Context: an optimization exercise on an open-source flow, tuned for small area and a short achievable clock period. The choices shown serve that exercise and are no tape-out recipe.
In this exercise RTL edits were held to simulation tests only and were not proved equivalent to the original.
The series may have gaps, and a smaller design here may also do less where the tests do not look.

--- design/flow/design.v ---
module IF_ID_Register (
    input wire clk,                    
    input wire rst,                    
    input wire [7:0] inPC,             
    input wire [31:0] inInstruction,   
	 output reg [7:0] newPC,
    output reg [7:0] outPC,            
    output reg [31:0] outInstruction   
);
    always @(posedge clk) begin
        if (rst) begin
          	newPC <= 8'b0;
            outPC <= 8'b0;
            outInstruction <= 32'b11111000000000000000000000000000;
        end else begin
          	newPC <= inPC + 1;
            outPC <= inPC;
            outInstruction <= inInstruction;
        end
    end
endmodule
module Mux2to1 (
  	input wire [7:0] in0,     
  	input wire [7:0] in1,     
    input wire sel,            
  	output wire [7:0] out     
);
    assign out = (sel == 1'b0) ? in0 : in1;
endmodule
module IF_STAGE(
	clk,
	rst,
	BranchTaken,
	imem_rdata,
	imem_addr,
	BranchTarget,
	IF_ID_Instruction,
	IF_ID_PC
);
input wire	clk;
input wire	rst;
input wire	BranchTaken;
input wire	[7:0] BranchTarget;
input wire	[31:0] imem_rdata;
output wire	[7:0] imem_addr;
output wire	[31:0] IF_ID_Instruction;
output wire	[7:0] IF_ID_PC;
wire	[31:0] SYNTHESIZED_WIRE_0;
wire	[7:0] SYNTHESIZED_WIRE_4;
wire	[7:0] SYNTHESIZED_WIRE_3;
IF_ID_Register	b2v_inst(
	.clk(clk),
	.rst(rst),
	.inInstruction(SYNTHESIZED_WIRE_0),
	.inPC(SYNTHESIZED_WIRE_4),
	.newPC(SYNTHESIZED_WIRE_3),
	.outInstruction(IF_ID_Instruction),
	.outPC(IF_ID_PC));
assign	imem_addr = SYNTHESIZED_WIRE_4;
assign	SYNTHESIZED_WIRE_0 = imem_rdata;
Mux2to1	b2v_inst4(
	.sel(BranchTaken),
	.in0(SYNTHESIZED_WIRE_3),
	.in1(BranchTarget),
	.out(SYNTHESIZED_WIRE_4));
endmodule
module InstructionDecoder (
    input wire [31:0] IF_ID_Instruction,   
    output wire [4:0] opcode,             
    output wire [4:0] rb,                 
    output wire [4:0] rd,                 
    output wire [15:0] immediate          
);
    assign opcode = IF_ID_Instruction[31:27];
    assign rb = IF_ID_Instruction[26:22];
    assign rd = IF_ID_Instruction[21:17];
    assign immediate = IF_ID_Instruction[15:0];
endmodule
module SignExtend (
    input wire [15:0] immediate,         
    output wire [31:0] signExtImm        
);
    assign signExtImm = {{16{immediate[15]}}, immediate};
endmodule
module Control (                
    input wire [4:0] opcode,          
    output reg RegDst,                
    output reg ALUSrc,                
    output reg MemToReg,              
    output reg RegWrite,              
    output reg MemRead,               
    output reg MemWrite,              
    output reg Branch,                
    output reg [4:0] ALUOp            
);
parameter LW_1  = 5'b00000,   
			 LW_2  = 5'b00001,   
			 LW_3  = 5'b00010,   
			 SW_1  = 5'b00011,   
			 SW_2  = 5'b00100,   
			 MOV   = 5'b00101,   
			 ADD   = 5'b00110,   
			 SUB   = 5'b00111,   
			 MUL   = 5'b01000,   
			 DIV   = 5'b01001,   
			 AND   = 5'b01010,   
			 OR    = 5'b01011,   
			 SHL   = 5'b01100,   
			 SHR   = 5'b01101,   
			 CMP   = 5'b01110,   
			 NOT   = 5'b01111,   
			 JR    = 5'b10000,   
			 JPC   = 5'b10001,   
			 BRFL  = 5'b10010,   
			 CALL  = 5'b10011,   
			 RET   = 5'b10100,   
			 NOP   = 5'b10101;   
always @(*) begin
    case (opcode)
        LW_1: begin
            RegDst = 0;
            ALUSrc = 1;
            MemToReg = 1;
            RegWrite = 1;
            MemRead = 1;
            MemWrite = 0;
            Branch = 0;
            ALUOp = LW_1;
        end
         LW_2: begin
            RegDst = 0;
            ALUSrc = 0;
            MemToReg = 1;
            RegWrite = 1;
            MemRead = 1;
            MemWrite = 0;
            Branch = 0;
            ALUOp = LW_2; 
        end
        LW_3: begin
            RegDst = 0;
            ALUSrc = 1;
            MemToReg = 1;
            RegWrite = 1;
            MemRead = 1;
            MemWrite = 0;
            Branch = 0;
            ALUOp = LW_3; 
        end
        SW_1: begin
           	RegDst = 1'b0;
            ALUSrc = 1;
            MemToReg = 1'b0;
            RegWrite = 0;
            MemRead = 0;
            MemWrite = 1;
            Branch = 0;
            ALUOp = SW_1;
        end
        SW_2: begin
            RegDst = 1'b0;
            ALUSrc = 0;
            MemToReg = 1'b0;
            RegWrite = 0;
            MemRead = 0;
            MemWrite = 1;
            Branch = 0;
            ALUOp = SW_2;
        end
        MOV: begin
            RegDst = 1;
            ALUSrc = 0;
            MemToReg = 0;
            RegWrite = 1;
            MemRead = 0;
            MemWrite = 0;
            Branch = 0;
            ALUOp = MOV;
        end
        ADD: begin
            RegDst = 1;
            ALUSrc = 0;
            MemToReg = 0;
            RegWrite = 1;
            MemRead = 0;
            MemWrite = 0;
            Branch = 0;
            ALUOp = ADD;
        end
        SUB: begin
            RegDst = 1;
            ALUSrc = 0;
            MemToReg = 0;
            RegWrite = 1;
            MemRead = 0;
            MemWrite = 0;
            Branch = 0;
            ALUOp = SUB;
        end
        MUL: begin
            RegDst = 1;
            ALUSrc = 0;
            MemToReg = 0;
            RegWrite = 1;
            MemRead = 0;
            MemWrite = 0;
            Branch = 0;
            ALUOp = MUL;
        end
        DIV: begin
            RegDst = 1;
            ALUSrc = 0;
            MemToReg = 0;
            RegWrite = 1;
            MemRead = 0;
            MemWrite = 0;
            Branch = 0;
            ALUOp = DIV;
        end
        AND: begin
            RegDst = 1;
            ALUSrc = 0;
            MemToReg = 0;
            RegWrite = 1;
            MemRead = 0;
            MemWrite = 0;
            Branch = 0;
            ALUOp = AND;
        end
        OR: begin
            RegDst = 1;
            ALUSrc = 0;
            MemToReg = 0;
            RegWrite = 1;
            MemRead = 0;
            MemWrite = 0;
            Branch = 0;
            ALUOp = OR;
        end
        SHL: begin
            RegDst = 1;
            ALUSrc = 0;
            MemToReg = 0;
            RegWrite = 1;
            MemRead = 0;
            MemWrite = 0;
            Branch = 0;
            ALUOp = SHL;
        end
        SHR: begin
            RegDst = 1;
            ALUSrc = 0;
            MemToReg = 0;
            RegWrite = 1;
            MemRead = 0;
            MemWrite = 0;
            Branch = 0;
            ALUOp = SHR;
        end
        CMP: begin
            RegDst = 1;
            ALUSrc = 0;
            MemToReg = 0;
            RegWrite = 0;
            MemRead = 0;
            MemWrite = 0;
            Branch = 0;
            ALUOp = CMP;
        end
        NOT: begin
            RegDst = 1;
            ALUSrc = 0;
            MemToReg = 0;
            RegWrite = 1;
            MemRead = 0;
            MemWrite = 0;
            Branch = 0;
            ALUOp = NOT;
        end
        JR: begin
            RegDst = 0;
            ALUSrc = 0;
            MemToReg = 0;
            RegWrite = 0;
            MemRead = 0;
            MemWrite = 0;
            Branch = 1;
            ALUOp = JR;
        end
        JPC: begin
            RegDst = 0;
            ALUSrc = 1;
            MemToReg = 0;
            RegWrite = 0;
            MemRead = 0;
            MemWrite = 0;
            Branch = 1;
            ALUOp = JPC;
        end
        BRFL: begin
            RegDst = 0;
            ALUSrc = 0;
            MemToReg = 0;
            RegWrite = 0;
            MemRead = 0;
            MemWrite = 0;
            Branch = 1;
            ALUOp = BRFL;
        end
        CALL: begin
            RegDst = 0;
            ALUSrc = 0;
            MemToReg = 0;
            RegWrite = 1;
            MemRead = 0;
            MemWrite = 0;
            Branch = 1;
            ALUOp = CALL;
        end
        RET: begin
            RegDst = 0;
            ALUSrc = 0;
            MemToReg = 0;
            RegWrite = 0;
            MemRead = 0;
            MemWrite = 0;
            Branch = 1;
            ALUOp = RET;
        end
        NOP: begin
            RegDst = 0;
            ALUSrc = 0;
            MemToReg = 0;
            RegWrite = 0;
            MemRead = 0;
            MemWrite = 0;
            Branch = 0;
            ALUOp = NOP;
        end
        default: begin
            RegDst = 0;
            ALUSrc = 0;
            MemToReg = 0;
            RegWrite = 0;
            MemRead = 0;
            MemWrite = 0;
            Branch = 0;
          	ALUOp = 5'b11111;  
        end
    endcase
end
endmodule
module RegisterFile (
    input wire clk,                  
    input wire rst,                  
    input wire [4:0] readReg1,       
    input wire [4:0] readReg2,       
    input wire [4:0] writeReg,       
    input wire [31:0] writeData,     
    input wire RegWrite,             
    output wire [31:0] readData1,    
    output wire [31:0] readData2     
);
    reg [31:0] registers [31:0];
    assign readData1 = (RegWrite && writeReg != 5'b00000 && writeReg == readReg1) ? writeData : registers[readReg1];
    assign readData2 = (RegWrite && writeReg != 5'b00000 && writeReg == readReg2) ? writeData : registers[readReg2];
    always @(posedge clk) begin
        if (rst) begin
            registers[0] <= 32'b0;
            registers[1] <= 32'b0;
            registers[2] <= 32'b0;
            registers[3] <= 32'b0;
            registers[4] <= 32'b0;
            registers[5] <= 32'b0;
            registers[6] <= 32'b0;
            registers[7] <= 32'b0;
            registers[8] <= 32'b0;
            registers[9] <= 32'b0;
            registers[10] <= 32'b0;
            registers[11] <= 32'b0;
            registers[12] <= 32'b0;
            registers[13] <= 32'b0;
            registers[14] <= 32'b0;
            registers[15] <= 32'b0;
            registers[16] <= 32'b0;
            registers[17] <= 32'b0;
            registers[18] <= 32'b0;
            registers[19] <= 32'b0;
            registers[20] <= 32'b0;
            registers[21] <= 32'b0;
            registers[22] <= 32'b0;
            registers[23] <= 32'b0;
            registers[24] <= 32'b0;
            registers[25] <= 32'b0;
            registers[26] <= 32'b0;
            registers[27] <= 32'b0;
            registers[28] <= 32'b0;
            registers[29] <= 32'b0;
            registers[30] <= 32'b0;
            registers[31] <= 32'b0;
        end else if (RegWrite && writeReg != 5'b00000) begin
            registers[writeReg] <= writeData;
        end
    end
endmodule
module ID_EX_Register (
    input wire clk,
    input wire rst,                   
	 input wire [7:0] inPc,
    input wire [31:0] inReadData1,         
    input wire [31:0] inReadData2,         
    input wire [31:0] inSignExtImm,        
    input wire [4:0] inRb,                 
    input wire [4:0] inRd,                 
    input wire inRegDst,                   
    input wire inALUSrc,                   
    input wire inMemToReg,                 
    input wire inRegWrite,                 
    input wire inMemRead,                  
    input wire inMemWrite,                 
    input wire inBranch,                   
  	 input wire [4:0] inALUOp,              
    output reg [31:0] outReadData1,        
    output reg [31:0] outReadData2,        
    output reg [31:0] outSignExtImm,       
    output reg [4:0] outRd,                
  	 output reg [7:0] outPc,
    output reg outALUSrc,                  
    output reg outMemToReg,                
    output reg outRegWrite,                
    output reg outMemRead,                 
    output reg outMemWrite,                
    output reg outBranch,                  
  	 output reg [4:0] outALUOp              
);
  always @(posedge clk) begin
        if (rst) begin
            outReadData1 <= 32'b0;
            outReadData2 <= 32'b0;
            outSignExtImm <= 32'b0;
            outRd <= 5'b0;
          	outPc <= 8'b0;
            outALUSrc <= 1'b0;  
            outMemToReg <= 1'b0;  
            outRegWrite <= 1'b0;  
            outMemRead <= 1'b0;  
            outMemWrite <= 1'b0;  
            outBranch <= 1'b0;  
            outALUOp <= 5'b11111;  
        end else begin
            outReadData1 <= inReadData1;
            outReadData2 <= inReadData2;
            outSignExtImm <= inSignExtImm;
            outRd <= inRd;
          	outPc <= inPc;
            outALUSrc <= inALUSrc;  
            outMemToReg <= inMemToReg;  
            outRegWrite <= inRegWrite;  
            outMemRead <= inMemRead;  
            outMemWrite <= inMemWrite;  
            outBranch <= inBranch;   
            outALUOp <= inALUOp;  
        end
    end
endmodule
module ID_STAGE(
	RegWrite,
	clk,
	rst,
	IF_ID_Instruction,
	IF_ID_PC,
	writeData,
	writeReg,
	ID_EX_ALUSrc,
	ID_EX_MemToReg,
	ID_EX_RegWrite,
	ID_EX_MemRead,
	ID_EX_MemWrite,
	ID_EX_Branch,
	ID_EX_ALUOp,
	ID_EX_PC,
	ID_EX_Rd,
	ID_EX_ReadData1,
	ID_EX_ReadData2,
	ID_EX_SignExtImm
);
input wire	RegWrite;
input wire	clk;
input wire	rst;
input wire	[31:0] IF_ID_Instruction;
input wire	[7:0] IF_ID_PC;
input wire	[31:0] writeData;
input wire	[4:0] writeReg;
output wire	ID_EX_ALUSrc;
output wire	ID_EX_MemToReg;
output wire	ID_EX_RegWrite;
output wire	ID_EX_MemRead;
output wire	ID_EX_MemWrite;
output wire	ID_EX_Branch;
output wire	[4:0] ID_EX_ALUOp;
output wire	[7:0] ID_EX_PC;
output wire	[4:0] ID_EX_Rd;
output wire	[31:0] ID_EX_ReadData1;
output wire	[31:0] ID_EX_ReadData2;
output wire	[31:0] ID_EX_SignExtImm;
wire	SYNTHESIZED_WIRE_0;
wire	SYNTHESIZED_WIRE_1;
wire	SYNTHESIZED_WIRE_2;
wire	SYNTHESIZED_WIRE_3;
wire	SYNTHESIZED_WIRE_4;
wire	SYNTHESIZED_WIRE_5;
wire	SYNTHESIZED_WIRE_6;
wire	[4:0] SYNTHESIZED_WIRE_7;
wire	[4:0] SYNTHESIZED_WIRE_17;
wire	[4:0] SYNTHESIZED_WIRE_18;
wire	[31:0] SYNTHESIZED_WIRE_10;
wire	[31:0] SYNTHESIZED_WIRE_11;
wire	[31:0] SYNTHESIZED_WIRE_12;
wire	[15:0] SYNTHESIZED_WIRE_13;
wire	[4:0] SYNTHESIZED_WIRE_16;
ID_EX_Register	b2v_inst5(
	.clk(clk),
	.rst(rst),
	.inRegDst(SYNTHESIZED_WIRE_0),
	.inALUSrc(SYNTHESIZED_WIRE_1),
	.inMemToReg(SYNTHESIZED_WIRE_2),
	.inRegWrite(SYNTHESIZED_WIRE_3),
	.inMemRead(SYNTHESIZED_WIRE_4),
	.inMemWrite(SYNTHESIZED_WIRE_5),
	.inBranch(SYNTHESIZED_WIRE_6),
	.inALUOp(SYNTHESIZED_WIRE_7),
	.inPc(IF_ID_PC),
	.inRb(SYNTHESIZED_WIRE_17),
	.inRd(SYNTHESIZED_WIRE_18),
	.inReadData1(SYNTHESIZED_WIRE_10),
	.inReadData2(SYNTHESIZED_WIRE_11),
	.inSignExtImm(SYNTHESIZED_WIRE_12),
	.outALUSrc(ID_EX_ALUSrc),
	.outMemToReg(ID_EX_MemToReg),
	.outRegWrite(ID_EX_RegWrite),
	.outMemRead(ID_EX_MemRead),
	.outMemWrite(ID_EX_MemWrite),
	.outBranch(ID_EX_Branch),
	.outALUOp(ID_EX_ALUOp),
	.outPc(ID_EX_PC),
	.outRd(ID_EX_Rd),
	.outReadData1(ID_EX_ReadData1),
	.outReadData2(ID_EX_ReadData2),
	.outSignExtImm(ID_EX_SignExtImm));
SignExtend	b2v_inst6(
	.immediate(SYNTHESIZED_WIRE_13),
	.signExtImm(SYNTHESIZED_WIRE_12));
RegisterFile	b2v_inst7(
	.clk(clk),
	.rst(rst),
	.RegWrite(RegWrite),
	.readReg1(SYNTHESIZED_WIRE_17),
	.readReg2(SYNTHESIZED_WIRE_18),
	.writeData(writeData),
	.writeReg(writeReg),
	.readData1(SYNTHESIZED_WIRE_10),
	.readData2(SYNTHESIZED_WIRE_11));
Control	b2v_inst8(
	.opcode(SYNTHESIZED_WIRE_16),
	.RegDst(SYNTHESIZED_WIRE_0),
	.ALUSrc(SYNTHESIZED_WIRE_1),
	.MemToReg(SYNTHESIZED_WIRE_2),
	.RegWrite(SYNTHESIZED_WIRE_3),
	.MemRead(SYNTHESIZED_WIRE_4),
	.MemWrite(SYNTHESIZED_WIRE_5),
	.Branch(SYNTHESIZED_WIRE_6),
	.ALUOp(SYNTHESIZED_WIRE_7));
	defparam	b2v_inst8.ADD = 5'b00110;
	defparam	b2v_inst8.AND = 5'b01010;
	defparam	b2v_inst8.BRFL = 5'b10010;
	defparam	b2v_inst8.CALL = 5'b10011;
	defparam	b2v_inst8.CMP = 5'b01110;
	defparam	b2v_inst8.DIV = 5'b01001;
	defparam	b2v_inst8.JPC = 5'b10001;
	defparam	b2v_inst8.JR = 5'b10000;
	defparam	b2v_inst8.LW_1 = 5'b00000;
	defparam	b2v_inst8.LW_2 = 5'b00001;
	defparam	b2v_inst8.LW_3 = 5'b00010;
	defparam	b2v_inst8.MOV = 5'b00101;
	defparam	b2v_inst8.MUL = 5'b01000;
	defparam	b2v_inst8.NOP = 5'b10101;
	defparam	b2v_inst8.NOT = 5'b01111;
	defparam	b2v_inst8.OR = 5'b01011;
	defparam	b2v_inst8.RET = 5'b10100;
	defparam	b2v_inst8.SHL = 5'b01100;
	defparam	b2v_inst8.SHR = 5'b01101;
	defparam	b2v_inst8.SUB = 5'b00111;
	defparam	b2v_inst8.SW_1 = 5'b00011;
	defparam	b2v_inst8.SW_2 = 5'b00100;
InstructionDecoder	b2v_inst9(
	.IF_ID_Instruction(IF_ID_Instruction),
	.immediate(SYNTHESIZED_WIRE_13),
	.opcode(SYNTHESIZED_WIRE_16),
	.rb(SYNTHESIZED_WIRE_17),
	.rd(SYNTHESIZED_WIRE_18));
endmodule
module ALU32Bits(
    input wire signed [31:0] data1, data2,
    input wire [4:0] ALUControl,
	 input wire [7:0] PC,
    output reg zero,
    output reg signed [31:0] ALUResult,
	 output reg [31:0] BranchTarget
);
reg signed [63:0] MUL_Result;
reg [4:0] RFlags;  
parameter LW_1  = 5'b00000,   
          LW_2  = 5'b00001,   
          LW_3  = 5'b00010,   
          SW_1  = 5'b00011,   
          SW_2  = 5'b00100,   
          MOV   = 5'b00101,   
          ADD   = 5'b00110,   
          SUB   = 5'b00111,   
          MUL   = 5'b01000,   
          DIV   = 5'b01001,   
          AND   = 5'b01010,   
          OR    = 5'b01011,   
          SHL   = 5'b01100,   
          SHR   = 5'b01101,   
          CMP   = 5'b01110,   
          NOT   = 5'b01111,   
          JR    = 5'b10000,   
          JPC   = 5'b10001,   
          BRFL  = 5'b10010,   
          CALL  = 5'b10011,   
          RET   = 5'b10100,   
          NOP   = 5'b10101;   
always @(*) begin
	 ALUResult = 32'b0;
	 BranchTarget = 32'b0;
    zero = 1'b0;
    RFlags = 5'b00000;
    MUL_Result = 64'b0;
    case (ALUControl)
        LW_1: begin
            ALUResult = data1 + data2;
        end
        LW_2: begin
            ALUResult = data1;
        end
        LW_3: begin
            ALUResult = data1;
        end
        SW_1: begin
            ALUResult = data1 + 8;
        end
        SW_2: begin
            ALUResult = data1;
        end
        MOV: begin
            ALUResult = {data1[4:0],data2[4:0]};
        end
        ADD: begin
            ALUResult = data1 + data2;
            if ((data1[31] == data2[31]) && (ALUResult[31] != data1[31])) begin
                RFlags[0] = 1'b1;  
                RFlags[4] = 1'b1;  
            end
            if (ALUResult == 0)
                zero = 1'b1;
        end
        SUB: begin
            ALUResult = data1 - data2;
            if ((data1[31] != data2[31]) && (ALUResult[31] != data1[31])) begin
                RFlags[0] = 1'b1;  
                RFlags[4] = 1'b1;  
            end
            if (ALUResult == 0)
                zero = 1'b1;
        end
        MUL: begin
            MUL_Result = data1 * data2;
            ALUResult = MUL_Result[31:0];
            if (MUL_Result[63:32] != 0) begin
                RFlags[0] = 1'b1;    
                RFlags[4] = 1'b1;    
            end
            if (ALUResult == 0)
                zero = 1'b1;
        end
        DIV: begin
            if (data2 == 0) begin
                ALUResult = 0;
                RFlags[4] = 1'b1;  
            end 
            else if (data1 == 32'sh80000000 && data2 == -32'sd1) begin
                ALUResult = 32'sh80000000;
            end
            else begin
                ALUResult = data1 / data2;
            end
            if (ALUResult == 0)
                zero = 1'b1;
        end
        AND: begin
            ALUResult = data1 & data2;
            if (ALUResult == 0)
                zero = 1'b1;
        end
        OR: begin
            ALUResult = data1 | data2;
            if (ALUResult == 0)
                zero = 1'b1;
        end
        SHL: begin
            ALUResult = data1 << data2;
        end
        SHR: begin
            ALUResult = data2 >> data2;
        end
        CMP: begin
            if (data1 == data2)
                RFlags[3] = 1'b1;  
            else if (data1 > data2)
                RFlags[1] = 1'b1;  
            else
                RFlags[2] = 1'b1;  
        end
        NOT: begin
            ALUResult = ~data1;
        end
        JR: begin
            BranchTarget = data1;
            zero = 1;
        end
        JPC: begin
            BranchTarget = PC + data2;
            zero = 1;
        end
        BRFL: begin
            if (data2[4:0] == 5'b00000) begin  
                zero = 1'b1;  
                ALUResult = data1;  
            end else begin
                ALUResult = 32'b0;  
                zero = 1'b1;
            end
        end
        CALL: begin
            ALUResult = data1;
            zero = 1'b1;
        end
        default: begin
				BranchTarget = 0;
            ALUResult = 0;
            zero = 1'b1;
        end
    endcase
end
endmodule
module Mux2to1_32bits (
    input [31:0] in0,        
    input [31:0] in1,        
    input select,            
    output reg [31:0] out    
);
    always @(*) begin
        case (select)
            1'b0: out = in0;   
            1'b1: out = in1;   
            default: out = 32'b0;  
        endcase
    end
endmodule
module EX_MEM_REGISTER (
    input wire clk, reset,
    input wire RegWrite, MemtoReg,
    input wire MemWrite, MemRead,
    input wire [31:0] ALUresult, writedata,
    input wire [4:0] writeReg,
	 input wire inBranchTaken,
	 input wire [31:0] inBranchTarget,
	 output reg [31:0] outALUResult,
	 output reg [31:0] writedataOut,
	 output reg MemWriteOut,
	 output reg [4:0]writeRegOut,
    output reg MemtoRegOut,  
    output reg RegWriteOut,
    output reg MemReadOut,
	 output reg outBranchTaken,
	 output reg [7:0] outBranchTarget
    );
always@(posedge clk)
if (reset) begin
    RegWriteOut <= 1'b0;
    MemtoRegOut <= 1'b0;
    MemWriteOut <= 1'b0;
    MemReadOut <= 1'b0;
    writedataOut <= 32'b0;
    writeRegOut <= 4'b0;
	 outALUResult <= 32'b0;
	 outBranchTaken <= 1'b0;
	 outBranchTarget <= 8'b0;
end
else begin
    RegWriteOut <= RegWrite;
    MemtoRegOut <= MemtoReg;
    MemWriteOut <= MemWrite;
    MemReadOut <= MemRead;
    writedataOut <= writedata;
    writeRegOut <= writeReg;
	 outALUResult <= ALUresult;
	 outBranchTaken <= inBranchTaken;
	 outBranchTarget <= inBranchTarget[7:0];
end
endmodule
module EX_STAGE(
	ID_EX_ALUSrc,
	rst,
	clk,
	ID_EX_RegWrite,
	ID_EX_MemtoReg,
	ID_EX_MemWrite,
	ID_EX_MemRead,
	ID_EX_Branch,
	ID_EX_ALUOp,
	ID_EX_PC,
	ID_EX_Rd,
	ID_EX_ReadData1,
	ID_EX_ReadData2,
	ID_EX_SignExtImm,
	EX_MEM_MemtoRegOut,
	EX_MEM_MemWriteOut,
	EX_MEM_MemReadOut,
	EX_MEM_Branch,
	EX_MEM_RegWrite,
	EX_MEM_ALUResult,
	EX_MEM_BranchTarget,
	EX_MEM_WriteData,
	EX_MEM_WriteReg
);
input wire	ID_EX_ALUSrc;
input wire	rst;
input wire	clk;
input wire	ID_EX_RegWrite;
input wire	ID_EX_MemtoReg;
input wire	ID_EX_MemWrite;
input wire	ID_EX_MemRead;
input wire	ID_EX_Branch;
input wire	[4:0] ID_EX_ALUOp;
input wire	[7:0] ID_EX_PC;
input wire	[4:0] ID_EX_Rd;
input wire	[31:0] ID_EX_ReadData1;
input wire	[31:0] ID_EX_ReadData2;
input wire	[31:0] ID_EX_SignExtImm;
output wire	EX_MEM_MemtoRegOut;
output wire	EX_MEM_MemWriteOut;
output wire	EX_MEM_MemReadOut;
output wire	EX_MEM_Branch;
output wire	EX_MEM_RegWrite;
output wire	[31:0] EX_MEM_ALUResult;
output wire	[7:0] EX_MEM_BranchTarget;
output wire	[31:0] EX_MEM_WriteData;
output wire	[4:0] EX_MEM_WriteReg;
wire	[31:0] SYNTHESIZED_WIRE_0;
wire	SYNTHESIZED_WIRE_1;
wire	[31:0] SYNTHESIZED_WIRE_2;
wire	[31:0] SYNTHESIZED_WIRE_3;
wire	SYNTHESIZED_WIRE_4;
ALU32Bits	b2v_inst(
	.ALUControl(ID_EX_ALUOp),
	.data1(ID_EX_ReadData1),
	.data2(SYNTHESIZED_WIRE_0),
	.PC(ID_EX_PC),
	.zero(SYNTHESIZED_WIRE_4),
	.ALUResult(SYNTHESIZED_WIRE_2),
	.BranchTarget(SYNTHESIZED_WIRE_3));
	defparam	b2v_inst.ADD = 5'b00110;
	defparam	b2v_inst.AND = 5'b01010;
	defparam	b2v_inst.BRFL = 5'b10010;
	defparam	b2v_inst.CALL = 5'b10011;
	defparam	b2v_inst.CMP = 5'b01110;
	defparam	b2v_inst.DIV = 5'b01001;
	defparam	b2v_inst.JPC = 5'b10001;
	defparam	b2v_inst.JR = 5'b10000;
	defparam	b2v_inst.LW_1 = 5'b00000;
	defparam	b2v_inst.LW_2 = 5'b00001;
	defparam	b2v_inst.LW_3 = 5'b00010;
	defparam	b2v_inst.MOV = 5'b00101;
	defparam	b2v_inst.MUL = 5'b01000;
	defparam	b2v_inst.NOP = 5'b10101;
	defparam	b2v_inst.NOT = 5'b01111;
	defparam	b2v_inst.OR = 5'b01011;
	defparam	b2v_inst.RET = 5'b10100;
	defparam	b2v_inst.SHL = 5'b01100;
	defparam	b2v_inst.SHR = 5'b01101;
	defparam	b2v_inst.SUB = 5'b00111;
	defparam	b2v_inst.SW_1 = 5'b00011;
	defparam	b2v_inst.SW_2 = 5'b00100;
EX_MEM_REGISTER	b2v_inst12(
	.clk(clk),
	.reset(rst),
	.RegWrite(ID_EX_RegWrite),
	.MemtoReg(ID_EX_MemtoReg),
	.MemWrite(ID_EX_MemWrite),
	.MemRead(ID_EX_MemRead),
	.inBranchTaken(SYNTHESIZED_WIRE_1),
	.ALUresult(SYNTHESIZED_WIRE_2),
	.inBranchTarget(SYNTHESIZED_WIRE_3),
	.writedata(ID_EX_SignExtImm),
	.writeReg(ID_EX_Rd),
	.MemWriteOut(EX_MEM_MemWriteOut),
	.MemtoRegOut(EX_MEM_MemtoRegOut),
	.RegWriteOut(EX_MEM_RegWrite),
	.MemReadOut(EX_MEM_MemReadOut),
	.outBranchTaken(EX_MEM_Branch),
	.outALUResult(EX_MEM_ALUResult),
	.outBranchTarget(EX_MEM_BranchTarget),
	.writedataOut(EX_MEM_WriteData),
	.writeRegOut(EX_MEM_WriteReg));
assign	SYNTHESIZED_WIRE_1 = ID_EX_Branch & SYNTHESIZED_WIRE_4;
Mux2to1_32bits	b2v_inst8(
	.select(ID_EX_ALUSrc),
	.in0(ID_EX_ReadData2),
	.in1(ID_EX_SignExtImm),
	.out(SYNTHESIZED_WIRE_0));
endmodule
module ExtractMSB (
    input  wire [31:0] data_in,   
    output wire [7:0]  data_out   
);
    assign data_out = data_in[7:0];
endmodule
module MEM_WB_Register (
    input wire clk,
    input wire rst,
    input wire [31:0] inALUResult,
    input wire [31:0] inReadData,
    input wire [4:0] inWriteReg,
    input wire inMemToReg,
    input wire inRegWrite,
    output reg [31:0] outALUResult,
    output reg [31:0] outReadData,
    output reg [4:0] outWriteReg,
    output reg outMemToReg,
    output reg outRegWrite
);
    always @(posedge clk) begin
        if (rst) begin
            outALUResult <= 32'b0;
            outReadData <= 32'b0;
            outWriteReg <= 5'b0;
            outMemToReg <= 1'b0;
            outRegWrite <= 1'b0;
        end else begin
            outALUResult <= inALUResult;
            outReadData <= inReadData;
            outWriteReg <= inWriteReg;
            outMemToReg <= inMemToReg;
            outRegWrite <= inRegWrite;
        end
    end
endmodule
module Mem_Stage(
	clk,
	EX_MEM_MemWrite,
	rst,
	EX_MEM_MemToReg,
	EX_MEM_RegWrite,
	EX_MEM_MemRead,
	EX_MEM_ALUResult,
	EX_MEM_Data,
	EX_MEM_WriteReg,
	dmem_rdata,
	dmem_addr,
	dmem_wdata,
	dmem_we,
	dmem_re,
	MEM_WB_MemToReg,
	MEM_WB_RegWrite,
	MEM_WB_ALUResult,
	MEM_WB_ReadData,
	MEM_WB_WriteReg
);
input wire	clk;
input wire	EX_MEM_MemWrite;
input wire	rst;
input wire	EX_MEM_MemToReg;
input wire	EX_MEM_RegWrite;
input wire	EX_MEM_MemRead;
input wire	[31:0] EX_MEM_ALUResult;
input wire	[31:0] EX_MEM_Data;
input wire	[4:0] EX_MEM_WriteReg;
input wire	[31:0] dmem_rdata;
output wire	[7:0] dmem_addr;
output wire	[31:0] dmem_wdata;
output wire	dmem_we;
output wire	dmem_re;
output wire	MEM_WB_MemToReg;
output wire	MEM_WB_RegWrite;
output wire	[31:0] MEM_WB_ALUResult;
output wire	[31:0] MEM_WB_ReadData;
output wire	[4:0] MEM_WB_WriteReg;
wire	[31:0] SYNTHESIZED_WIRE_0;
wire	[7:0] SYNTHESIZED_WIRE_1;
MEM_WB_Register	b2v_inst(
	.clk(clk),
	.rst(rst),
	.inMemToReg(EX_MEM_MemToReg),
	.inRegWrite(EX_MEM_RegWrite),
	.inALUResult(EX_MEM_ALUResult),
	.inReadData(SYNTHESIZED_WIRE_0),
	.inWriteReg(EX_MEM_WriteReg),
	.outMemToReg(MEM_WB_MemToReg),
	.outRegWrite(MEM_WB_RegWrite),
	.outALUResult(MEM_WB_ALUResult),
	.outReadData(MEM_WB_ReadData),
	.outWriteReg(MEM_WB_WriteReg));
assign	dmem_addr = SYNTHESIZED_WIRE_1;
assign	dmem_wdata = EX_MEM_Data;
assign	dmem_we = EX_MEM_MemWrite;
assign	dmem_re = EX_MEM_MemRead;
assign	SYNTHESIZED_WIRE_0 = dmem_rdata;
ExtractMSB	b2v_inst2(
	.data_in(EX_MEM_ALUResult),
	.data_out(SYNTHESIZED_WIRE_1));
endmodule
module WB_Stage (
	 input wire [31:0] ALUResult,         
	 input wire [31:0] MemData,           
	 input wire [4:0] WriteReg,           
    input wire MemToReg,                 
    input wire RegWrite,                 
    output wire [31:0] WriteData,        
    output wire [4:0] WriteRegOut,       
    output wire RegWriteOut              
);
    assign WriteData = (MemToReg) ? MemData : ALUResult;
    assign WriteRegOut = WriteReg;
    assign RegWriteOut = RegWrite;
endmodule
module ProcessadorPipeline(
	clk,
	rst,
	imem_rdata,
	dmem_rdata,
	imem_addr,
	dmem_addr,
	dmem_wdata,
	dmem_we,
	dmem_re,
	wb_we,
	wb_reg,
	wb_data
);
input wire	clk;
input wire	rst;
input wire	[31:0] imem_rdata;
input wire	[31:0] dmem_rdata;
output wire	[7:0] imem_addr;
output wire	[7:0] dmem_addr;
output wire	[31:0] dmem_wdata;
output wire	dmem_we;
output wire	dmem_re;
output wire	wb_we;
output wire	[4:0] wb_reg;
output wire	[31:0] wb_data;
wire	SYNTHESIZED_WIRE_0;
wire	[7:0] SYNTHESIZED_WIRE_1;
wire	SYNTHESIZED_WIRE_2;
wire	[31:0] SYNTHESIZED_WIRE_3;
wire	[7:0] SYNTHESIZED_WIRE_4;
wire	[31:0] SYNTHESIZED_WIRE_5;
wire	[4:0] SYNTHESIZED_WIRE_6;
wire	SYNTHESIZED_WIRE_7;
wire	SYNTHESIZED_WIRE_8;
wire	SYNTHESIZED_WIRE_9;
wire	SYNTHESIZED_WIRE_10;
wire	SYNTHESIZED_WIRE_11;
wire	SYNTHESIZED_WIRE_12;
wire	[4:0] SYNTHESIZED_WIRE_13;
wire	[7:0] SYNTHESIZED_WIRE_14;
wire	[4:0] SYNTHESIZED_WIRE_15;
wire	[31:0] SYNTHESIZED_WIRE_16;
wire	[31:0] SYNTHESIZED_WIRE_17;
wire	[31:0] SYNTHESIZED_WIRE_18;
wire	SYNTHESIZED_WIRE_19;
wire	SYNTHESIZED_WIRE_20;
wire	SYNTHESIZED_WIRE_21;
wire	SYNTHESIZED_WIRE_22;
wire	[31:0] SYNTHESIZED_WIRE_23;
wire	[31:0] SYNTHESIZED_WIRE_24;
wire	[4:0] SYNTHESIZED_WIRE_25;
wire	SYNTHESIZED_WIRE_26;
wire	SYNTHESIZED_WIRE_27;
wire	[31:0] SYNTHESIZED_WIRE_28;
wire	[31:0] SYNTHESIZED_WIRE_29;
wire	[4:0] SYNTHESIZED_WIRE_30;
assign	wb_we = SYNTHESIZED_WIRE_2;
assign	wb_reg = SYNTHESIZED_WIRE_6;
assign	wb_data = SYNTHESIZED_WIRE_5;
IF_STAGE	b2v_inst(
	.BranchTaken(SYNTHESIZED_WIRE_0),
	.clk(clk),
	.rst(rst),
	.BranchTarget(SYNTHESIZED_WIRE_1),
	.imem_rdata(imem_rdata),
	.imem_addr(imem_addr),
	.IF_ID_Instruction(SYNTHESIZED_WIRE_3),
	.IF_ID_PC(SYNTHESIZED_WIRE_4));
ID_STAGE	b2v_inst1(
	.RegWrite(SYNTHESIZED_WIRE_2),
	.clk(clk),
	.rst(rst),
	.IF_ID_Instruction(SYNTHESIZED_WIRE_3),
	.IF_ID_PC(SYNTHESIZED_WIRE_4),
	.writeData(SYNTHESIZED_WIRE_5),
	.writeReg(SYNTHESIZED_WIRE_6),
	.ID_EX_ALUSrc(SYNTHESIZED_WIRE_7),
	.ID_EX_MemToReg(SYNTHESIZED_WIRE_8),
	.ID_EX_RegWrite(SYNTHESIZED_WIRE_9),
	.ID_EX_MemRead(SYNTHESIZED_WIRE_10),
	.ID_EX_MemWrite(SYNTHESIZED_WIRE_11),
	.ID_EX_Branch(SYNTHESIZED_WIRE_12),
	.ID_EX_ALUOp(SYNTHESIZED_WIRE_13),
	.ID_EX_PC(SYNTHESIZED_WIRE_14),
	.ID_EX_Rd(SYNTHESIZED_WIRE_15),
	.ID_EX_ReadData1(SYNTHESIZED_WIRE_16),
	.ID_EX_ReadData2(SYNTHESIZED_WIRE_17),
	.ID_EX_SignExtImm(SYNTHESIZED_WIRE_18));
EX_STAGE	b2v_inst3(
	.ID_EX_ALUSrc(SYNTHESIZED_WIRE_7),
	.ID_EX_MemtoReg(SYNTHESIZED_WIRE_8),
	.ID_EX_RegWrite(SYNTHESIZED_WIRE_9),
	.ID_EX_MemRead(SYNTHESIZED_WIRE_10),
	.ID_EX_MemWrite(SYNTHESIZED_WIRE_11),
	.ID_EX_Branch(SYNTHESIZED_WIRE_12),
	.clk(clk),
	.rst(rst),
	.ID_EX_ALUOp(SYNTHESIZED_WIRE_13),
	.ID_EX_PC(SYNTHESIZED_WIRE_14),
	.ID_EX_Rd(SYNTHESIZED_WIRE_15),
	.ID_EX_ReadData1(SYNTHESIZED_WIRE_16),
	.ID_EX_ReadData2(SYNTHESIZED_WIRE_17),
	.ID_EX_SignExtImm(SYNTHESIZED_WIRE_18),
	.EX_MEM_MemWriteOut(SYNTHESIZED_WIRE_19),
	.EX_MEM_MemtoRegOut(SYNTHESIZED_WIRE_20),
	.EX_MEM_RegWrite(SYNTHESIZED_WIRE_21),
	.EX_MEM_MemReadOut(SYNTHESIZED_WIRE_22),
	.EX_MEM_Branch(SYNTHESIZED_WIRE_0),
	.EX_MEM_ALUResult(SYNTHESIZED_WIRE_23),
	.EX_MEM_BranchTarget(SYNTHESIZED_WIRE_1),
	.EX_MEM_WriteData(SYNTHESIZED_WIRE_24),
	.EX_MEM_WriteReg(SYNTHESIZED_WIRE_25));
Mem_Stage	b2v_inst4(
	.EX_MEM_MemWrite(SYNTHESIZED_WIRE_19),
	.EX_MEM_MemToReg(SYNTHESIZED_WIRE_20),
	.EX_MEM_RegWrite(SYNTHESIZED_WIRE_21),
	.EX_MEM_MemRead(SYNTHESIZED_WIRE_22),
	.clk(clk),
	.rst(rst),
	.EX_MEM_ALUResult(SYNTHESIZED_WIRE_23),
	.EX_MEM_Data(SYNTHESIZED_WIRE_24),
	.EX_MEM_WriteReg(SYNTHESIZED_WIRE_25),
	.dmem_rdata(dmem_rdata),
	.dmem_addr(dmem_addr),
	.dmem_wdata(dmem_wdata),
	.dmem_we(dmem_we),
	.dmem_re(dmem_re),
	.MEM_WB_MemToReg(SYNTHESIZED_WIRE_26),
	.MEM_WB_RegWrite(SYNTHESIZED_WIRE_27),
	.MEM_WB_ALUResult(SYNTHESIZED_WIRE_28),
	.MEM_WB_ReadData(SYNTHESIZED_WIRE_29),
	.MEM_WB_WriteReg(SYNTHESIZED_WIRE_30));
WB_Stage	b2v_inst5(
	.MemToReg(SYNTHESIZED_WIRE_26),
	.RegWrite(SYNTHESIZED_WIRE_27),
	.ALUResult(SYNTHESIZED_WIRE_28),
	.MemData(SYNTHESIZED_WIRE_29),
	.WriteReg(SYNTHESIZED_WIRE_30),
	.RegWriteOut(SYNTHESIZED_WIRE_2),
	.WriteData(SYNTHESIZED_WIRE_5),
	.WriteRegOut(SYNTHESIZED_WIRE_6));
endmodule
--- design/flow/run.sh ---
#!/bin/bash
# synth_recipe.tcl (not shown) runs the flow's synth.tcl, then flattens the netlist and writes it again
# the make line also repeats each setting of config.mk as NAME=value (left out here)
make -C /OpenROAD-flow-scripts/flow DESIGN_CONFIG=/design/flow/config.mk WORK_HOME=/design/flow/orfs CLKGATE_MAP_FILE= SYNTH_SCRIPT=/design/flow/synth_recipe.tcl finish
--- design/flow/config.mk ---
export PLATFORM = sky130hd
export DESIGN_NAME = ProcessadorPipeline
export DESIGN_NICKNAME = ProcessadorPipeline
export VERILOG_FILES = /design/flow/design.v
export SDC_FILE = /design/flow/constraint.sdc
export NUM_CORES = 4
export LEC_CHECK = 0
export CAP_MARGIN = 20
export CORE_MARGIN = 2
export CORE_UTILIZATION = 40
export SLEW_MARGIN = 20
--- design/flow/constraint.sdc ---
create_clock -name core_clock -period 95.0 [get_ports {clk}]
set_input_delay 19.0000 -clock core_clock [delete_from_list [all_inputs] [get_ports {clk}]]
set_output_delay 19.0000 -clock core_clock [all_outputs]
set_load 0.01 [all_outputs]
==> results.txt, run 1 <==
Worst Hold Class flop to flop; top post-synthesis cells by area edfxtp_1, mux4_2, ha_1, fa_1, nor2_1; slowest library cell on the worst path or4_1; largest net degree at the start of global routing 150; clk tree area frac 3.27%; Initial Utilization 40.1%; CP peak stage delay 0.76 ns; maxcap violations 0; RSZ-0062 raised after global routing false; synthesized cell area ~120000 um^2; CTS buffer count around 140; H-tree levels 4; Final setup viols 0; mux cell area share after synthesis 14.7%; die area 292000 um^2; data required time at the worst endpoint 95.73 ns; Final Hold Slack 0.439 ns; Post-Synth Adder-Cell Area about 16%; GRT met1 Usage 40.6%; Initial DRC Count 11707; WL final 485000 um; Synth Area in Compound Gates 12.6%; share of the synthesized area in the top cell type 26.7%; commonest non-fill, non-tap cell in the layout nor2_1; Rel. slew slack 17.9%; CP delay by family, top compound AO/OA/AOI/OAI gates; dominant synthesized flop cell edfxtp_1; grt peak-use layer met2; max-slew violation count 0; Synth warnings 8; invs w/o clock 842; GRT Util Overall 32.5%; Final min period 90.32 ns; I/O pins 154; clk sinks between 1000 and 1500; antenna violations before repair 25; Period Utilization, post-route 95.1%; Fillers about 27000; global route overflow 0; layout cells sized above 1 21.2%; total negative slack 0 ns; Yosys reg bits 1310; Antenna Cells 13; CTS tree yes; DR WL/cell 29.1 um; Clock Tree Root clkbuf_16; Top Layer Used met5; data arrival time of the worst path slightly above 90 ns; Fmax achieved approximately 0.011 GHz; post-synth top area cell edfxtp_1; Worst Skew 0.0473 ns; Clock Pin Slew Worst Setup and Hold Paths 0.06 ns; hpwl dp approximately 350000 um; hold_buf cts 0; Cells after DPL around 16000; buffers added on ports between 150 and 200; synth cell count leaders nor2_1, edfxtp_1, inv_1; met3 routed WL 45900 um; ys async rst share 0%; drt drc 0; Mapped Avg Cell Area 9.82 um^2; Clock Latency Late Sink 0.82 ns; Post-Synthesis Cells 11737; met3 Use GR 5.91%; Nets 14015; placed inst area 131000 um^2; Setup crit end kind flop; main combinational cell family by area after synthesis adder cells; Synth Area in Simple Gates 15.6%; Post-Synth XOR/XNOR Area around 4.4%; drt pass-1 iters 8; WL met1 181000 um; CP Max Fanout 24; Netlist cell types 115; status finished clean; startpoint types flop; Non-clk bufs 1603; register area 36500 um^2; Max Buffers Root-to-Sink 4; gpl congestion approximately 1.1; tap cells 3781; fraction of area in multi-input gates about 55%; register area share after synthesis 31.6%; post-route insts no fill 16647; number of flops mapped to enable cells by yosys 1024; Seq/total area 27.0%; routed wl met2 224000 um; most frequent cells in the layout nor2_1, buf_4, edfxtp_1; Fin. Hold Viols 0; dominant cell by count in the synthesized netlist nor2_1; fraction of cell area in non-clock buffers under 10%; Via density 6.13; Final ANT Viol Nets 0; Leading cell kind multi-input gates; multi-input logic area about 74000 um^2; # clk buffers approximately 190; Setup Crit Path Kind flop to flop; pre-CTS WS around 3.9 ns; worst setup margin 4.68 ns; buffers and inverters on the worst path 69; vias in the first global route 103655; final instance area 135000 um^2; routed via count 101963; Least-Margin Pin Slew 1.23 ns; seq_cells ~1300; #MultiIn Comb about 8900; area delta synth->final 17.3%; M2 GR Usage 52.7%; first-pass GRT wire length between 700000 and 800000 um; most frequent cell on the critical path buf_4
[run 1: path summary, 6_finish.rpt]
path	slack, ns	depth (start not counted)	endpoint	start
hold / removal	0.44	1	b2v_inst1.b2v_inst5.outSignExtImm[6]$_SDFF_PP0_	b2v_inst.b2v_inst.outInstruction[6]$_SDFF_PP0_
hold reg to reg	0.44	1	b2v_inst1.b2v_inst5.outSignExtImm[6]$_SDFF_PP0_	b2v_inst.b2v_inst.outInstruction[6]$_SDFF_PP0_
setup / recovery	4.68	365	b2v_inst3.b2v_inst12.outBranchTaken$_SDFF_PP0_	b2v_inst1.b2v_inst5.outSignExtImm[1]$_SDFF_PP0_
setup reg to reg	4.68	365	b2v_inst3.b2v_inst12.outBranchTaken$_SDFF_PP0_	b2v_inst1.b2v_inst5.outSignExtImm[1]$_SDFF_PP0_
[run 1: state kept, by name, summed over array words and instances (netlist names), 5 cells and up]
| name | flops |
|---|---|
| b2v_inst1.b2v_inst7.registers | 1024 |
| b2v_inst1.b2v_inst5.outReadData1 | 32 |
| b2v_inst1.b2v_inst5.outReadData2 | 32 |
| b2v_inst3.b2v_inst12.outALUResult | 32 |
| b2v_inst4.b2v_inst.outALUResult | 32 |
| b2v_inst4.b2v_inst.outReadData | 32 |
| b2v_inst.b2v_inst.outInstruction | 31 |
| b2v_inst1.b2v_inst5.outSignExtImm | 16 |
| b2v_inst3.b2v_inst12.writedataOut | 16 |
| b2v_inst.b2v_inst.newPC | 8 |
| b2v_inst.b2v_inst.outPC | 8 |
| b2v_inst1.b2v_inst5.outPc | 8 |
| b2v_inst3.b2v_inst12.outBranchTarget | 8 |
| b2v_inst1.b2v_inst5.outALUOp | 5 |
| b2v_inst1.b2v_inst5.outRd | 5 |
| b2v_inst3.b2v_inst12.writeRegOut | 5 |
| b2v_inst4.b2v_inst.outWriteReg | 5 |
[run 1: what timing repair did]
| item | 4_1_cts | 5_1_grt |
|---|---|---|
| buffers inserted | 0 | 7 |
| endpoints found under the setup margin | 0 | 33 |
| gates resized for setup | 0 | 18 |
run_1/pdn.png
Pins as bars on the die edge.
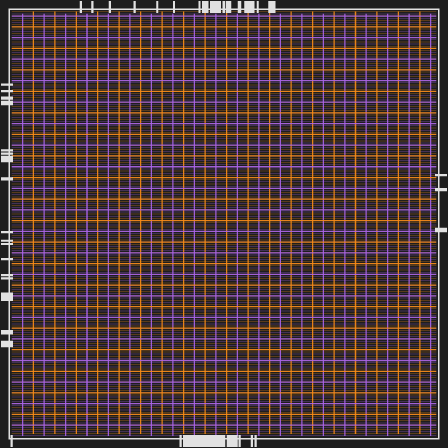
| net | color |
|---|---|
| VSS | purple |
| VDD | orange |
met5 straps: 39
met1 rails: 198
rows: 197
signal pins: 154
met4 straps: 39
core area: 287000 um^2
DIE HEIGHT: 541 um
chip width: 541 um

run_1/cell_classes.png
Fill, decap, tap and diode cells in gray.
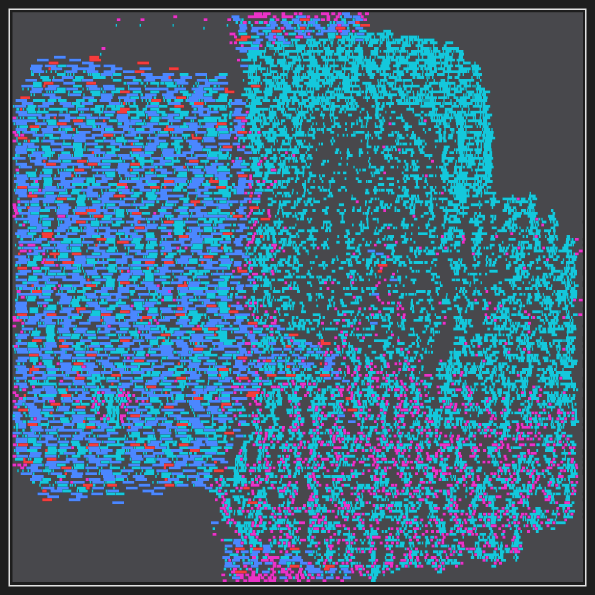
| class | color | cells | share of their area |
|---|---|---|---|
| flip-flops | blue | 1310 | 28% |
| clock drivers and dummy loads | red | 246 | 3.4% |
| all other logic | cyan | 9694 | 59% |
| other buffers and delay cells | magenta | 1603 | 9.6% |
Core Util, Final: 47.0%
site row count: 197

run_1/clock_map.png
The bar under the picture is 200 um long.
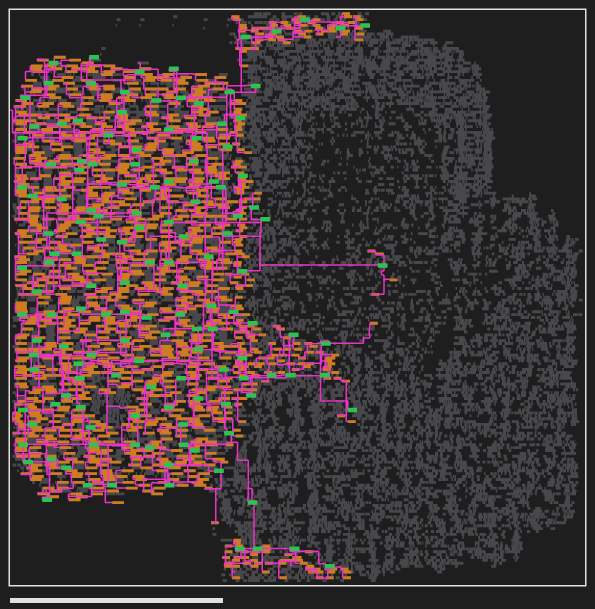
[cells driving clock nets] green | count: 141
[flip-flops] orange | count: 1310
[clock wires] magenta | length: 16900 um
routed clock nets: 142

run_1/metal_stack.png
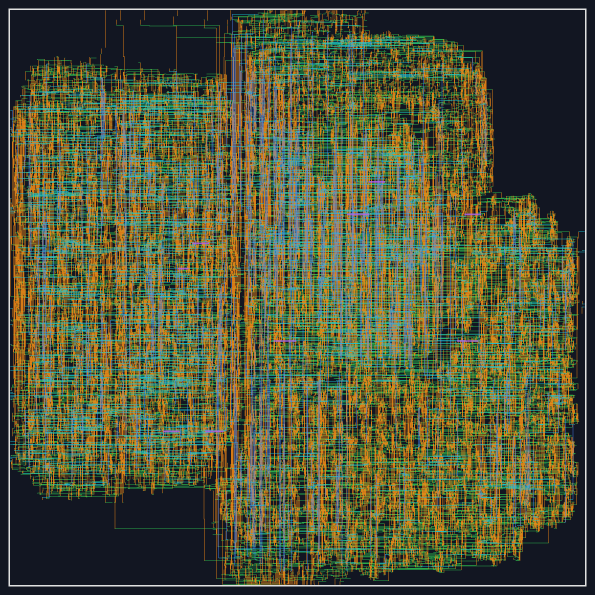
| layer | color | wire length |
|---|---|---|
| met5 | purple | 136 um |
| met2 | orange | 224 mm |
| met3 | cyan | 45.9 mm |
| met4 | blue | 34.0 mm |
| met1 | green | 181 mm |

## Run 2: large edit since run 1, in outline
design/flow/design.v: 1180 -> 1201 lines; modules unchanged: 0
  DivStageID: new, 64 lines
  DivStageEX: new, 75 lines
  DivStageMEM: new, 64 lines
  mul32: new, 805 lines
  ProcessadorPipeline: edited, 143 -> 193 lines
  removed: IF_ID_Register, Mux2to1, IF_STAGE, InstructionDecoder, SignExtend, Control, RegisterFile, ID_EX_Register, ID_STAGE, ALU32Bits, Mux2to1_32bits, EX_MEM_REGISTER, EX_STAGE, ExtractMSB, MEM_WB_Register, Mem_Stage, WB_Stage
==> module ProcessadorPipeline as of run 2 <==
module ProcessadorPipeline(
	clk,
	rst,
	imem_rdata,
	dmem_rdata,
	imem_addr,
	dmem_addr,
	dmem_wdata,
	dmem_we,
	dmem_re,
	wb_we,
	wb_reg,
	wb_data
);
input wire	clk;
input wire	rst;
input wire	[31:0] imem_rdata;
input wire	[31:0] dmem_rdata;
output wire	[7:0] imem_addr;
output wire	[7:0] dmem_addr;
output wire	[31:0] dmem_wdata;
output wire	dmem_we;
output wire	dmem_re;
output wire	wb_we;
output wire	[4:0] wb_reg;
output wire	[31:0] wb_data;
localparam LW_1 = 5'd0,  LW_2 = 5'd1,  LW_3 = 5'd2,  SW_1 = 5'd3,  SW_2 = 5'd4,
           MOV  = 5'd5,  ADD  = 5'd6,  SUB  = 5'd7,  MUL  = 5'd8,  DIV  = 5'd9,
           AND  = 5'd10, OR   = 5'd11, SHL  = 5'd12, SHR  = 5'd13, CMP  = 5'd14,
           NOT  = 5'd15, JR   = 5'd16, JPC  = 5'd17, BRFL = 5'd18, CALL = 5'd19,
           RET  = 5'd20, NOP  = 5'd21;
localparam QID = 10, QEX = 12;
reg  [7:0]  pc;            
reg  [7:0]  f_pc;          
reg  [4:0]  f_op;
reg  [4:0]  f_rb, f_rd;
reg  [15:0] f_imm;
reg  [31:0] x_a;           
reg  [31:0] x_b;           
reg  [15:0] x_imm;         
reg  [33:0] x_d3;          
reg  [4:0]  x_op, x_rd;
reg  [7:0]  x_tgt;
reg         x_we, x_mr, x_mw, x_br, x_sgn, x_bz;
reg  [31:0] m_res;         
reg  [15:0] m_imm;
reg  [31:0] m_d;
reg  [33:0] m_d3;
reg  [QID+QEX-1:0] m_q;
reg  [4:0]  m_rd;
reg         m_we, m_mr, m_mw, m_div, m_sgn, m_bz;
reg  [31:0] w_data;
reg  [4:0]  w_rd;
reg         w_we;
reg  [31:0] rf [1:31];
reg         rst_q;
assign imem_addr = pc;
always @(posedge clk) begin
	if (rst) begin
		pc    <= 8'd0;
		f_op  <= 5'b11111;
	end else begin
		pc    <= x_br ? x_tgt : pc + 8'd1;
		f_op  <= imem_rdata[31:27];
	end
	f_pc  <= pc;
	f_rb  <= imem_rdata[26:22];
	f_rd  <= imem_rdata[21:17];
	f_imm <= imem_rdata[15:0];
end
wire bypass_a = w_we && (w_rd == f_rb);
wire bypass_b = w_we && (w_rd == f_rd);
reg  [31:0] rd_a, rd_b;
integer i;
always @(*) begin
	rd_a = 32'b0;
	rd_b = 32'b0;
	for (i = 1; i < 32; i = i + 1) begin
		rd_a = rd_a | (rf[i] & {32{f_rb == i}});
		rd_b = rd_b | (rf[i] & {32{f_rd == i}});
	end
end
wire [31:0] ra = (bypass_a && f_rb != 5'd0) ? w_data : rd_a;
wire [31:0] rb = (bypass_b && f_rd != 5'd0) ? w_data : rd_b;
wire [31:0] simm = {{16{f_imm[15]}}, f_imm};
wire d_load   = (f_op == LW_1) || (f_op == LW_2) || (f_op == LW_3);
wire d_store  = (f_op == SW_1) || (f_op == SW_2);
wire d_branch = (f_op == JR) || (f_op == JPC) || (f_op == BRFL) || (f_op == CALL) || (f_op == RET);
wire d_we     = d_load || (f_op == MOV) || (f_op == ADD) || (f_op == SUB) || (f_op == MUL) ||
                (f_op == DIV) || (f_op == AND) || (f_op == OR) || (f_op == SHL) ||
                (f_op == SHR) || (f_op == NOT) || (f_op == CALL);
wire d_div    = (f_op == DIV);
wire [7:0] d_tgt = (f_op == JR)  ? ra[7:0] :
                   (f_op == JPC) ? f_pc + f_imm[7:0] : 8'd0;
wire [31:0] a_mag = ra[31] ? -ra : ra;
wire [31:0] b_mag = rb[31] ? -rb : rb;
wire [33:0] b_mag3 = {2'b0, b_mag} + {1'b0, b_mag, 1'b0};
wire [31:0] div_p1;
wire [QID-1:0] div_q1;
DivStageID u_div1 (.P(a_mag), .D(b_mag), .D3(b_mag3), .Po(div_p1), .q(div_q1));
always @(posedge clk) begin
	if (rst) begin
		x_we <= 1'b0;
		x_mr <= 1'b0;
		x_mw <= 1'b0;
		x_br <= 1'b0;
	end else begin
		x_we <= d_we;
		x_mr <= d_load;
		x_mw <= d_store;
		x_br <= d_branch;
	end
	x_op  <= f_op;
	x_rd  <= f_rd;
	x_tgt <= d_tgt;
	x_a   <= d_div ? div_p1 : ra;
	x_b   <= d_div ? b_mag : (f_op == LW_1) ? simm : (f_op == SW_1) ? 32'd8 : rb;
	x_imm <= d_div ? {{(16-QID){1'b0}}, div_q1} : f_imm;
	x_d3  <= b_mag3;
	x_sgn <= ra[31] ^ rb[31];
	x_bz  <= (rb == 32'd0);
end
wire [31:0] div_p2;
wire [QEX-1:0] div_q2;
DivStageEX u_div2 (.P(x_a), .D(x_b), .D3(x_d3), .Po(div_p2), .q(div_q2));
wire [31:0] prod;
mul32 u_mul (.a(x_a), .b(x_b), .p(prod));
wire        is_sub = (x_op == SUB);
wire [31:0] sum    = x_a + (is_sub ? ~x_b : x_b) + {31'b0, is_sub};
wire [31:0] shl    = (|x_b[31:5]) ? 32'b0 : (x_a << x_b[4:0]);
reg  [31:0] alu;
always @(*) begin
	case (x_op)
		LW_1, SW_1, ADD, SUB: alu = sum;
		MOV:                  alu = {22'b0, x_a[4:0], x_b[4:0]};
		MUL:                  alu = prod;
		DIV:                  alu = div_p2;
		AND:                  alu = x_a & x_b;
		OR:                   alu = x_a | x_b;
		SHL:                  alu = shl;
		NOT:                  alu = ~x_a;
		LW_2, LW_3, SW_2, CALL: alu = x_a;
		default:              alu = 32'b0;    
	endcase
end
always @(posedge clk) begin
	if (rst) begin
		m_we <= 1'b0;
		m_mr <= 1'b0;
		m_mw <= 1'b0;
	end else begin
		m_we <= x_we;
		m_mr <= x_mr;
		m_mw <= x_mw;
	end
	m_res <= alu;
	m_imm <= x_imm;
	m_rd  <= x_rd;
	m_div <= (x_op == DIV);
	m_d   <= x_b;
	m_d3  <= x_d3;
	m_q   <= {x_imm[QID-1:0], div_q2};
	m_sgn <= x_sgn;
	m_bz  <= x_bz;
end
assign dmem_addr  = m_res[7:0];
assign dmem_wdata = {{16{m_imm[15]}}, m_imm};
assign dmem_we    = m_mw;
assign dmem_re    = m_mr;
wire [31:0] div_p3;
wire [31-QID-QEX:0] div_q3;
DivStageMEM u_div3 (.P(m_res), .D(m_d), .D3(m_d3), .Po(div_p3), .q(div_q3));
wire [31:0] quo = {m_q, div_q3};
wire [31:0] div_res = m_bz ? 32'b0 : m_sgn ? -quo : quo;
always @(posedge clk) begin
	if (rst)
		w_we <= 1'b0;
	else
		w_we <= m_we;
	w_rd   <= m_rd;
	w_data <= m_mr ? dmem_rdata : m_div ? div_res : m_res;
end
assign wb_we   = w_we;
assign wb_reg  = w_rd;
assign wb_data = w_data;
integer k;
always @(posedge clk) begin
	rst_q <= rst;
	for (k = 1; k < 32; k = k + 1)
		if (rst_q || (w_we && w_rd == k))
			rf[k] <= rst_q ? 32'b0 : w_data;
end
endmodule
==> module DivStageEX as of run 2 <==
module DivStageEX (
    input  wire [31:0] P,     
    input  wire [31:0] D,     
    input  wire [33:0] D3,    
    output wire [31:0] Po,
    output wire [11:0] q
);
  wire [11:0] t12 = P[31:20];
  wire [12:0] e1_12 = {1'b0,t12} - {1'b0,D[11:0]};
  wire g1_12 = (~|D[31:12]) & ~e1_12[12];
  wire [12:0] e2_12 = {1'b0,t12} - {1'b0,{D[10:0],1'b0}};
  wire [12:0] e3_12 = {1'b0,t12} - {1'b0,D3[11:0]};
  wire g2_12 = (~|D[31:11]) & ~e2_12[12];
  wire g3_12 = (~|D3[33:12]) & ~e3_12[12];
  assign q[11] = g2_12;
  assign q[10] = g3_12 | (g1_12 & ~g2_12);
  wire [11:0] r12 = g3_12 ? e3_12[11:0] : g2_12 ? e2_12[11:0] : g1_12 ? e1_12[11:0] : t12;
  wire [31:0] p12 = {r12, P[19:0]};
  wire [13:0] t14 = p12[31:18];
  wire [14:0] e1_14 = {1'b0,t14} - {1'b0,D[13:0]};
  wire g1_14 = (~|D[31:14]) & ~e1_14[14];
  wire [14:0] e2_14 = {1'b0,t14} - {1'b0,{D[12:0],1'b0}};
  wire [14:0] e3_14 = {1'b0,t14} - {1'b0,D3[13:0]};
  wire g2_14 = (~|D[31:13]) & ~e2_14[14];
  wire g3_14 = (~|D3[33:14]) & ~e3_14[14];
  assign q[9] = g2_14;
  assign q[8] = g3_14 | (g1_14 & ~g2_14);
  wire [13:0] r14 = g3_14 ? e3_14[13:0] : g2_14 ? e2_14[13:0] : g1_14 ? e1_14[13:0] : t14;
  wire [31:0] p14 = {r14, p12[17:0]};
  wire [15:0] t16 = p14[31:16];
  wire [16:0] e1_16 = {1'b0,t16} - {1'b0,D[15:0]};
  wire g1_16 = (~|D[31:16]) & ~e1_16[16];
  wire [16:0] e2_16 = {1'b0,t16} - {1'b0,{D[14:0],1'b0}};
  wire [16:0] e3_16 = {1'b0,t16} - {1'b0,D3[15:0]};
  wire g2_16 = (~|D[31:15]) & ~e2_16[16];
  wire g3_16 = (~|D3[33:16]) & ~e3_16[16];
  assign q[7] = g2_16;
  assign q[6] = g3_16 | (g1_16 & ~g2_16);
  wire [15:0] r16 = g3_16 ? e3_16[15:0] : g2_16 ? e2_16[15:0] : g1_16 ? e1_16[15:0] : t16;
  wire [31:0] p16 = {r16, p14[15:0]};
  wire [17:0] t18 = p16[31:14];
  wire [18:0] e1_18 = {1'b0,t18} - {1'b0,D[17:0]};
  wire g1_18 = (~|D[31:18]) & ~e1_18[18];
  wire [18:0] e2_18 = {1'b0,t18} - {1'b0,{D[16:0],1'b0}};
  wire [18:0] e3_18 = {1'b0,t18} - {1'b0,D3[17:0]};
  wire g2_18 = (~|D[31:17]) & ~e2_18[18];
  wire g3_18 = (~|D3[33:18]) & ~e3_18[18];
  assign q[5] = g2_18;
  assign q[4] = g3_18 | (g1_18 & ~g2_18);
  wire [17:0] r18 = g3_18 ? e3_18[17:0] : g2_18 ? e2_18[17:0] : g1_18 ? e1_18[17:0] : t18;
  wire [31:0] p18 = {r18, p16[13:0]};
  wire [19:0] t20 = p18[31:12];
  wire [20:0] e1_20 = {1'b0,t20} - {1'b0,D[19:0]};
  wire g1_20 = (~|D[31:20]) & ~e1_20[20];
  wire [20:0] e2_20 = {1'b0,t20} - {1'b0,{D[18:0],1'b0}};
  wire [20:0] e3_20 = {1'b0,t20} - {1'b0,D3[19:0]};
  wire g2_20 = (~|D[31:19]) & ~e2_20[20];
  wire g3_20 = (~|D3[33:20]) & ~e3_20[20];
  assign q[3] = g2_20;
  assign q[2] = g3_20 | (g1_20 & ~g2_20);
  wire [19:0] r20 = g3_20 ? e3_20[19:0] : g2_20 ? e2_20[19:0] : g1_20 ? e1_20[19:0] : t20;
  wire [31:0] p20 = {r20, p18[11:0]};
  wire [21:0] t22 = p20[31:10];
  wire [22:0] e1_22 = {1'b0,t22} - {1'b0,D[21:0]};
  wire g1_22 = (~|D[31:22]) & ~e1_22[22];
  wire [22:0] e2_22 = {1'b0,t22} - {1'b0,{D[20:0],1'b0}};
  wire [22:0] e3_22 = {1'b0,t22} - {1'b0,D3[21:0]};
  wire g2_22 = (~|D[31:21]) & ~e2_22[22];
  wire g3_22 = (~|D3[33:22]) & ~e3_22[22];
  assign q[1] = g2_22;
  assign q[0] = g3_22 | (g1_22 & ~g2_22);
  wire [21:0] r22 = g3_22 ? e3_22[21:0] : g2_22 ? e2_22[21:0] : g1_22 ? e1_22[21:0] : t22;
  wire [31:0] p22 = {r22, p20[9:0]};
  assign Po = p22;
endmodule
==> module DivStageID as of run 2 <==
module DivStageID (
    input  wire [31:0] P,     
    input  wire [31:0] D,     
    input  wire [33:0] D3,    
    output wire [31:0] Po,
    output wire [9:0] q
);
  wire [1:0] t2 = P[31:30];
  wire [2:0] e1_2 = {1'b0,t2} - {1'b0,D[1:0]};
  wire g1_2 = (~|D[31:2]) & ~e1_2[2];
  wire [2:0] e2_2 = {1'b0,t2} - {1'b0,{D[0:0],1'b0}};
  wire [2:0] e3_2 = {1'b0,t2} - {1'b0,D3[1:0]};
  wire g2_2 = (~|D[31:1]) & ~e2_2[2];
  wire g3_2 = (~|D3[33:2]) & ~e3_2[2];
  assign q[9] = g2_2;
  assign q[8] = g3_2 | (g1_2 & ~g2_2);
  wire [1:0] r2 = g3_2 ? e3_2[1:0] : g2_2 ? e2_2[1:0] : g1_2 ? e1_2[1:0] : t2;
  wire [31:0] p2 = {r2, P[29:0]};
  wire [3:0] t4 = p2[31:28];
  wire [4:0] e1_4 = {1'b0,t4} - {1'b0,D[3:0]};
  wire g1_4 = (~|D[31:4]) & ~e1_4[4];
  wire [4:0] e2_4 = {1'b0,t4} - {1'b0,{D[2:0],1'b0}};
  wire [4:0] e3_4 = {1'b0,t4} - {1'b0,D3[3:0]};
  wire g2_4 = (~|D[31:3]) & ~e2_4[4];
  wire g3_4 = (~|D3[33:4]) & ~e3_4[4];
  assign q[7] = g2_4;
  assign q[6] = g3_4 | (g1_4 & ~g2_4);
  wire [3:0] r4 = g3_4 ? e3_4[3:0] : g2_4 ? e2_4[3:0] : g1_4 ? e1_4[3:0] : t4;
  wire [31:0] p4 = {r4, p2[27:0]};
  wire [5:0] t6 = p4[31:26];
  wire [6:0] e1_6 = {1'b0,t6} - {1'b0,D[5:0]};
  wire g1_6 = (~|D[31:6]) & ~e1_6[6];
  wire [6:0] e2_6 = {1'b0,t6} - {1'b0,{D[4:0],1'b0}};
  wire [6:0] e3_6 = {1'b0,t6} - {1'b0,D3[5:0]};
  wire g2_6 = (~|D[31:5]) & ~e2_6[6];
  wire g3_6 = (~|D3[33:6]) & ~e3_6[6];
  assign q[5] = g2_6;
  assign q[4] = g3_6 | (g1_6 & ~g2_6);
  wire [5:0] r6 = g3_6 ? e3_6[5:0] : g2_6 ? e2_6[5:0] : g1_6 ? e1_6[5:0] : t6;
  wire [31:0] p6 = {r6, p4[25:0]};
  wire [7:0] t8 = p6[31:24];
  wire [8:0] e1_8 = {1'b0,t8} - {1'b0,D[7:0]};
  wire g1_8 = (~|D[31:8]) & ~e1_8[8];
  wire [8:0] e2_8 = {1'b0,t8} - {1'b0,{D[6:0],1'b0}};
  wire [8:0] e3_8 = {1'b0,t8} - {1'b0,D3[7:0]};
  wire g2_8 = (~|D[31:7]) & ~e2_8[8];
  wire g3_8 = (~|D3[33:8]) & ~e3_8[8];
  assign q[3] = g2_8;
  assign q[2] = g3_8 | (g1_8 & ~g2_8);
  wire [7:0] r8 = g3_8 ? e3_8[7:0] : g2_8 ? e2_8[7:0] : g1_8 ? e1_8[7:0] : t8;
  wire [31:0] p8 = {r8, p6[23:0]};
  wire [9:0] t10 = p8[31:22];
  wire [10:0] e1_10 = {1'b0,t10} - {1'b0,D[9:0]};
  wire g1_10 = (~|D[31:10]) & ~e1_10[10];
  wire [10:0] e2_10 = {1'b0,t10} - {1'b0,{D[8:0],1'b0}};
  wire [10:0] e3_10 = {1'b0,t10} - {1'b0,D3[9:0]};
  wire g2_10 = (~|D[31:9]) & ~e2_10[10];
  wire g3_10 = (~|D3[33:10]) & ~e3_10[10];
  assign q[1] = g2_10;
  assign q[0] = g3_10 | (g1_10 & ~g2_10);
  wire [9:0] r10 = g3_10 ? e3_10[9:0] : g2_10 ? e2_10[9:0] : g1_10 ? e1_10[9:0] : t10;
  wire [31:0] p10 = {r10, p8[21:0]};
  assign Po = p10;
endmodule
==> design/flow/flow/run.sh (new file) <==
#!/bin/bash
set -euo pipefail
cd "$(dirname "${BASH_SOURCE[0]}")/.."
margin=$(python3 -c "print(round(${FLOW_PERIOD_NS} - 20.0, 3))")
bash standard.sh SETUP_SLACK_MARGIN="${margin}" finish > flow_make.log 2>&1
==> design/flow/standard.sh (new file) <==
#!/bin/bash
# synth_recipe.tcl (not shown) runs the flow's synth.tcl, then flattens the netlist and writes it again
# the make line also repeats each setting of config.mk as NAME=value (left out here)
make -C /OpenROAD-flow-scripts/flow DESIGN_CONFIG=/design/flow/config.mk WORK_HOME=/design/flow/orfs CLKGATE_MAP_FILE= SYNTH_SCRIPT=/design/flow/synth_recipe.tcl "${@:-finish}"
--- a/design/flow/config.mk
+++ b/design/flow/config.mk
@@ -6,6 +6,8 @@
 export NUM_CORES = 4
 export LEC_CHECK = 0
+export ABC_CLOCK_PERIOD_IN_PS = 19000
 export CAP_MARGIN = 20
 export CORE_MARGIN = 2
 export CORE_UTILIZATION = 40
+export PLACE_DENSITY = 0.55
 export SLEW_MARGIN = 20
removed: design/flow/run.sh
run_2/final_congestion.png
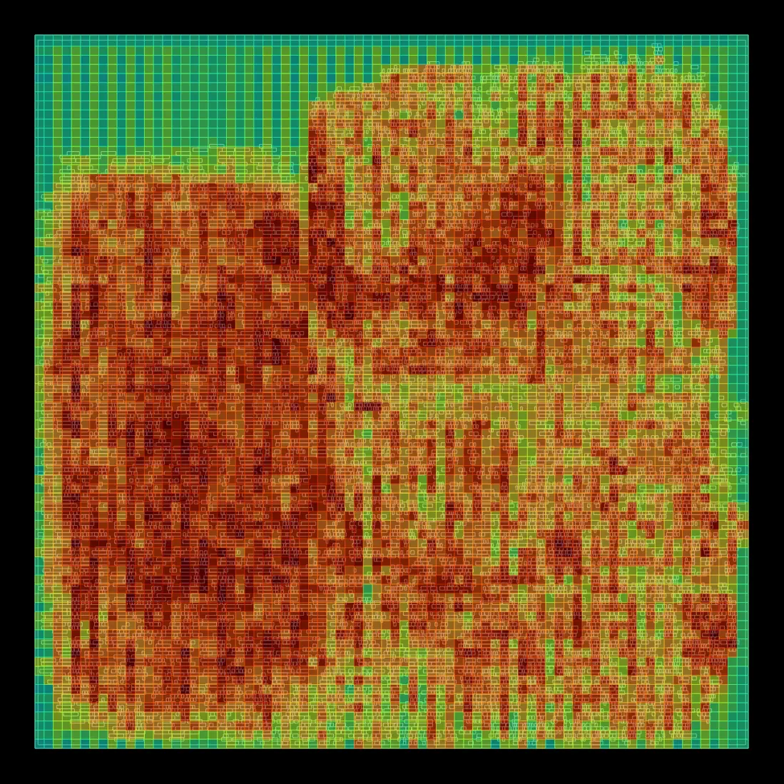
grt peak-use layer: met2
GRT Util Overall: 39.5%
M2 GR Usage: 59.5%
met3 Use GR: 11.8%
GRT met1 Usage: 47.9%

==> results.txt, run 2 <==
Rel. slew slack 18.5% (was 17.9%); area delta synth->final 18.9% (was 17.3%); Max Buffers Root-to-Sink 4 (unchanged); Setup crit end kind primary output (was flop); top post-synthesis cells by area edfxtp_1, ha_1, dfxtp_1, a22oi_1, xnor2_1 (was edfxtp_1, mux4_2, ha_1, fa_1, nor2_1); register area share after synthesis 32.2% (was 31.6%); Initial DRC Count 17385 (was 11707); data required time at the worst endpoint 76.00 ns (was 95.73 ns); chip width 540 um (was 541 um); share of the synthesized area in the top cell type 25.9% (was 26.7%); WL final 605000 um (was 485000 um); post-synth top area cell edfxtp_1 (unchanged); Post-Synthesis Cells 12933 (was 11737); pre-CTS WS 65.70 ns (was 3.86 ns); dominant synthesized flop cell edfxtp_1 (unchanged); site row count 196 (was 197); Yosys reg bits 1353 (was 1310); CP peak stage delay 0.55 ns (was 0.76 ns); worst setup margin 74.50 ns (was 4.68 ns); slowest library cell on the worst path dfxtp_4 (was or4_1); die area 291000 um^2 (was 292000 um^2); Final ANT Viol Nets 0 (unchanged); status finished clean (unchanged); I/O pins 154 (unchanged); Cells after DPL 16539 (was 16381); H-tree levels 4 (unchanged); DR WL/cell 34.8 um (was 29.1 um); total negative slack 0 ns (unchanged); routed via count 116872 (was 101963); antenna violations before repair 43 (was 25); CP Max Fanout 4 (was 24); Least-Margin Pin Slew 1.22 ns (was 1.23 ns); post-route insts no fill 17404 (was 16647); Synth warnings 2 (was 8); data arrival time of the worst path 1.50 ns (was 91.05 ns); CP delay by family, top flip-flops (was compound AO/OA/AOI/OAI gates); most frequent cells in the layout edfxtp_1, ha_1, nand2_1 (was nor2_1, buf_4, edfxtp_1); CTS buffer count 156 (was 141); buffers and inverters on the worst path 1 (was 69); ys async rst share 0% (unchanged); number of flops mapped to enable cells by yosys 992 (was 1024); Mapped Avg Cell Area 8.88 um^2 (was 9.82 um^2); vias in the first global route 109784 (was 103655); Clock Pin Slew Worst Setup and Hold Paths 0.06 ns (about the same); drt drc 0 (unchanged); gpl congestion 1.01 (was 1.06); clk sinks 1353 (was 1310); cells along the critical path buf_6; core area 285000 um^2 (was 287000 um^2); startpoint types flop (unchanged); Top Registers rf: 992 flops, m_d3: 34 flops, x_d3: 34 flops; largest net degree at the start of global routing 83 (was 150); Clock Tree Root clkbuf_16 (unchanged); Fmax achieved 0.0488 GHz (was 0.0111 GHz); max reg flops 992 (was 1024); CTS resizes 1228 (was 0); Fin. Hold Viols 0 (unchanged); hold_buf cts 0 (unchanged); hpwl dp 400000 um (was 351000 um); DIE HEIGHT 540 um (was 541 um); dominant cell by count in the synthesized netlist edfxtp_1 (was nor2_1); layout cells sized above 1 16.7% (was 21.2%); CTS tree yes (unchanged); Netlist cell types 122 (was 115); buffers added on ports 152 (unchanged); Final min period 20.50 ns (was 90.32 ns); Top Layer Used met5 (unchanged); max-slew violation count 0 (unchanged); Final setup viols 0 (unchanged); commonest non-fill, non-tap cell in the layout edfxtp_1 (was nor2_1); RSZ-0062 raised after global routing true (was false); Nets 14780 (was 14015); routed wl met2 255000 um (was 224000 um); WL met1 220000 um (was 181000 um); Fillers 26965 (was 26804); Initial Utilization 40.2% (was 40.1%); Setup Crit Path Kind flop to primary output (was flop to flop); maxcap violations 0 (unchanged); synth cell count leaders edfxtp_1, ha_1, nand2_1 (was nor2_1, edfxtp_1, inv_1); met3 routed WL 75500 um (was 45900 um); Via density 6.72 (was 6.13); setup bufs post-CTS 402 (was 0); synthesized cell area 115000 um^2 (about the same); Worst Hold Class flop to flop (unchanged); drt pass-1 iters 10 (was 8); global route overflow 0 (unchanged); first-pass GRT wire length 830000 um (was 701000 um); top register by number of flip-flops rf (was b2v_inst1.b2v_inst7.registers); Period Utilization, post-route 21.6% (was 95.1%)
run_2/clock_map.png
The bar under the picture is 200 um long.
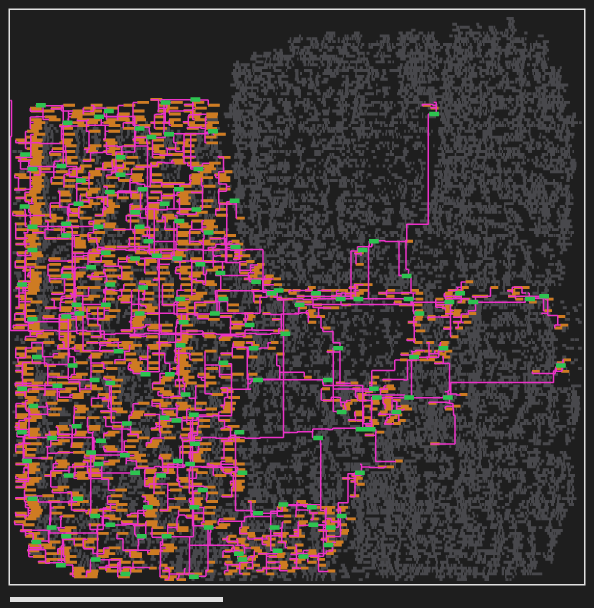
[cells driving clock nets] green | count: 156
[clock wires] magenta | length: 19000 um
[flip-flops] orange | count: 1353
routed clock nets: 157
Worst Skew: 0.174 ns
Clock Latency Late Sink: 0.92 ns

run 2: cell count changes in the layout (fill, tap and decap cells not counted), sizes merged, moves of 212 or more:
cell / change
o21ai: +523
nand2: +322
nand3: +409
a22oi: +716
mux4: -639
and3: +235
nor2: -1315
xnor2: +212
buf: -411
run 2: area by class of cell:
cell class              instances  area, um^2  share of cell area (%)
multi-input cells           10050       76500                    56.0
flip-flops and latches       1353       37300                    27.3
repair buffers               1126        9740                    7.13
well taps                    3762        4710                    3.45
clock buffers                 187        4180                    3.06
inverters                     815        3160                    2.32
clock inverters                84         918                   0.673
diodes                         27        67.6                  0.0495
run 2: routing by layer:
layer	vias up	track usage, %
met4	20	28.7
li1	49364	-
met3	2439	11.8
met2	8598	59.5
met5	-	0
met1	56451	47.9
run 2: logic make-up (layout without fill, tap and decap cells):
kind of cell | count (synthesis) | count (layout) | synth area share [%]
compound gates | 3936 | 3937 | 22.9
xor+xnor | 855 | 855 | 6.55
fa+ha+maj | 1242 | 1242 | 15.0
buf+inv | 1531 | 2212 | 5.25
flops | 1353 | 1353 | 32.2
mux | 145 | 145 | 1.32
other cells | 0 | 27 | 0
simple gates | 3871 | 3871 | 16.7
run 2: metrics by stage:
stage	area, um^2	utilization, %	hold slack [ns]
floorplan	115000	-	0.310
global placement	122000	42.8	0.311
detailed placement	122000	42.8	0.312
CTS	133000	46.7	0.321
global route	137000	47.8	0.319
finish	137000	47.8	0.323
run 2: final timing paths:
check | from | to | slack (ns) | depth (start not counted)
max | w_data[30]$_DFF_P_ | wb_data[30] | 74.50 | 1
min reg2reg | x_imm[0]$_DFF_P_ | m_q[12]$_DFF_P_ | 0.32 | 0
max reg2reg | m_d[1]$_DFF_P_ | w_data[28]$_DFF_P_ | 74.84 | 120
min | x_imm[0]$_DFF_P_ | m_q[12]$_DFF_P_ | 0.32 | 0
## Run 3: what changed since run 2
--- a/design/flow/design.v
+++ b/design/flow/design.v
@@ -201,7 +201,7 @@
   wire [31:0] p32 = r32;
   assign Po = p32;
 endmodule
-module mul32(input [31:0] a, input [31:0] b, output [31:0] p);
+module mul32(input [31:0] a, input [31:0] b, output [31:0] x0, output [31:0] x1);   
   wire neg0 = b[1];
   wire one0 = b[0] ^ 1'b0;
   wire two0 = (b[1] & ~b[0] & ~1'b0) | (~b[1] & b[0] & 1'b0);
@@ -1002,9 +1002,8 @@
   wire c478 = (c416 & s417) | (c416 & s359) | (s417 & s359);
   wire s479 = c418 ^ s419 ^ s363;
   wire c480 = (c418 & s419) | (c418 & s363) | (s419 & s363);
-  wire [31:0] x0 = {c478,c476,c474,c472,c470,c468,c466,c464,c462,c460,c458,c456,c454,c452,c450,c448,c446,c444,c442,c440,c438,c436,c434,c432,c430,c428,c426,c424,c422,s421,pp0_1,pp0_0};
-  wire [31:0] x1 = {s479,s477,s475,s473,s471,s469,s467,s465,s463,s461,s459,s457,s455,s453,s451,s449,s447,s445,s443,s441,s439,s437,s435,s433,s431,s429,s427,s425,s423,neg1,1'b0,neg0};
-  assign p = x0 + x1;
+  assign x0 = {c478,c476,c474,c472,c470,c468,c466,c464,c462,c460,c458,c456,c454,c452,c450,c448,c446,c444,c442,c440,c438,c436,c434,c432,c430,c428,c426,c424,c422,s421,pp0_1,pp0_0};
+  assign x1 = {s479,s477,s475,s473,s471,s469,s467,s465,s463,s461,s459,s457,s455,s453,s451,s449,s447,s445,s443,s441,s439,s437,s435,s433,s431,s429,s427,s425,s423,neg1,1'b0,neg0};
 endmodule
 module ProcessadorPipeline(
 	clk,
@@ -1131,17 +1130,19 @@
 wire [31:0] div_p2;
 wire [QEX-1:0] div_q2;
 DivStageEX u_div2 (.P(x_a), .D(x_b), .D3(x_d3), .Po(div_p2), .q(div_q2));
-wire [31:0] prod;
-mul32 u_mul (.a(x_a), .b(x_b), .p(prod));
+wire [31:0] mul_x0, mul_x1;
+mul32 u_mul (.a(x_a), .b(x_b), .x0(mul_x0), .x1(mul_x1));
 wire        is_sub = (x_op == SUB);
-wire [31:0] sum    = x_a + (is_sub ? ~x_b : x_b) + {31'b0, is_sub};
+wire        is_mul = (x_op == MUL);
+wire [31:0] add_a  = is_mul ? mul_x0 : x_a;
+wire [31:0] add_b  = is_mul ? mul_x1 : is_sub ? ~x_b : x_b;
+wire [31:0] sum    = add_a + add_b + {31'b0, is_sub};
 wire [31:0] shl    = (|x_b[31:5]) ? 32'b0 : (x_a << x_b[4:0]);
 reg  [31:0] alu;
 always @(*) begin
 	case (x_op)
-		LW_1, SW_1, ADD, SUB: alu = sum;
+		LW_1, SW_1, ADD, SUB, MUL: alu = sum;
 		MOV:                  alu = {22'b0, x_a[4:0], x_b[4:0]};
-		MUL:                  alu = prod;
 		DIV:                  alu = div_p2;
 		AND:                  alu = x_a & x_b;
 		OR:                   alu = x_a | x_b;
==> design/flow/flow/run.sh (replaced) <==
#!/bin/bash
set -euo pipefail
cd "$(dirname "${BASH_SOURCE[0]}")/.."
margin=$(python3 -c "print(round(${FLOW_PERIOD_NS} - 20.3, 3))")
bash standard.sh SETUP_SLACK_MARGIN="${margin}" finish > flow_make.log 2>&1
--- a/design/flow/config.mk
+++ b/design/flow/config.mk
@@ -5,6 +5,7 @@
 export SDC_FILE = /design/flow/constraint.sdc
 export NUM_CORES = 4
 export LEC_CHECK = 0
+export ABC_AREA = 1
 export ABC_CLOCK_PERIOD_IN_PS = 19000
 export CAP_MARGIN = 20
 export CORE_MARGIN = 2
run_3/cell_classes.png
Fill, decap, tap and diode cells in gray.
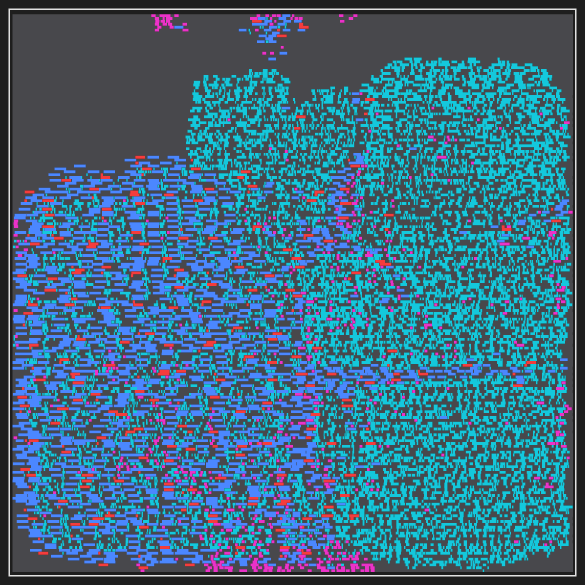
| class | color | cells | share of their area |
|---|---|---|---|
| all other logic | cyan | 12162 | 61% |
| other buffers and delay cells | magenta | 659 | 4.7% |
| flip-flops | blue | 1353 | 30% |
| clock drivers and dummy loads | red | 288 | 4.3% |
core area: 277000 um^2
Seq/total area: 29.3%

==> results.txt, run 3 <==
chip width 532 um (was 540 um); multi-input logic area 67500 um^2 (was 76500 um^2); vias in the first global route 101062 (was 109784); buffers and inverters on the worst path 1 (unchanged); total negative slack 0 ns (unchanged); CTS buffer count 159 (was 156); reg2reg end x_a[25]$_DFF_P_ (was w_data[28]$_DFF_P_); stages on the worst setup path 1 (unchanged); Worst Reg-to-Reg Cells 97 (was 120); hold_buf cts 0 (unchanged); first-pass GRT wire length 753000 um (was 830000 um); startpoint types flop (unchanged); Final Hold Slack 0.319 ns (was 0.323 ns); data arrival time of the worst path 1.55 ns (was 1.50 ns); largest net degree at the start of global routing 77 (was 83); number of flops mapped to enable cells by yosys 992 (unchanged); final instance area 127000 um^2 (was 137000 um^2); routed wl met2 227000 um (was 255000 um); max-slew violation count 0 (unchanged); Top Registers rf: 992 flops, m_d3: 34 flops, x_d3: 34 flops (unchanged); Fillers 27914 (was 26965); share of the synthesized area in the top cell type 26.8% (was 25.9%); Netlist cell types 70 (was 122); CP peak stage delay 0.52 ns (was 0.55 ns); Rel. slew slack 14.2% (was 18.5%); FF-to-FF Start f_rd[0]$_DFF_P_ (was m_d[1]$_DFF_P_); buffers added on ports 152 (unchanged); Clock Pin Slew Worst Setup and Hold Paths 0.06 ns (about the same); Least-Margin Pin Slew 1.28 ns (was 1.22 ns); drt pass-1 iters 10 (unchanged); Mapped Avg Cell Area 7.93 um^2 (was 8.88 um^2); Top Layer Used met5 (unchanged); synth cell count leaders nand2_1, inv_1, a21oi_1 (was edfxtp_1, ha_1, nand2_1); Setup crit end kind primary output (unchanged); dominant cell by count in the synthesized netlist nand2_1 (was edfxtp_1); gpl congestion 1.03 (was 1.01); HP Start m_rd[3]$_DFF_P_ (was x_imm[0]$_DFF_P_); Cells after DPL 17692 (was 16539); status finished clean (unchanged); most frequent cells in the layout nand2_1, inv_1, edfxtp_1 (was edfxtp_1, ha_1, nand2_1); die area 283000 um^2 (was 291000 um^2); maxcap violations 0 (unchanged); Nets 15580 (was 14780); register area share after synthesis 33.2% (was 32.2%); worst hold path depth 0 (unchanged); commonest non-fill, non-tap cell in the layout nand2_1 (was edfxtp_1); data required time at the worst endpoint 76.00 ns (about the same); Initial Utilization 40.2% (about the same); Final setup viols 0 (unchanged); H-tree levels 4 (unchanged); Reg2Reg Setup Slack 75.56 ns (was 74.84 ns); placed inst area 118000 um^2 (was 122000 um^2); DIE HEIGHT 532 um (was 540 um); post-synth top area cell edfxtp_1 (unchanged); Period Utilization, post-route 21.6% (about the same); cells along the critical path buf_6 (unchanged); Max Buffers Root-to-Sink 4 (unchanged); ys async rst share 0% (unchanged); post-route insts no fill 18193 (was 17404); Final ANT Viol Nets 0 (unchanged); Initial DRC Count 14749 (was 17385); drt drc 0 (unchanged); Setup Crit Path Kind flop to primary output (unchanged); met3 routed WL 67000 um (was 75500 um); site row count 193 (was 196); GRT Util Overall 36.9% (was 39.5%); WL met1 201000 um (was 220000 um); hpwl dp 380000 um (was 400000 um); Final min period 20.55 ns (was 20.50 ns); global route overflow 0 (unchanged); Clock Latency Late Sink 0.92 ns (about the same); Fmax achieved 0.0487 GHz (was 0.0488 GHz); Post-Synthesis Cells 14045 (was 12933); I/O pins 154 (unchanged); Synth warnings 2 (unchanged); area delta synth->final 14.2% (was 18.9%); Fin. Hold Viols 0 (unchanged); Worst Hold Class flop to flop (unchanged); CP Max Fanout 2 (was 4); layout cells sized above 1 10.0% (was 16.7%); Yosys reg bits 1353 (unchanged); synthesized cell area 111000 um^2 (was 115000 um^2); register area 37300 um^2 (about the same); Worst Skew 0.127 ns (was 0.174 ns); top register by number of flip-flops rf (unchanged); dominant synthesized flop cell edfxtp_1 (unchanged); CP delay by family, top flip-flops (unchanged); max reg flops 992 (unchanged); destination of the worst hold path w_rd[3]$_DFF_P_ (was m_q[12]$_DFF_P_); slowest library cell on the worst path dfxtp_4 (unchanged); clk sinks 1353 (unchanged); top post-synthesis cells by area edfxtp_1, ha_1, nand2_1, dfxtp_1, inv_1 (was edfxtp_1, ha_1, dfxtp_1, a22oi_1, xnor2_1); CTS tree yes (unchanged); Via density 6.09 (was 6.72); Clock Tree Root clkbuf_16 (unchanged); RSZ-0062 raised after global routing true (unchanged); antenna violations before repair 44 (was 43)
run_3/metal_stack.png
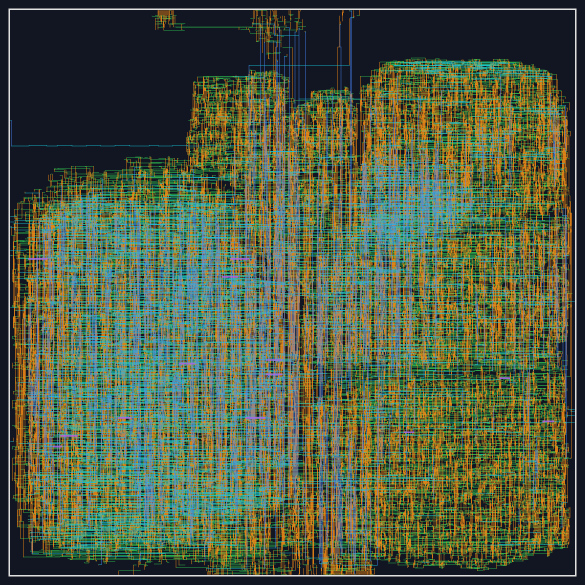
| layer | color | wire length |
|---|---|---|
| met2 | orange | 227 mm |
| met3 | cyan | 67.0 mm |
| met5 | purple | 164 um |
| met1 | green | 201 mm |
| met4 | blue | 51.9 mm |
DR WL/cell: 30.1 um
routed via count: 110798
WL final: 547000 um

-- run 3: timing repair --
action	CTS	global route
resized for setup	734	345
gates cloned	3	3
buffers inserted	107	70
pin swaps	8	40
endpoints found under the setup margin	156	151
-- run 3: layout make-up --
class | count | share of cell area, %
multi-input cells | 10462 | 53.1
well taps | 3705 | 3.64
flip-flops and latches | 1353 | 29.3
clock buffers | 200 | 3.45
clock inverters | 88 | 0.704
inverters | 1699 | 5.18
repair buffers | 659 | 4.56
diodes | 26 | 0.0512
repair inverters | 1 | 0.00394
-- run 3: through the flow --
stage / utilization, % / worst slack [ns]
2_1_floorplan: - / 75.20
3_3_place_gp: 42.7 / 69.83
3_5_place_dp: 42.7 / 69.81
4_1_cts: 45.3 / 74.42
5_1_grt: 45.9 / 74.43
6_report: 46.0 / 74.45
-- run 3: how the worst max path moves through the flow --
stage | startpoint | slack (ns) | to
finish | w_data[19]$_DFF_P_ | 74.45 | wb_data[19]
global route | w_data[26]$_DFF_P_ | 74.43 | wb_data[26]
CTS | w_data[26]$_DFF_P_ | 74.42 | wb_data[26]
detailed placement | x_a[20]$_DFF_P_ | 69.81 | m_res[12]$_DFF_P_
global placement | x_a[20]$_DFF_P_ | 69.83 | m_res[12]$_DFF_P_
floorplan | m_imm[15]$_DFF_P_ | 75.20 | dmem_wdata[16]
-- run 3: cell families after synthesis --
group / synth area share (%)
AO/OA/AOI/OAI: 17.4
XOR/XNOR: 6.93
adder cells (fa/ha/maj): 14.8
buffers and inverters: 7.80
flip-flops: 33.2
multiplexers: 0.0955
AND/OR/NAND/NOR: 19.7
-- run 3: routing by layer --
layer / GRT usage (%) / vias to the layer above
met5: 0 / -
met4: 28.4 / 26
met3: 10.7 / 2083
met2: 54.7 / 7292
met1: 45.2 / 52148
li1: - / 49249
## Run 4: what changed since run 3
--- a/design/flow/design.v
+++ b/design/flow/design.v
@@ -1059,6 +1059,9 @@
 reg  [31:0] w_data;
 reg  [4:0]  w_rd;
 reg         w_we;
+reg  [31:0] o_wdata;
+reg  [4:0]  o_wreg;
+reg  [7:0]  o_daddr;
 reg  [31:0] rf [1:31];
 reg         rst_q;
 assign imem_addr = pc;
@@ -1163,6 +1166,7 @@
 		m_mw <= x_mw;
 	end
 	m_res <= alu;
+	o_daddr <= rst ? 8'd0 : alu[7:0];
 	m_imm <= x_imm;
 	m_rd  <= x_rd;
 	m_div <= (x_op == DIV);
@@ -1172,7 +1176,7 @@
 	m_sgn <= x_sgn;
 	m_bz  <= x_bz;
 end
-assign dmem_addr  = m_res[7:0];
+assign dmem_addr  = o_daddr;
 assign dmem_wdata = {{16{m_imm[15]}}, m_imm};
 assign dmem_we    = m_mw;
 assign dmem_re    = m_mr;
@@ -1181,17 +1185,20 @@
 DivStageMEM u_div3 (.P(m_res), .D(m_d), .D3(m_d3), .Po(div_p3), .q(div_q3));
 wire [31:0] quo = {m_q, div_q3};
 wire [31:0] div_res = m_bz ? 32'b0 : m_sgn ? -quo : quo;
+wire [31:0] wb_next = m_mr ? dmem_rdata : m_div ? div_res : m_res;
 always @(posedge clk) begin
 	if (rst)
 		w_we <= 1'b0;
 	else
 		w_we <= m_we;
 	w_rd   <= m_rd;
-	w_data <= m_mr ? dmem_rdata : m_div ? div_res : m_res;
+	w_data <= wb_next;
+	o_wreg  <= rst ? 5'd0 : m_rd;
+	o_wdata <= rst ? 32'd0 : wb_next;
 end
 assign wb_we   = w_we;
-assign wb_reg  = w_rd;
-assign wb_data = w_data;
+assign wb_reg  = o_wreg;
+assign wb_data = o_wdata;
 integer k;
 always @(posedge clk) begin
 	rst_q <= rst;
run_4/pdn.png
Pins as bars on the die edge.
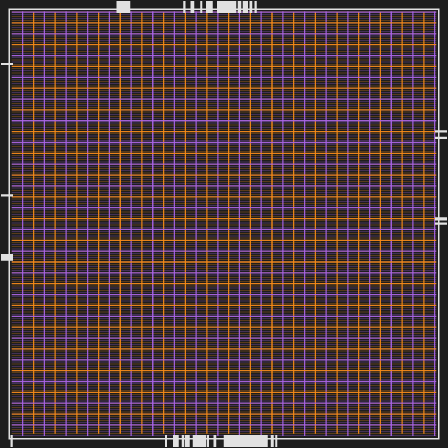
| net | color |
|---|---|
| VDD | orange |
| VSS | purple |
signal pins: 154
met5 straps: 39
met1 rails: 196

==> results.txt, run 4 <==
Rel. slew slack 12.0% (was 14.2%); ys async rst share 0% (unchanged); maxcap violations 0 (unchanged); top register by number of flip-flops rf (unchanged); Top Registers rf: 992 flops, m_d3: 34 flops, x_d3: 34 flops (unchanged); Worst Skew 0.114 ns (was 0.127 ns); drt drc 0 (unchanged); Period Utilization, post-route 21.5% (was 21.6%); die area 287000 um^2 (was 283000 um^2); Initial DRC Count 14168 (was 14749); Setup Crit Path Kind flop to primary output (unchanged); register area share after synthesis 33.5% (was 33.2%); Clock Latency Late Sink 0.90 ns (was 0.92 ns); clk sinks 1398 (was 1353); routed via count 111177 (was 110798); slowest library cell on the worst path dfxtp_4 (unchanged); CP peak stage delay 0.36 ns (was 0.52 ns); Fillers 28314 (was 27914); layout cells sized above 1 10.1% (was 10.0%); Fin. Hold Viols 0 (unchanged); WL final 550000 um (was 547000 um); GRT Util Overall 37.1% (was 36.9%); Core Util, Final 45.5% (was 46.0%); largest net degree at the start of global routing 89 (was 77); RSZ-0062 raised after global routing true (unchanged); site row count 195 (was 193); area delta synth->final 13.3% (was 14.2%); Nets 15658 (was 15580); mux cell area share after synthesis 0.121% (was 0.0955%); DR WL/cell 30.1 um (about the same); vias in the first global route 103220 (was 101062); worst setup margin 74.54 ns (was 74.45 ns); hpwl dp 386000 um (was 380000 um); Via density 6.07 (was 6.09); core area 282000 um^2 (was 277000 um^2); status finished clean (unchanged); Setup crit end kind primary output (unchanged); cells along the critical path buf_6 > buf_2 (was buf_6); global route overflow 0 (unchanged); synth cell count leaders nand2_1, inv_1, a21oi_1 (unchanged); CP Max Fanout 8 (was 2); CTS tree yes (unchanged); dominant synthesized flop cell edfxtp_1 (unchanged); Cells after DPL 17843 (was 17692); Yosys reg bits 1398 (was 1353); first-pass GRT wire length 763000 um (was 753000 um); data required time at the worst endpoint 76.00 ns (about the same); synthesized cell area 113000 um^2 (was 111000 um^2); placed inst area 120000 um^2 (was 118000 um^2); antenna violations before repair 37 (was 44); drt pass-1 iters 7 (was 10); Initial Utilization 40.1% (was 40.2%); most frequent cells in the layout nand2_1, inv_1, edfxtp_1 (unchanged); Synth warnings 2 (unchanged); DIE HEIGHT 536 um (was 532 um); Worst Hold Class flop to flop (unchanged); post-synth top area cell edfxtp_1 (unchanged); top post-synthesis cells by area edfxtp_1, ha_1, nand2_1, dfxtp_1, inv_1 (unchanged); post-route insts no fill 18309 (was 18193); Post-Synthesis Cells 14138 (was 14045); final instance area 128000 um^2 (was 127000 um^2); number of flops mapped to enable cells by yosys 992 (unchanged); Synth Area in Compound Gates 17.2% (was 17.4%); max-slew violation count 0 (unchanged); hold_buf cts 0 (unchanged); Final min period 20.46 ns (was 20.55 ns); startpoint types flop (unchanged); H-tree levels 4 (unchanged); Final setup viols 0 (unchanged); chip width 536 um (was 532 um); dominant cell by count in the synthesized netlist nand2_1 (unchanged); Least-Margin Pin Slew 1.32 ns (was 1.28 ns); Netlist cell types 73 (was 70); share of the synthesized area in the top cell type 26.3% (was 26.8%); Mapped Avg Cell Area 8.00 um^2 (was 7.93 um^2); data arrival time of the worst path 1.46 ns (was 1.55 ns); gpl congestion 1.01 (was 1.03); CTS buffer count 162 (was 159); Clock Tree Root clkbuf_16 (unchanged); total negative slack 0 ns (unchanged); Synth Area in Simple Gates 19.8% (was 19.7%); pre-CTS WS 69.24 ns (was 69.81 ns); main combinational cell family by area after synthesis simple AND/OR/NAND/NOR gates (unchanged); Clock Pin Slew Worst Setup and Hold Paths 0.06 ns (about the same); buffers added on ports 152 (unchanged); commonest non-fill, non-tap cell in the layout nand2_1 (unchanged); Final ANT Viol Nets 0 (unchanged); Max Buffers Root-to-Sink 4 (unchanged); Final Hold Slack 0.318 ns (was 0.319 ns); Post-Synth Adder-Cell Area 14.6% (was 14.8%); max reg flops 992 (unchanged); I/O pins 154 (unchanged); Post-Synth XOR/XNOR Area 6.90% (was 6.93%); Fmax achieved 0.0489 GHz (was 0.0487 GHz)
run_4/cell_classes.png
Fill, decap, tap and diode cells in gray.
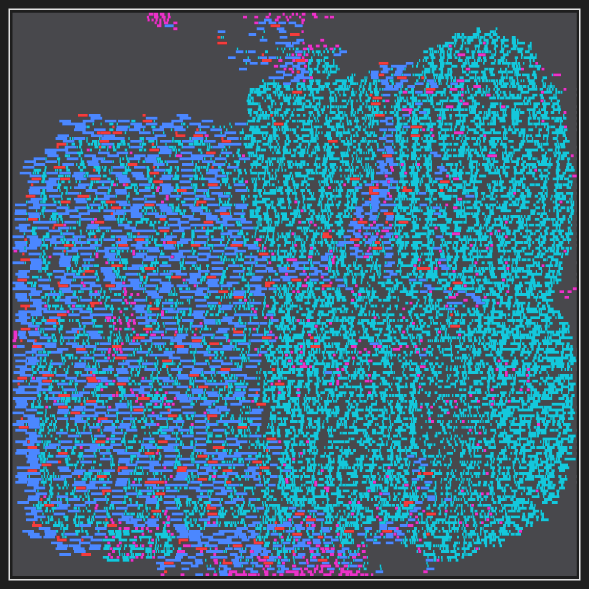
| class | color | cells | share of their area |
|---|---|---|---|
| clock drivers and dummy loads | red | 283 | 4.1% |
| other buffers and delay cells | magenta | 653 | 4.5% |
| flip-flops | blue | 1398 | 31% |
| all other logic | cyan | 12198 | 61% |

## run 4: changes by cell type after synthesis, sizes merged, moves of 18 or more
| cell | delta |
|---|---|
| clkbuf | -24 |
| nand4 | +44 |
| buf | +35 |
| o22ai | -18 |
| dfxtp | +45 |
| nand3 | +50 |
| o211ai | +27 |
| nand2 | -53 |
| nor2 | -43 |
| inv | +21 |
| and2 | +21 |
| o221ai | +25 |
## run 4: final timing paths
path	start	slack (ns)	cells after the start	to
setup / recovery	m_imm[15]$_DFF_P_	74.54	2	dmem_wdata[28]
hold reg to reg	x_rd[1]$_DFF_P_	0.32	0	m_rd[1]$_DFF_P_
hold / removal	x_rd[1]$_DFF_P_	0.32	0	m_rd[1]$_DFF_P_
setup reg to reg	m_res[8]$_DFF_P_	75.62	120	o_wdata[9]$_SDFF_PP0_
## run 4: cells by family (layout without fill, tap and decap cells)
| logic type | after synthesis | count (layout) |
|---|---|---|
| XOR/XNOR | 891 | 891 |
| flip-flops | 1398 | 1398 |
| other | 0 | 34 |
| multiplexers | 13 | 13 |
| AND/OR/NAND/NOR | 5195 | 5197 |
| AO/OA/AOI/OAI | 3202 | 3202 |
| buffers and inverters | 2260 | 2652 |
| adder cells (fa/ha/maj) | 1179 | 1179 |
## run 4: critical path: cells and delay by family, from the launching register on
kind / cells / cell delay, ns
buf+inv: 2 / 0.25
flops: 1 / 0.36
## run 4: per-layer routing
metal / part of all wire [%] / track usage (%)
met1: 37 / 44.6
met4: 10 / 30.6
met2: 43 / 56.4
met3: 11 / 8.47
met5: 0.029 / 0
## run 4: repair_timing
action	4_1_cts	5_1_grt
setup endpoints to repair	176	169
setup buffers	66	75
pin swaps	10	45
resized for setup	704	273
cloned	0	5
## run 4: final cells by class
type / instances / area [um^2] / share of cell area [%]
Inverter: 1715 / 6600 / 5.15
Clock buffer: 200 / 4360 / 3.40
Tap cell: 3743 / 4680 / 3.65
Sequential cell: 1398 / 38100 / 29.7
Multi-Input combinational cell: 10482 / 68100 / 53.2
Timing Repair Buffer: 653 / 5530 / 4.31
Clock inverter: 83 / 707 / 0.552
Timing Repair inverter: 1 / 5.00 / 0.00390
Antenna cell: 34 / 85.1 / 0.0664
## Run 5: what changed since run 4
--- a/design/flow/design.v
+++ b/design/flow/design.v
@@ -1062,6 +1062,8 @@
 reg  [31:0] o_wdata;
 reg  [4:0]  o_wreg;
 reg  [7:0]  o_daddr;
+reg         m_sx0, m_sx1, m_sx2;
+reg         m_sel;
 reg  [31:0] rf [1:31];
 reg         rst_q;
 assign imem_addr = pc;
@@ -1168,6 +1170,10 @@
 	m_res <= alu;
 	o_daddr <= rst ? 8'd0 : alu[7:0];
 	m_imm <= x_imm;
+	m_sx0 <= x_imm[15];
+	m_sx1 <= rst ? 1'b0 : x_imm[15];
+	m_sx2 <= rst ? 1'b1 : x_imm[15];
+	m_sel <= x_mr;
 	m_rd  <= x_rd;
 	m_div <= (x_op == DIV);
 	m_d   <= x_b;
@@ -1177,7 +1183,7 @@
 	m_bz  <= x_bz;
 end
 assign dmem_addr  = o_daddr;
-assign dmem_wdata = {{16{m_imm[15]}}, m_imm};
+assign dmem_wdata = {{5{m_sx2}}, {5{m_sx1}}, {6{m_sx0}}, m_imm};
 assign dmem_we    = m_mw;
 assign dmem_re    = m_mr;
 wire [31:0] div_p3;
@@ -1185,7 +1191,7 @@
 DivStageMEM u_div3 (.P(m_res), .D(m_d), .D3(m_d3), .Po(div_p3), .q(div_q3));
 wire [31:0] quo = {m_q, div_q3};
 wire [31:0] div_res = m_bz ? 32'b0 : m_sgn ? -quo : quo;
-wire [31:0] wb_next = m_mr ? dmem_rdata : m_div ? div_res : m_res;
+wire [31:0] wb_next = m_sel ? dmem_rdata : m_div ? div_res : m_res;
 always @(posedge clk) begin
 	if (rst)
 		w_we <= 1'b0;
--- a/design/flow/config.mk
+++ b/design/flow/config.mk
@@ -10,5 +10,7 @@
 export CAP_MARGIN = 20
 export CORE_MARGIN = 2
 export CORE_UTILIZATION = 40
+export CTS_CLUSTER_DIAMETER = 100
+export CTS_CLUSTER_SIZE = 20
 export PLACE_DENSITY = 0.55
 export SLEW_MARGIN = 20
run_5/final_clocks.png
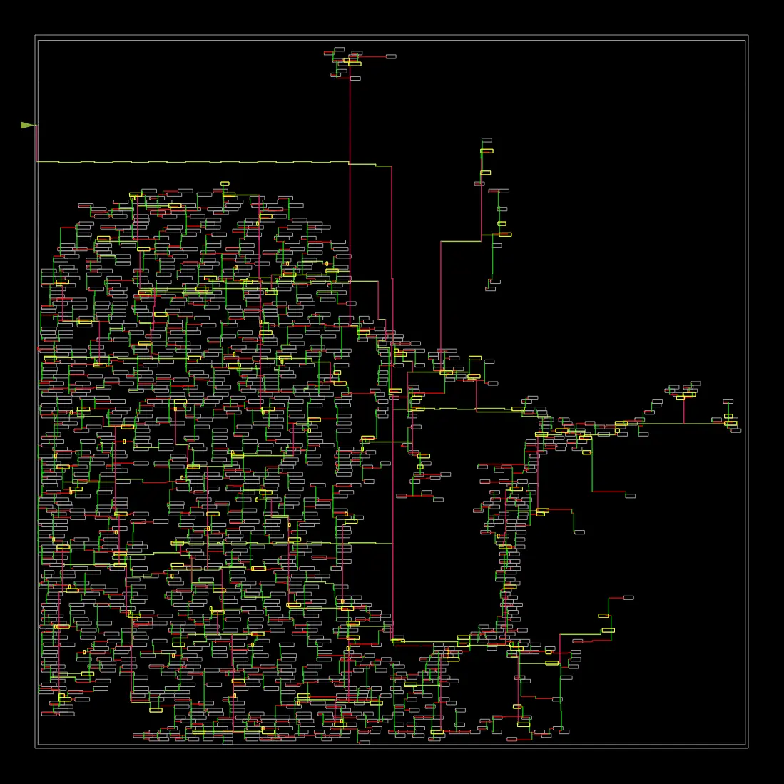
seq_cells: 1401
Worst Skew: 0.133 ns
CTS buffer count: 94
# clk buffers: 137

==> results.txt, run 5 <==
vias in the first global route 101651 (was 103220); clk sinks 1401 (was 1398); Max Buffers Root-to-Sink 4 (unchanged); total negative slack 0 ns (unchanged); dominant synthesized flop cell edfxtp_1 (unchanged); DR WL/cell 30.0 um (was 30.1 um); Clock Pin Slew Worst Setup and Hold Paths 0.08 ns (was 0.06 ns); Initial DRC Count 14192 (was 14168); Clock Tree Root clkbuf_16 (unchanged); GRT Util Overall 36.5% (was 37.1%); slowest library cell on the worst path dfxtp_4 (unchanged); Clock Latency Late Sink 0.92 ns (was 0.90 ns); synth cell count leaders nand2_1, inv_1, a21oi_1 (unchanged); H-tree levels 3 (was 4); data arrival time of the worst path 1.39 ns (was 1.46 ns); drt drc 0 (unchanged); CP peak stage delay 0.36 ns (about the same); data required time at the worst endpoint 76.00 ns (about the same); chip width 534 um (was 536 um); top post-synthesis cells by area edfxtp_1, ha_1, nand2_1, dfxtp_1, inv_1 (unchanged); Synth warnings 2 (unchanged); Period Utilization, post-route 21.5% (about the same); Fmax achieved 0.0491 GHz (was 0.0489 GHz); global route overflow 0 (unchanged); cells along the critical path buf_6 (was buf_6 > buf_2); hold_buf cts 0 (unchanged); Fin. Hold Viols 0 (unchanged); Rel. slew slack 16.4% (was 12.0%); share of the synthesized area in the top cell type 26.5% (was 26.3%); Top Registers rf: 992 flops, m_d3: 34 flops, x_d3: 34 flops (unchanged); area delta synth->final 11.7% (was 13.3%); Netlist cell types 79 (was 73); Final min period 20.39 ns (was 20.46 ns); buffers added on ports 152 (unchanged); largest net degree at the start of global routing 128 (was 89); CP Max Fanout 2 (was 8); Post-Synthesis Cells 14050 (was 14138); post-synth top area cell edfxtp_1 (unchanged); layout cells sized above 1 9.22% (was 10.1%); Setup Crit Path Kind flop to primary output (unchanged); die area 286000 um^2 (was 287000 um^2); commonest non-fill, non-tap cell in the layout nand2_1 (unchanged); startpoint types flop (unchanged); gpl congestion 1.04 (was 1.01); Initial Utilization 40.2% (was 40.1%); Via density 6.08 (was 6.07); Final setup viols 0 (unchanged); CP delay by family, top flip-flops (unchanged); register area 38100 um^2 (about the same); multi-input logic area 68000 um^2 (was 68100 um^2); drt pass-1 iters 9 (was 7); CTS tree yes (unchanged); routed via count 110045 (was 111177); most frequent cells in the layout nand2_1, inv_1, a21oi_1 (was nand2_1, inv_1, edfxtp_1); antenna violations before repair 39 (was 37); I/O pins 154 (unchanged); max reg flops 992 (unchanged); Setup crit end kind primary output (unchanged); RSZ-0062 raised after global routing true (unchanged); Fillers 28394 (was 28314); number of flops mapped to enable cells by yosys 992 (unchanged); Mapped Avg Cell Area 8.01 um^2 (was 8.00 um^2); register area share after synthesis 33.7% (was 33.5%); Nets 15495 (was 15658); top register by number of flip-flops rf (unchanged); Worst Hold Class flop to flop (unchanged); Yosys reg bits 1401 (was 1398); DIE HEIGHT 534 um (was 536 um); ys async rst share 0% (unchanged); Least-Margin Pin Slew 1.25 ns (was 1.32 ns); Final ANT Viol Nets 0 (unchanged); status finished clean (unchanged); WL final 543000 um (was 550000 um); Cells after DPL 17720 (was 17843); buffers and inverters on the worst path 1 (was 2); synthesized cell area 113000 um^2 (about the same); dominant cell by count in the synthesized netlist nand2_1 (unchanged); maxcap violations 0 (unchanged); post-route insts no fill 18091 (was 18309); first-pass GRT wire length 750000 um (was 763000 um); hpwl dp 375000 um (was 386000 um); max-slew violation count 0 (unchanged)
run_5/cell_classes.png
Fill, decap, tap and diode cells in gray.
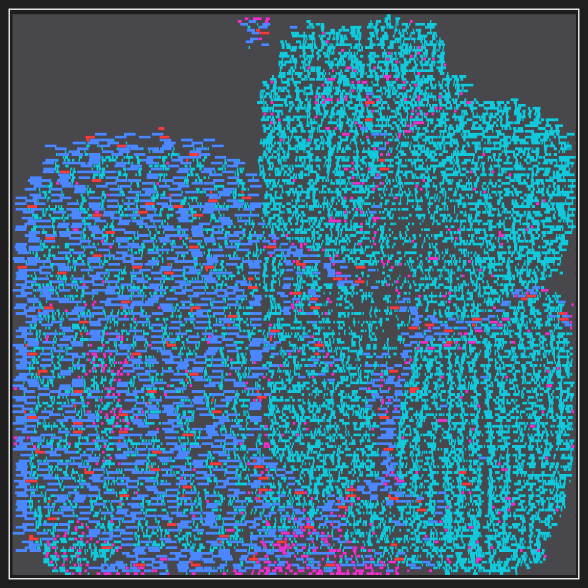
| class | color | cells | share of their area |
|---|---|---|---|
| clock drivers and dummy loads | red | 157 | 2.4% |
| all other logic | cyan | 12104 | 62% |
| other buffers and delay cells | magenta | 649 | 4.5% |
| flip-flops | blue | 1401 | 31% |
site row count: 194
Seq/total area: 30.3%
core area: 280000 um^2

-- run 5: cell count changes in the layout (fill, tap and decap cells not counted), sizes merged, moves of 27 or more --
cell and delta:
nand4 -38, o221ai -27, nand3 -50, clkbuf -62, o211ai -33, clkinv -58
a21oi +36, or2 -29, o21ai +128, nand2 -85
-- run 5: area by class of cell --
type	instances	area share (%)
diodes	56	0.111
clock buffers	137	2.06
clock inverters	20	0.209
inverters	1704	5.21
multi-input cells	10398	54.1
flip-flops and latches	1401	30.3
well taps	3724	3.71
repair buffers	649	4.35
repair inverters	2	0.00796
-- run 5: cells by family after synthesis --
group                      after synthesis  synth area share (%)
buffers and inverters                 2252                  7.81
and+or+nand+nor                       4992                  19.0
AOI/OAI and AO/OA                     3301                  17.6
muxes                                   14                 0.130
DFF                                   1401                  33.7
adders and majority gates             1179                  14.7
xor gates and xnor gates               911                  7.10
-- run 5: final timing paths --
kind                         from                end  slack, ns  cells past startpoint
min          x_imm[12]$_SDFF_PP0_  m_imm[12]$_DFF_P_       0.33                      0
max reg2reg       x_b[28]$_DFF_P_  m_res[13]$_DFF_P_      75.72                    127
min reg2reg  x_imm[12]$_SDFF_PP0_  m_imm[12]$_DFF_P_       0.33                      0
max               w_we$_SDFF_PP0_              wb_we      74.61                      1
-- run 5: per-stage QoR --
step	setup WS (ns)	instance area, um^2	util (%)	hold slack (ns)
after CTS	74.60	123000	44.1	0.329
after floorplan	75.27	113000	-	0.310
final	74.61	126000	45.0	0.328
after detailed placement	68.27	120000	42.7	0.312
after global routing	74.58	126000	44.9	0.334
after global placement	68.33	120000	42.7	0.310
-- run 5: metal layers --
metal | vias up | GRT usage, % | share of wire, %
li1 | 49005 | - | -
met1 | 52326 | 44.5 | 37
met2 | 6753 | 55.2 | 43
met3 | 1925 | 8.80 | 11
met4 | 36 | 28.4 | 9.3
met5 | - | 0 | 0.044
-- run 5: repair_timing --
item / 4_1_cts / 5_1_grt
pin swaps: 18 / 59
setup buffers: 65 / 85
endpoints found under the setup margin: 177 / 137
gates resized for setup: 691 / 292
gates cloned: 1 / 5
## Run 6: what changed since run 5
--- a/design/flow/config.mk
+++ b/design/flow/config.mk
@@ -12,5 +12,5 @@
 export CORE_UTILIZATION = 40
 export CTS_CLUSTER_DIAMETER = 100
 export CTS_CLUSTER_SIZE = 20
-export PLACE_DENSITY = 0.55
+export PLACE_DENSITY = 0.62
 export SLEW_MARGIN = 20
run_6/pdn.png
Pins as bars on the die edge.
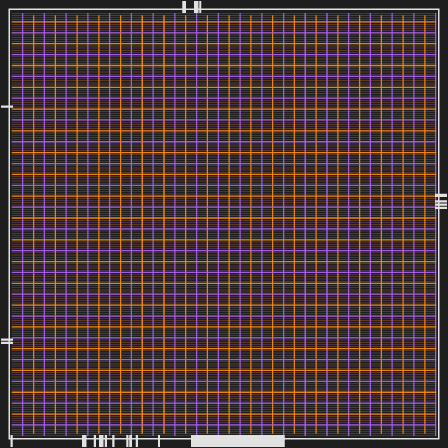
| net | color |
|---|---|
| VSS | purple |
| VDD | orange |
met5 straps: 38
met4 straps: 39
met1 rails: 195
signal pins: 154
DIE HEIGHT: 534 um
chip width: 534 um

==> results.txt, run 6 <==
top post-synthesis cells by area edfxtp_1, ha_1, nand2_1, dfxtp_1, inv_1 (unchanged); CTS buffer count 93 (was 94); post-synth top area cell edfxtp_1 (unchanged); WL final 525000 um (was 543000 um); GRT Util Overall 35.1% (was 36.5%); drt pass-1 iters 9 (unchanged); total negative slack 0 ns (unchanged); die area 286000 um^2 (unchanged); antenna violations before repair 41 (was 39); data arrival time of the worst path 1.39 ns (about the same); Top Registers rf: 992 flops, m_d3: 34 flops, x_d3: 34 flops (unchanged); top register by number of flip-flops rf (unchanged); data required time at the worst endpoint 76.00 ns (about the same); hold_buf cts 0 (unchanged); Initial Utilization 40.2% (unchanged); CTS tree yes (unchanged); Reg2Reg Setup Slack 75.76 ns (was 75.72 ns); layout cells sized above 1 9.08% (was 9.22%); commonest non-fill, non-tap cell in the layout nand2_1 (unchanged); Setup Crit Path Kind flop to primary output (unchanged); Netlist cell types 79 (unchanged); CP Max Fanout 7 (was 2); Setup crit end kind primary output (unchanged); Max Buffers Root-to-Sink 4 (unchanged); Fmax achieved 0.0491 GHz (about the same); maxcap violations 0 (unchanged); Nets 15471 (was 15495); dominant synthesized flop cell edfxtp_1 (unchanged); Post-Synthesis Cells 14050 (unchanged); Fin. Hold Viols 0 (unchanged); Final ANT Viol Nets 0 (unchanged); RSZ-0062 raised after global routing true (unchanged); site row count 194 (unchanged); Clock Latency Late Sink 0.92 ns (about the same); I/O pins 154 (unchanged); synth cell count leaders nand2_1, inv_1, a21oi_1 (unchanged); max reg flops 992 (unchanged); share of the synthesized area in the top cell type 26.5% (unchanged); reg2reg end m_res[21]$_DFF_P_ (was m_res[13]$_DFF_P_); Mapped Avg Cell Area 8.01 um^2 (unchanged); global route overflow 0 (unchanged); Via density 6.12 (was 6.08); Yosys reg bits 1401 (unchanged); most frequent cells in the layout nand2_1, inv_1, a21oi_1 (unchanged); register area share after synthesis 33.7% (unchanged); FF-to-FF Start x_b[25]$_DFF_P_ (was x_b[28]$_DFF_P_); hpwl dp 358000 um (was 375000 um); buffers and inverters on the worst path 1 (unchanged); buffers added on ports 152 (unchanged); Setup crit end dmem_wdata[21] (was wb_we); max-slew violation count 0 (unchanged); largest net degree at the start of global routing 89 (was 128); CP peak stage delay 0.41 ns (was 0.36 ns); number of flops mapped to enable cells by yosys 992 (unchanged); core area 280000 um^2 (unchanged); dominant cell by count in the synthesized netlist nand2_1 (unchanged); cells along the critical path buf_2 (was buf_6); Clock Pin Slew Worst Setup and Hold Paths 0.08 ns (about the same); clk sinks 1401 (unchanged); stages on the worst setup path 1 (unchanged); area delta synth->final 11.5% (was 11.7%); Worst Reg-to-Reg Cells 129 (was 127); Initial DRC Count 16215 (was 14192); gpl congestion 1.03 (was 1.04); Least-Margin Pin Slew 1.36 ns (was 1.25 ns); routed via count 110567 (was 110045); destination of the worst hold path m_q[20]$_DFF_P_ (was m_imm[12]$_DFF_P_); vias in the first global route 102058 (was 101651); Final min period 20.39 ns (about the same); Rel. slew slack 8.97% (was 16.4%); DR WL/cell 29.0 um (was 30.0 um); CP delay by family, top flip-flops (unchanged); Worst Hold Class flop to flop (unchanged); Clock Tree Root clkbuf_16 (unchanged); status finished clean (unchanged); Fillers 28020 (was 28394); Synth warnings 2 (unchanged); HP Start x_imm[8]$_DFF_P_ (was x_imm[12]$_SDFF_PP0_); drt drc 0 (unchanged); Period Utilization, post-route 21.5% (about the same); first-pass GRT wire length 728000 um (was 750000 um); synthesized cell area 113000 um^2 (unchanged); slowest library cell on the worst path dfxtp_4 (unchanged); H-tree levels 3 (unchanged); startpoint types flop (unchanged); Critical Path Start m_imm[15]$_DFF_P_ (was w_we$_SDFF_PP0_); Final setup viols 0 (unchanged); ys async rst share 0% (unchanged); worst hold path depth 0 (unchanged)
run_6/clock_map.png
The bar under the picture is 200 um long.
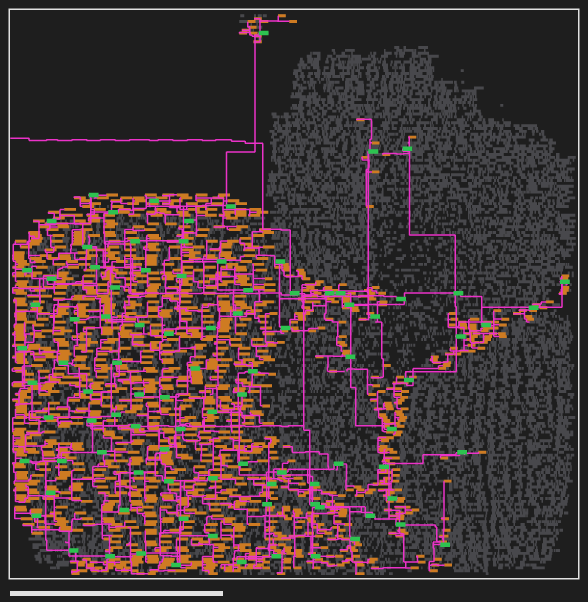
[flip-flops] orange | count: 1401
[clock wires] magenta | length: 17600 um
[cells driving clock nets] green | count: 93
routed clock nets: 94
Worst Skew: 0.0969 ns

[run 6: kinds of logic (layout without fill, tap and decap cells)]
group | Yosys count | count (layout) | synth area share (%)
AND/OR/NAND/NOR | 4992 | 4995 | 19.0
AO/OA/AOI/OAI | 3301 | 3301 | 17.6
buffers and inverters | 2252 | 2483 | 7.81
flip-flops | 1401 | 1401 | 33.7
adder cells (fa/ha/maj) | 1179 | 1179 | 14.7
XOR/XNOR | 911 | 911 | 7.10
multiplexers | 14 | 14 | 0.130
other | 0 | 60 | 0
[run 6: cell type report]
cell class              instances  area (um^2)  share of cell area (%)
diodes                         60          150                   0.120
clock buffers                 130         2480                    1.97
clock inverters                23          284                   0.226
inverters                    1704         6570                    5.24
multi-input cells           10400        67900                    54.1
flip-flops and latches       1401        38100                    30.4
well taps                    3724         4660                    3.71
repair buffers                625         5270                    4.20
repair inverters                1         5.00                 0.00399
[run 6: metal layers]
| metal | global-route usage (%) | up-vias | wire length [um] |
|---|---|---|---|
| li1 | - | 48985 | - |
| met1 | 42.4 | 52129 | 190000 |
| met2 | 52.7 | 7342 | 220000 |
| met3 | 10.6 | 2067 | 66400 |
| met4 | 26.0 | 44 | 48100 |
| met5 | 0.450 | - | 538 |
[run 6: worst reg2reg max path, delay by kind of cell (launching register included)]
| kind | cells | cell delay, ns |
|---|---|---|
| and+or+nand+nor | 42 | 4.92 |
| AOI/OAI and AO/OA | 59 | 9.04 |
| adders and majority gates | 6 | 1.95 |
| buffers and inverters | 22 | 2.80 |
| DFF | 1 | 0.31 |
[run 6: metrics by stage]
step	area (um^2)	utilization [%]	setup WS (ns)	hold WS [ns]	cells
2_1_floorplan	113000	-	75.27	0.310	14050
3_3_place_gp	119000	42.6	68.68	0.310	17687
3_5_place_dp	119000	42.6	68.57	0.312	17687
4_1_cts	123000	44.1	74.59	0.331	17914
5_1_grt	125000	44.8	74.50	0.337	18034
6_report	125000	44.9	74.61	0.330	18068
[run 6: repair_timing]
item	CTS	global route
endpoints found under the setup margin	177	153
setup buffers	73	83
gates resized for setup	697	305
pin swaps	21	55
cloned	1	5
## Run 7: what changed since run 6
==> design/flow/flow/run.sh (replaced) <==
#!/bin/bash
set -euo pipefail
cd "$(dirname "${BASH_SOURCE[0]}")/.."
margin=$(python3 -c "print(round(${FLOW_PERIOD_NS} - 20.8, 3))")
bash standard.sh SETUP_SLACK_MARGIN="${margin}" finish > flow_make.log 2>&1
--- a/design/flow/config.mk
+++ b/design/flow/config.mk
@@ -12,5 +12,5 @@
 export CORE_UTILIZATION = 40
 export CTS_CLUSTER_DIAMETER = 100
 export CTS_CLUSTER_SIZE = 20
-export PLACE_DENSITY = 0.62
+export PLACE_DENSITY = 0.55
 export SLEW_MARGIN = 20
run_7/clock_map.png
The bar under the picture is 200 um long.
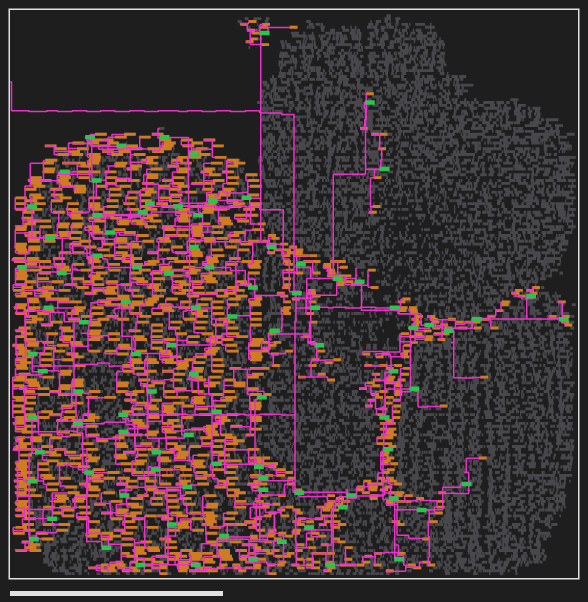
[clock wires] magenta | length: 18300 um
[flip-flops] orange | count: 1401
[cells driving clock nets] green | count: 94
routed clock nets: 95

==> results.txt, run 7 <==
drt pass-1 iters 9 (unchanged); Top Layer Used met5 (unchanged); buffers and inverters on the worst path 1 (unchanged); maxcap violations 0 (unchanged); grt peak-use layer met2 (unchanged); post-synth top area cell edfxtp_1 (unchanged); antenna violations before repair 41 (unchanged); CP delay by family, top buffers and inverters (was flip-flops); Final setup viols 0 (unchanged); ys async rst share 0% (unchanged); Nets 15447 (was 15471); CP peak stage delay 0.54 ns (was 0.41 ns); Netlist cell types 79 (unchanged); largest net degree at the start of global routing 128 (was 89); dominant synthesized flop cell edfxtp_1 (unchanged); M2 GR Usage 55.2% (was 52.7%); Post-Synthesis Cells 14050 (unchanged); vias in the first global route 101425 (was 102058); Fmax achieved 0.0482 GHz (was 0.0491 GHz); Clock Latency Late Sink 0.92 ns (about the same); slowest library cell on the worst path clkdlybuf4s50_1 (was dfxtp_4); Rel. slew slack 17.9% (was 8.97%); Via density 6.07 (was 6.12); max reg flops 992 (unchanged); RSZ-0062 raised after global routing false (was true); Fillers 28467 (was 28020); routed via count 109465 (was 110567); WL final 541000 um (was 525000 um); Clock Pin Slew Worst Setup and Hold Paths 0.09 ns (was 0.08 ns); Clock Tree Root clkbuf_16 (unchanged); hold_buf cts 0 (unchanged); Period Utilization, post-route 21.8% (was 21.5%); Setup Crit Path Kind flop to primary output (unchanged); status finished clean (unchanged); H-tree levels 3 (unchanged); GRT Util Overall 36.4% (was 35.1%); I/O pins 154 (unchanged); setup bufs post-CTS 42 (was 73); routed wl met2 231000 um (was 220000 um); drt drc 0 (unchanged); Reg2Reg Setup Slack 75.35 ns (was 75.76 ns); multi-input logic area 67600 um^2 (was 67900 um^2); core area 280000 um^2 (unchanged); register area share after synthesis 33.7% (unchanged); top post-synthesis cells by area edfxtp_1, ha_1, nand2_1, dfxtp_1, inv_1 (unchanged); CTS buffer count 94 (was 93); most frequent cells in the layout nand2_1, inv_1, a21oi_1 (unchanged); synth cell count leaders nand2_1, inv_1, a21oi_1 (unchanged); Yosys reg bits 1401 (unchanged); Worst Hold Class flop to flop (unchanged); startpoint types flop (unchanged); Max Buffers Root-to-Sink 4 (unchanged); GRT met1 Usage 44.4% (was 42.4%); CTS tree yes (unchanged); met3 routed WL 59000 um (was 66400 um); hpwl dp 375000 um (was 358000 um); commonest non-fill, non-tap cell in the layout nand2_1 (unchanged); data required time at the worst endpoint 76.00 ns (about the same); Top Registers rf: 992 flops, m_d3: 34 flops, x_d3: 34 flops (unchanged); Final min period 20.76 ns (was 20.39 ns); share of the synthesized area in the top cell type 26.5% (unchanged); total negative slack 0 ns (unchanged); DR WL/cell 30.0 um (was 29.0 um); area delta synth->final 11.0% (was 11.5%); synthesized cell area 113000 um^2 (unchanged); Least-Margin Pin Slew 1.23 ns (was 1.36 ns); max-slew violation count 0 (unchanged); global route overflow 0 (unchanged); layout cells sized above 1 7.79% (was 9.08%); first-pass GRT wire length 749000 um (was 728000 um); top register by number of flip-flops rf (unchanged); chip width 534 um (unchanged); met3 Use GR 8.89% (was 10.6%); CTS resizes 228 (was 697); site row count 194 (unchanged); die area 286000 um^2 (unchanged); gpl congestion 1.04 (was 1.03); cells along the critical path clkdlybuf4s50_1 (was buf_2); Mapped Avg Cell Area 8.01 um^2 (unchanged); data arrival time of the worst path 1.76 ns (was 1.39 ns); WL met1 200000 um (was 190000 um); Fin. Hold Viols 0 (unchanged); Initial Utilization 40.2% (unchanged); dominant cell by count in the synthesized netlist nand2_1 (unchanged); Final ANT Viol Nets 0 (unchanged); register area 38000 um^2 (was 38100 um^2); Synth warnings 2 (unchanged); number of flops mapped to enable cells by yosys 992 (unchanged); buffers added on ports 152 (unchanged); placed inst area 120000 um^2 (was 119000 um^2); CP Max Fanout 5 (was 7); DIE HEIGHT 534 um (unchanged); clk sinks 1401 (unchanged); Initial DRC Count 14025 (was 16215); Setup crit end kind primary output (unchanged); Worst Skew 0.138 ns (was 0.0969 ns)
run_7/cell_classes.png
Fill, decap, tap and diode cells in gray.
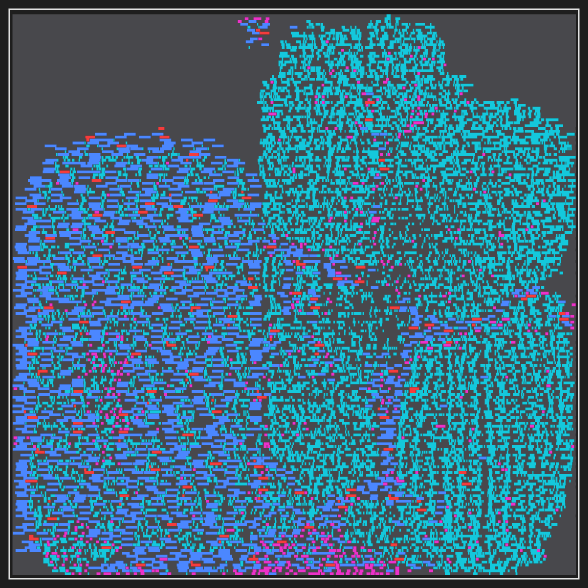
| class | color | cells | share of their area |
|---|---|---|---|
| all other logic | cyan | 12102 | 62% |
| clock drivers and dummy loads | red | 157 | 2.4% |
| flip-flops | blue | 1401 | 32% |
| other buffers and delay cells | magenta | 603 | 4.3% |
final instance area: 125000 um^2
Seq/total area: 30.4%
Core Util, Final: 44.7%

## run 7: cell count changes in the layout (fill, tap and decap cells not counted), sizes merged
cell	previous run	this run
clkdlybuf4s50	63	133
nand2	2860	2858
clkinvlp	28	25
clkinv	40	34
diode	60	57
clkbuf	133	139
nor2	896	895
dlygate4sd2	0	18
buf	559	450
inv	1660	1666
## run 7: cells by family (layout without fill, tap and decap cells)
family / Yosys count / after routing / synth area share, %
AOI/OAI and AO/OA: 3301 / 3301 / 17.6
xor gates and xnor gates: 911 / 911 / 7.10
adders and majority gates: 1179 / 1179 / 14.7
buffers and inverters: 2252 / 2465 / 7.81
DFF: 1401 / 1401 / 33.7
muxes: 14 / 14 / 0.130
other: 0 / 57 / 0
and+or+nand+nor: 4992 / 4992 / 19.0
## run 7: layout make-up
class / instances / area share (%)
flip-flops and latches: 1401 / 30.4
multi-input cells: 10397 / 54.1
repair inverters: 1 / 0.00400
clock buffers: 137 / 2.07
inverters: 1704 / 5.23
clock inverters: 20 / 0.210
repair buffers: 603 / 4.11
well taps: 3724 / 3.73
diodes: 57 / 0.114
## run 7: through the flow
stage | instances | utilization [%] | hold slack (ns) | setup slack [ns]
2_1_floorplan | 14050 | - | 0.310 | 75.27
3_3_place_gp | 17720 | 42.7 | 0.310 | 68.33
3_5_place_dp | 17720 | 42.7 | 0.312 | 68.27
4_1_cts | 17920 | 44.1 | 0.332 | 74.20
5_1_grt | 18012 | 44.7 | 0.334 | 74.12
6_report | 18044 | 44.7 | 0.329 | 74.24
## run 7: path summary, 6_finish.rpt
kind	from	endpoint	cells past startpoint
setup / recovery	m_q[16]$_DFF_P_	dmem_wdata[4]	1
hold / removal	x_imm[12]$_SDFF_PP0_	m_imm[12]$_DFF_P_	0
setup reg to reg	x_b[28]$_DFF_P_	m_res[13]$_DFF_P_	131
hold reg to reg	x_imm[12]$_SDFF_PP0_	m_imm[12]$_DFF_P_	0

port drivers added, routing unchanged:
How much do the figures lean on ideal ports? The routed layouts below were timed once more, with nothing changed but the port constraints.
Step 1 assumes that a clkbuf_16 drives the clock port and a buf_2 every other input.
Step 2 also shifts input and output timing later by t, the mid clock arrival at the registers, as if the neighbouring blocks saw the same clock.
a / b / c = ideal / step 1 / step 2; a / b = the first two.
run	shift t [ns]	setup WS [ns]	latest minus earliest clock arrival (ns)	worst register clock-pin slew, ns	pins driven straight from the clock port
run 1	0.887	4.678 / 4.678 / 4.678	0.048 / 0.048	0.07 / 0.07	1
run 2	0.936	74.497 / 74.396 / 74.379	0.175 / 0.176	0.07 / 0.07	1
run 3	0.942	74.454 / 74.367 / 74.464	0.127 / 0.127	0.08 / 0.08	1
run 4	0.937	74.539 / 74.449 / 74.177	0.115 / 0.116	0.07 / 0.07	1
run 5	0.938	74.614 / 74.525 / 74.175	0.143 / 0.143	0.10 / 0.10	1
run 6	0.941	74.613 / 74.533 / 74.065	0.111 / 0.110	0.10 / 0.10	1
run 7	0.942	74.244 / 74.151 / 74.144	0.149 / 0.149	0.10 / 0.10	1
After both steps every run listed still meets setup and hold. The setup slack of run 6, which loses most, moves by -0.080 ns with the drivers and by -0.548 ns with both steps.
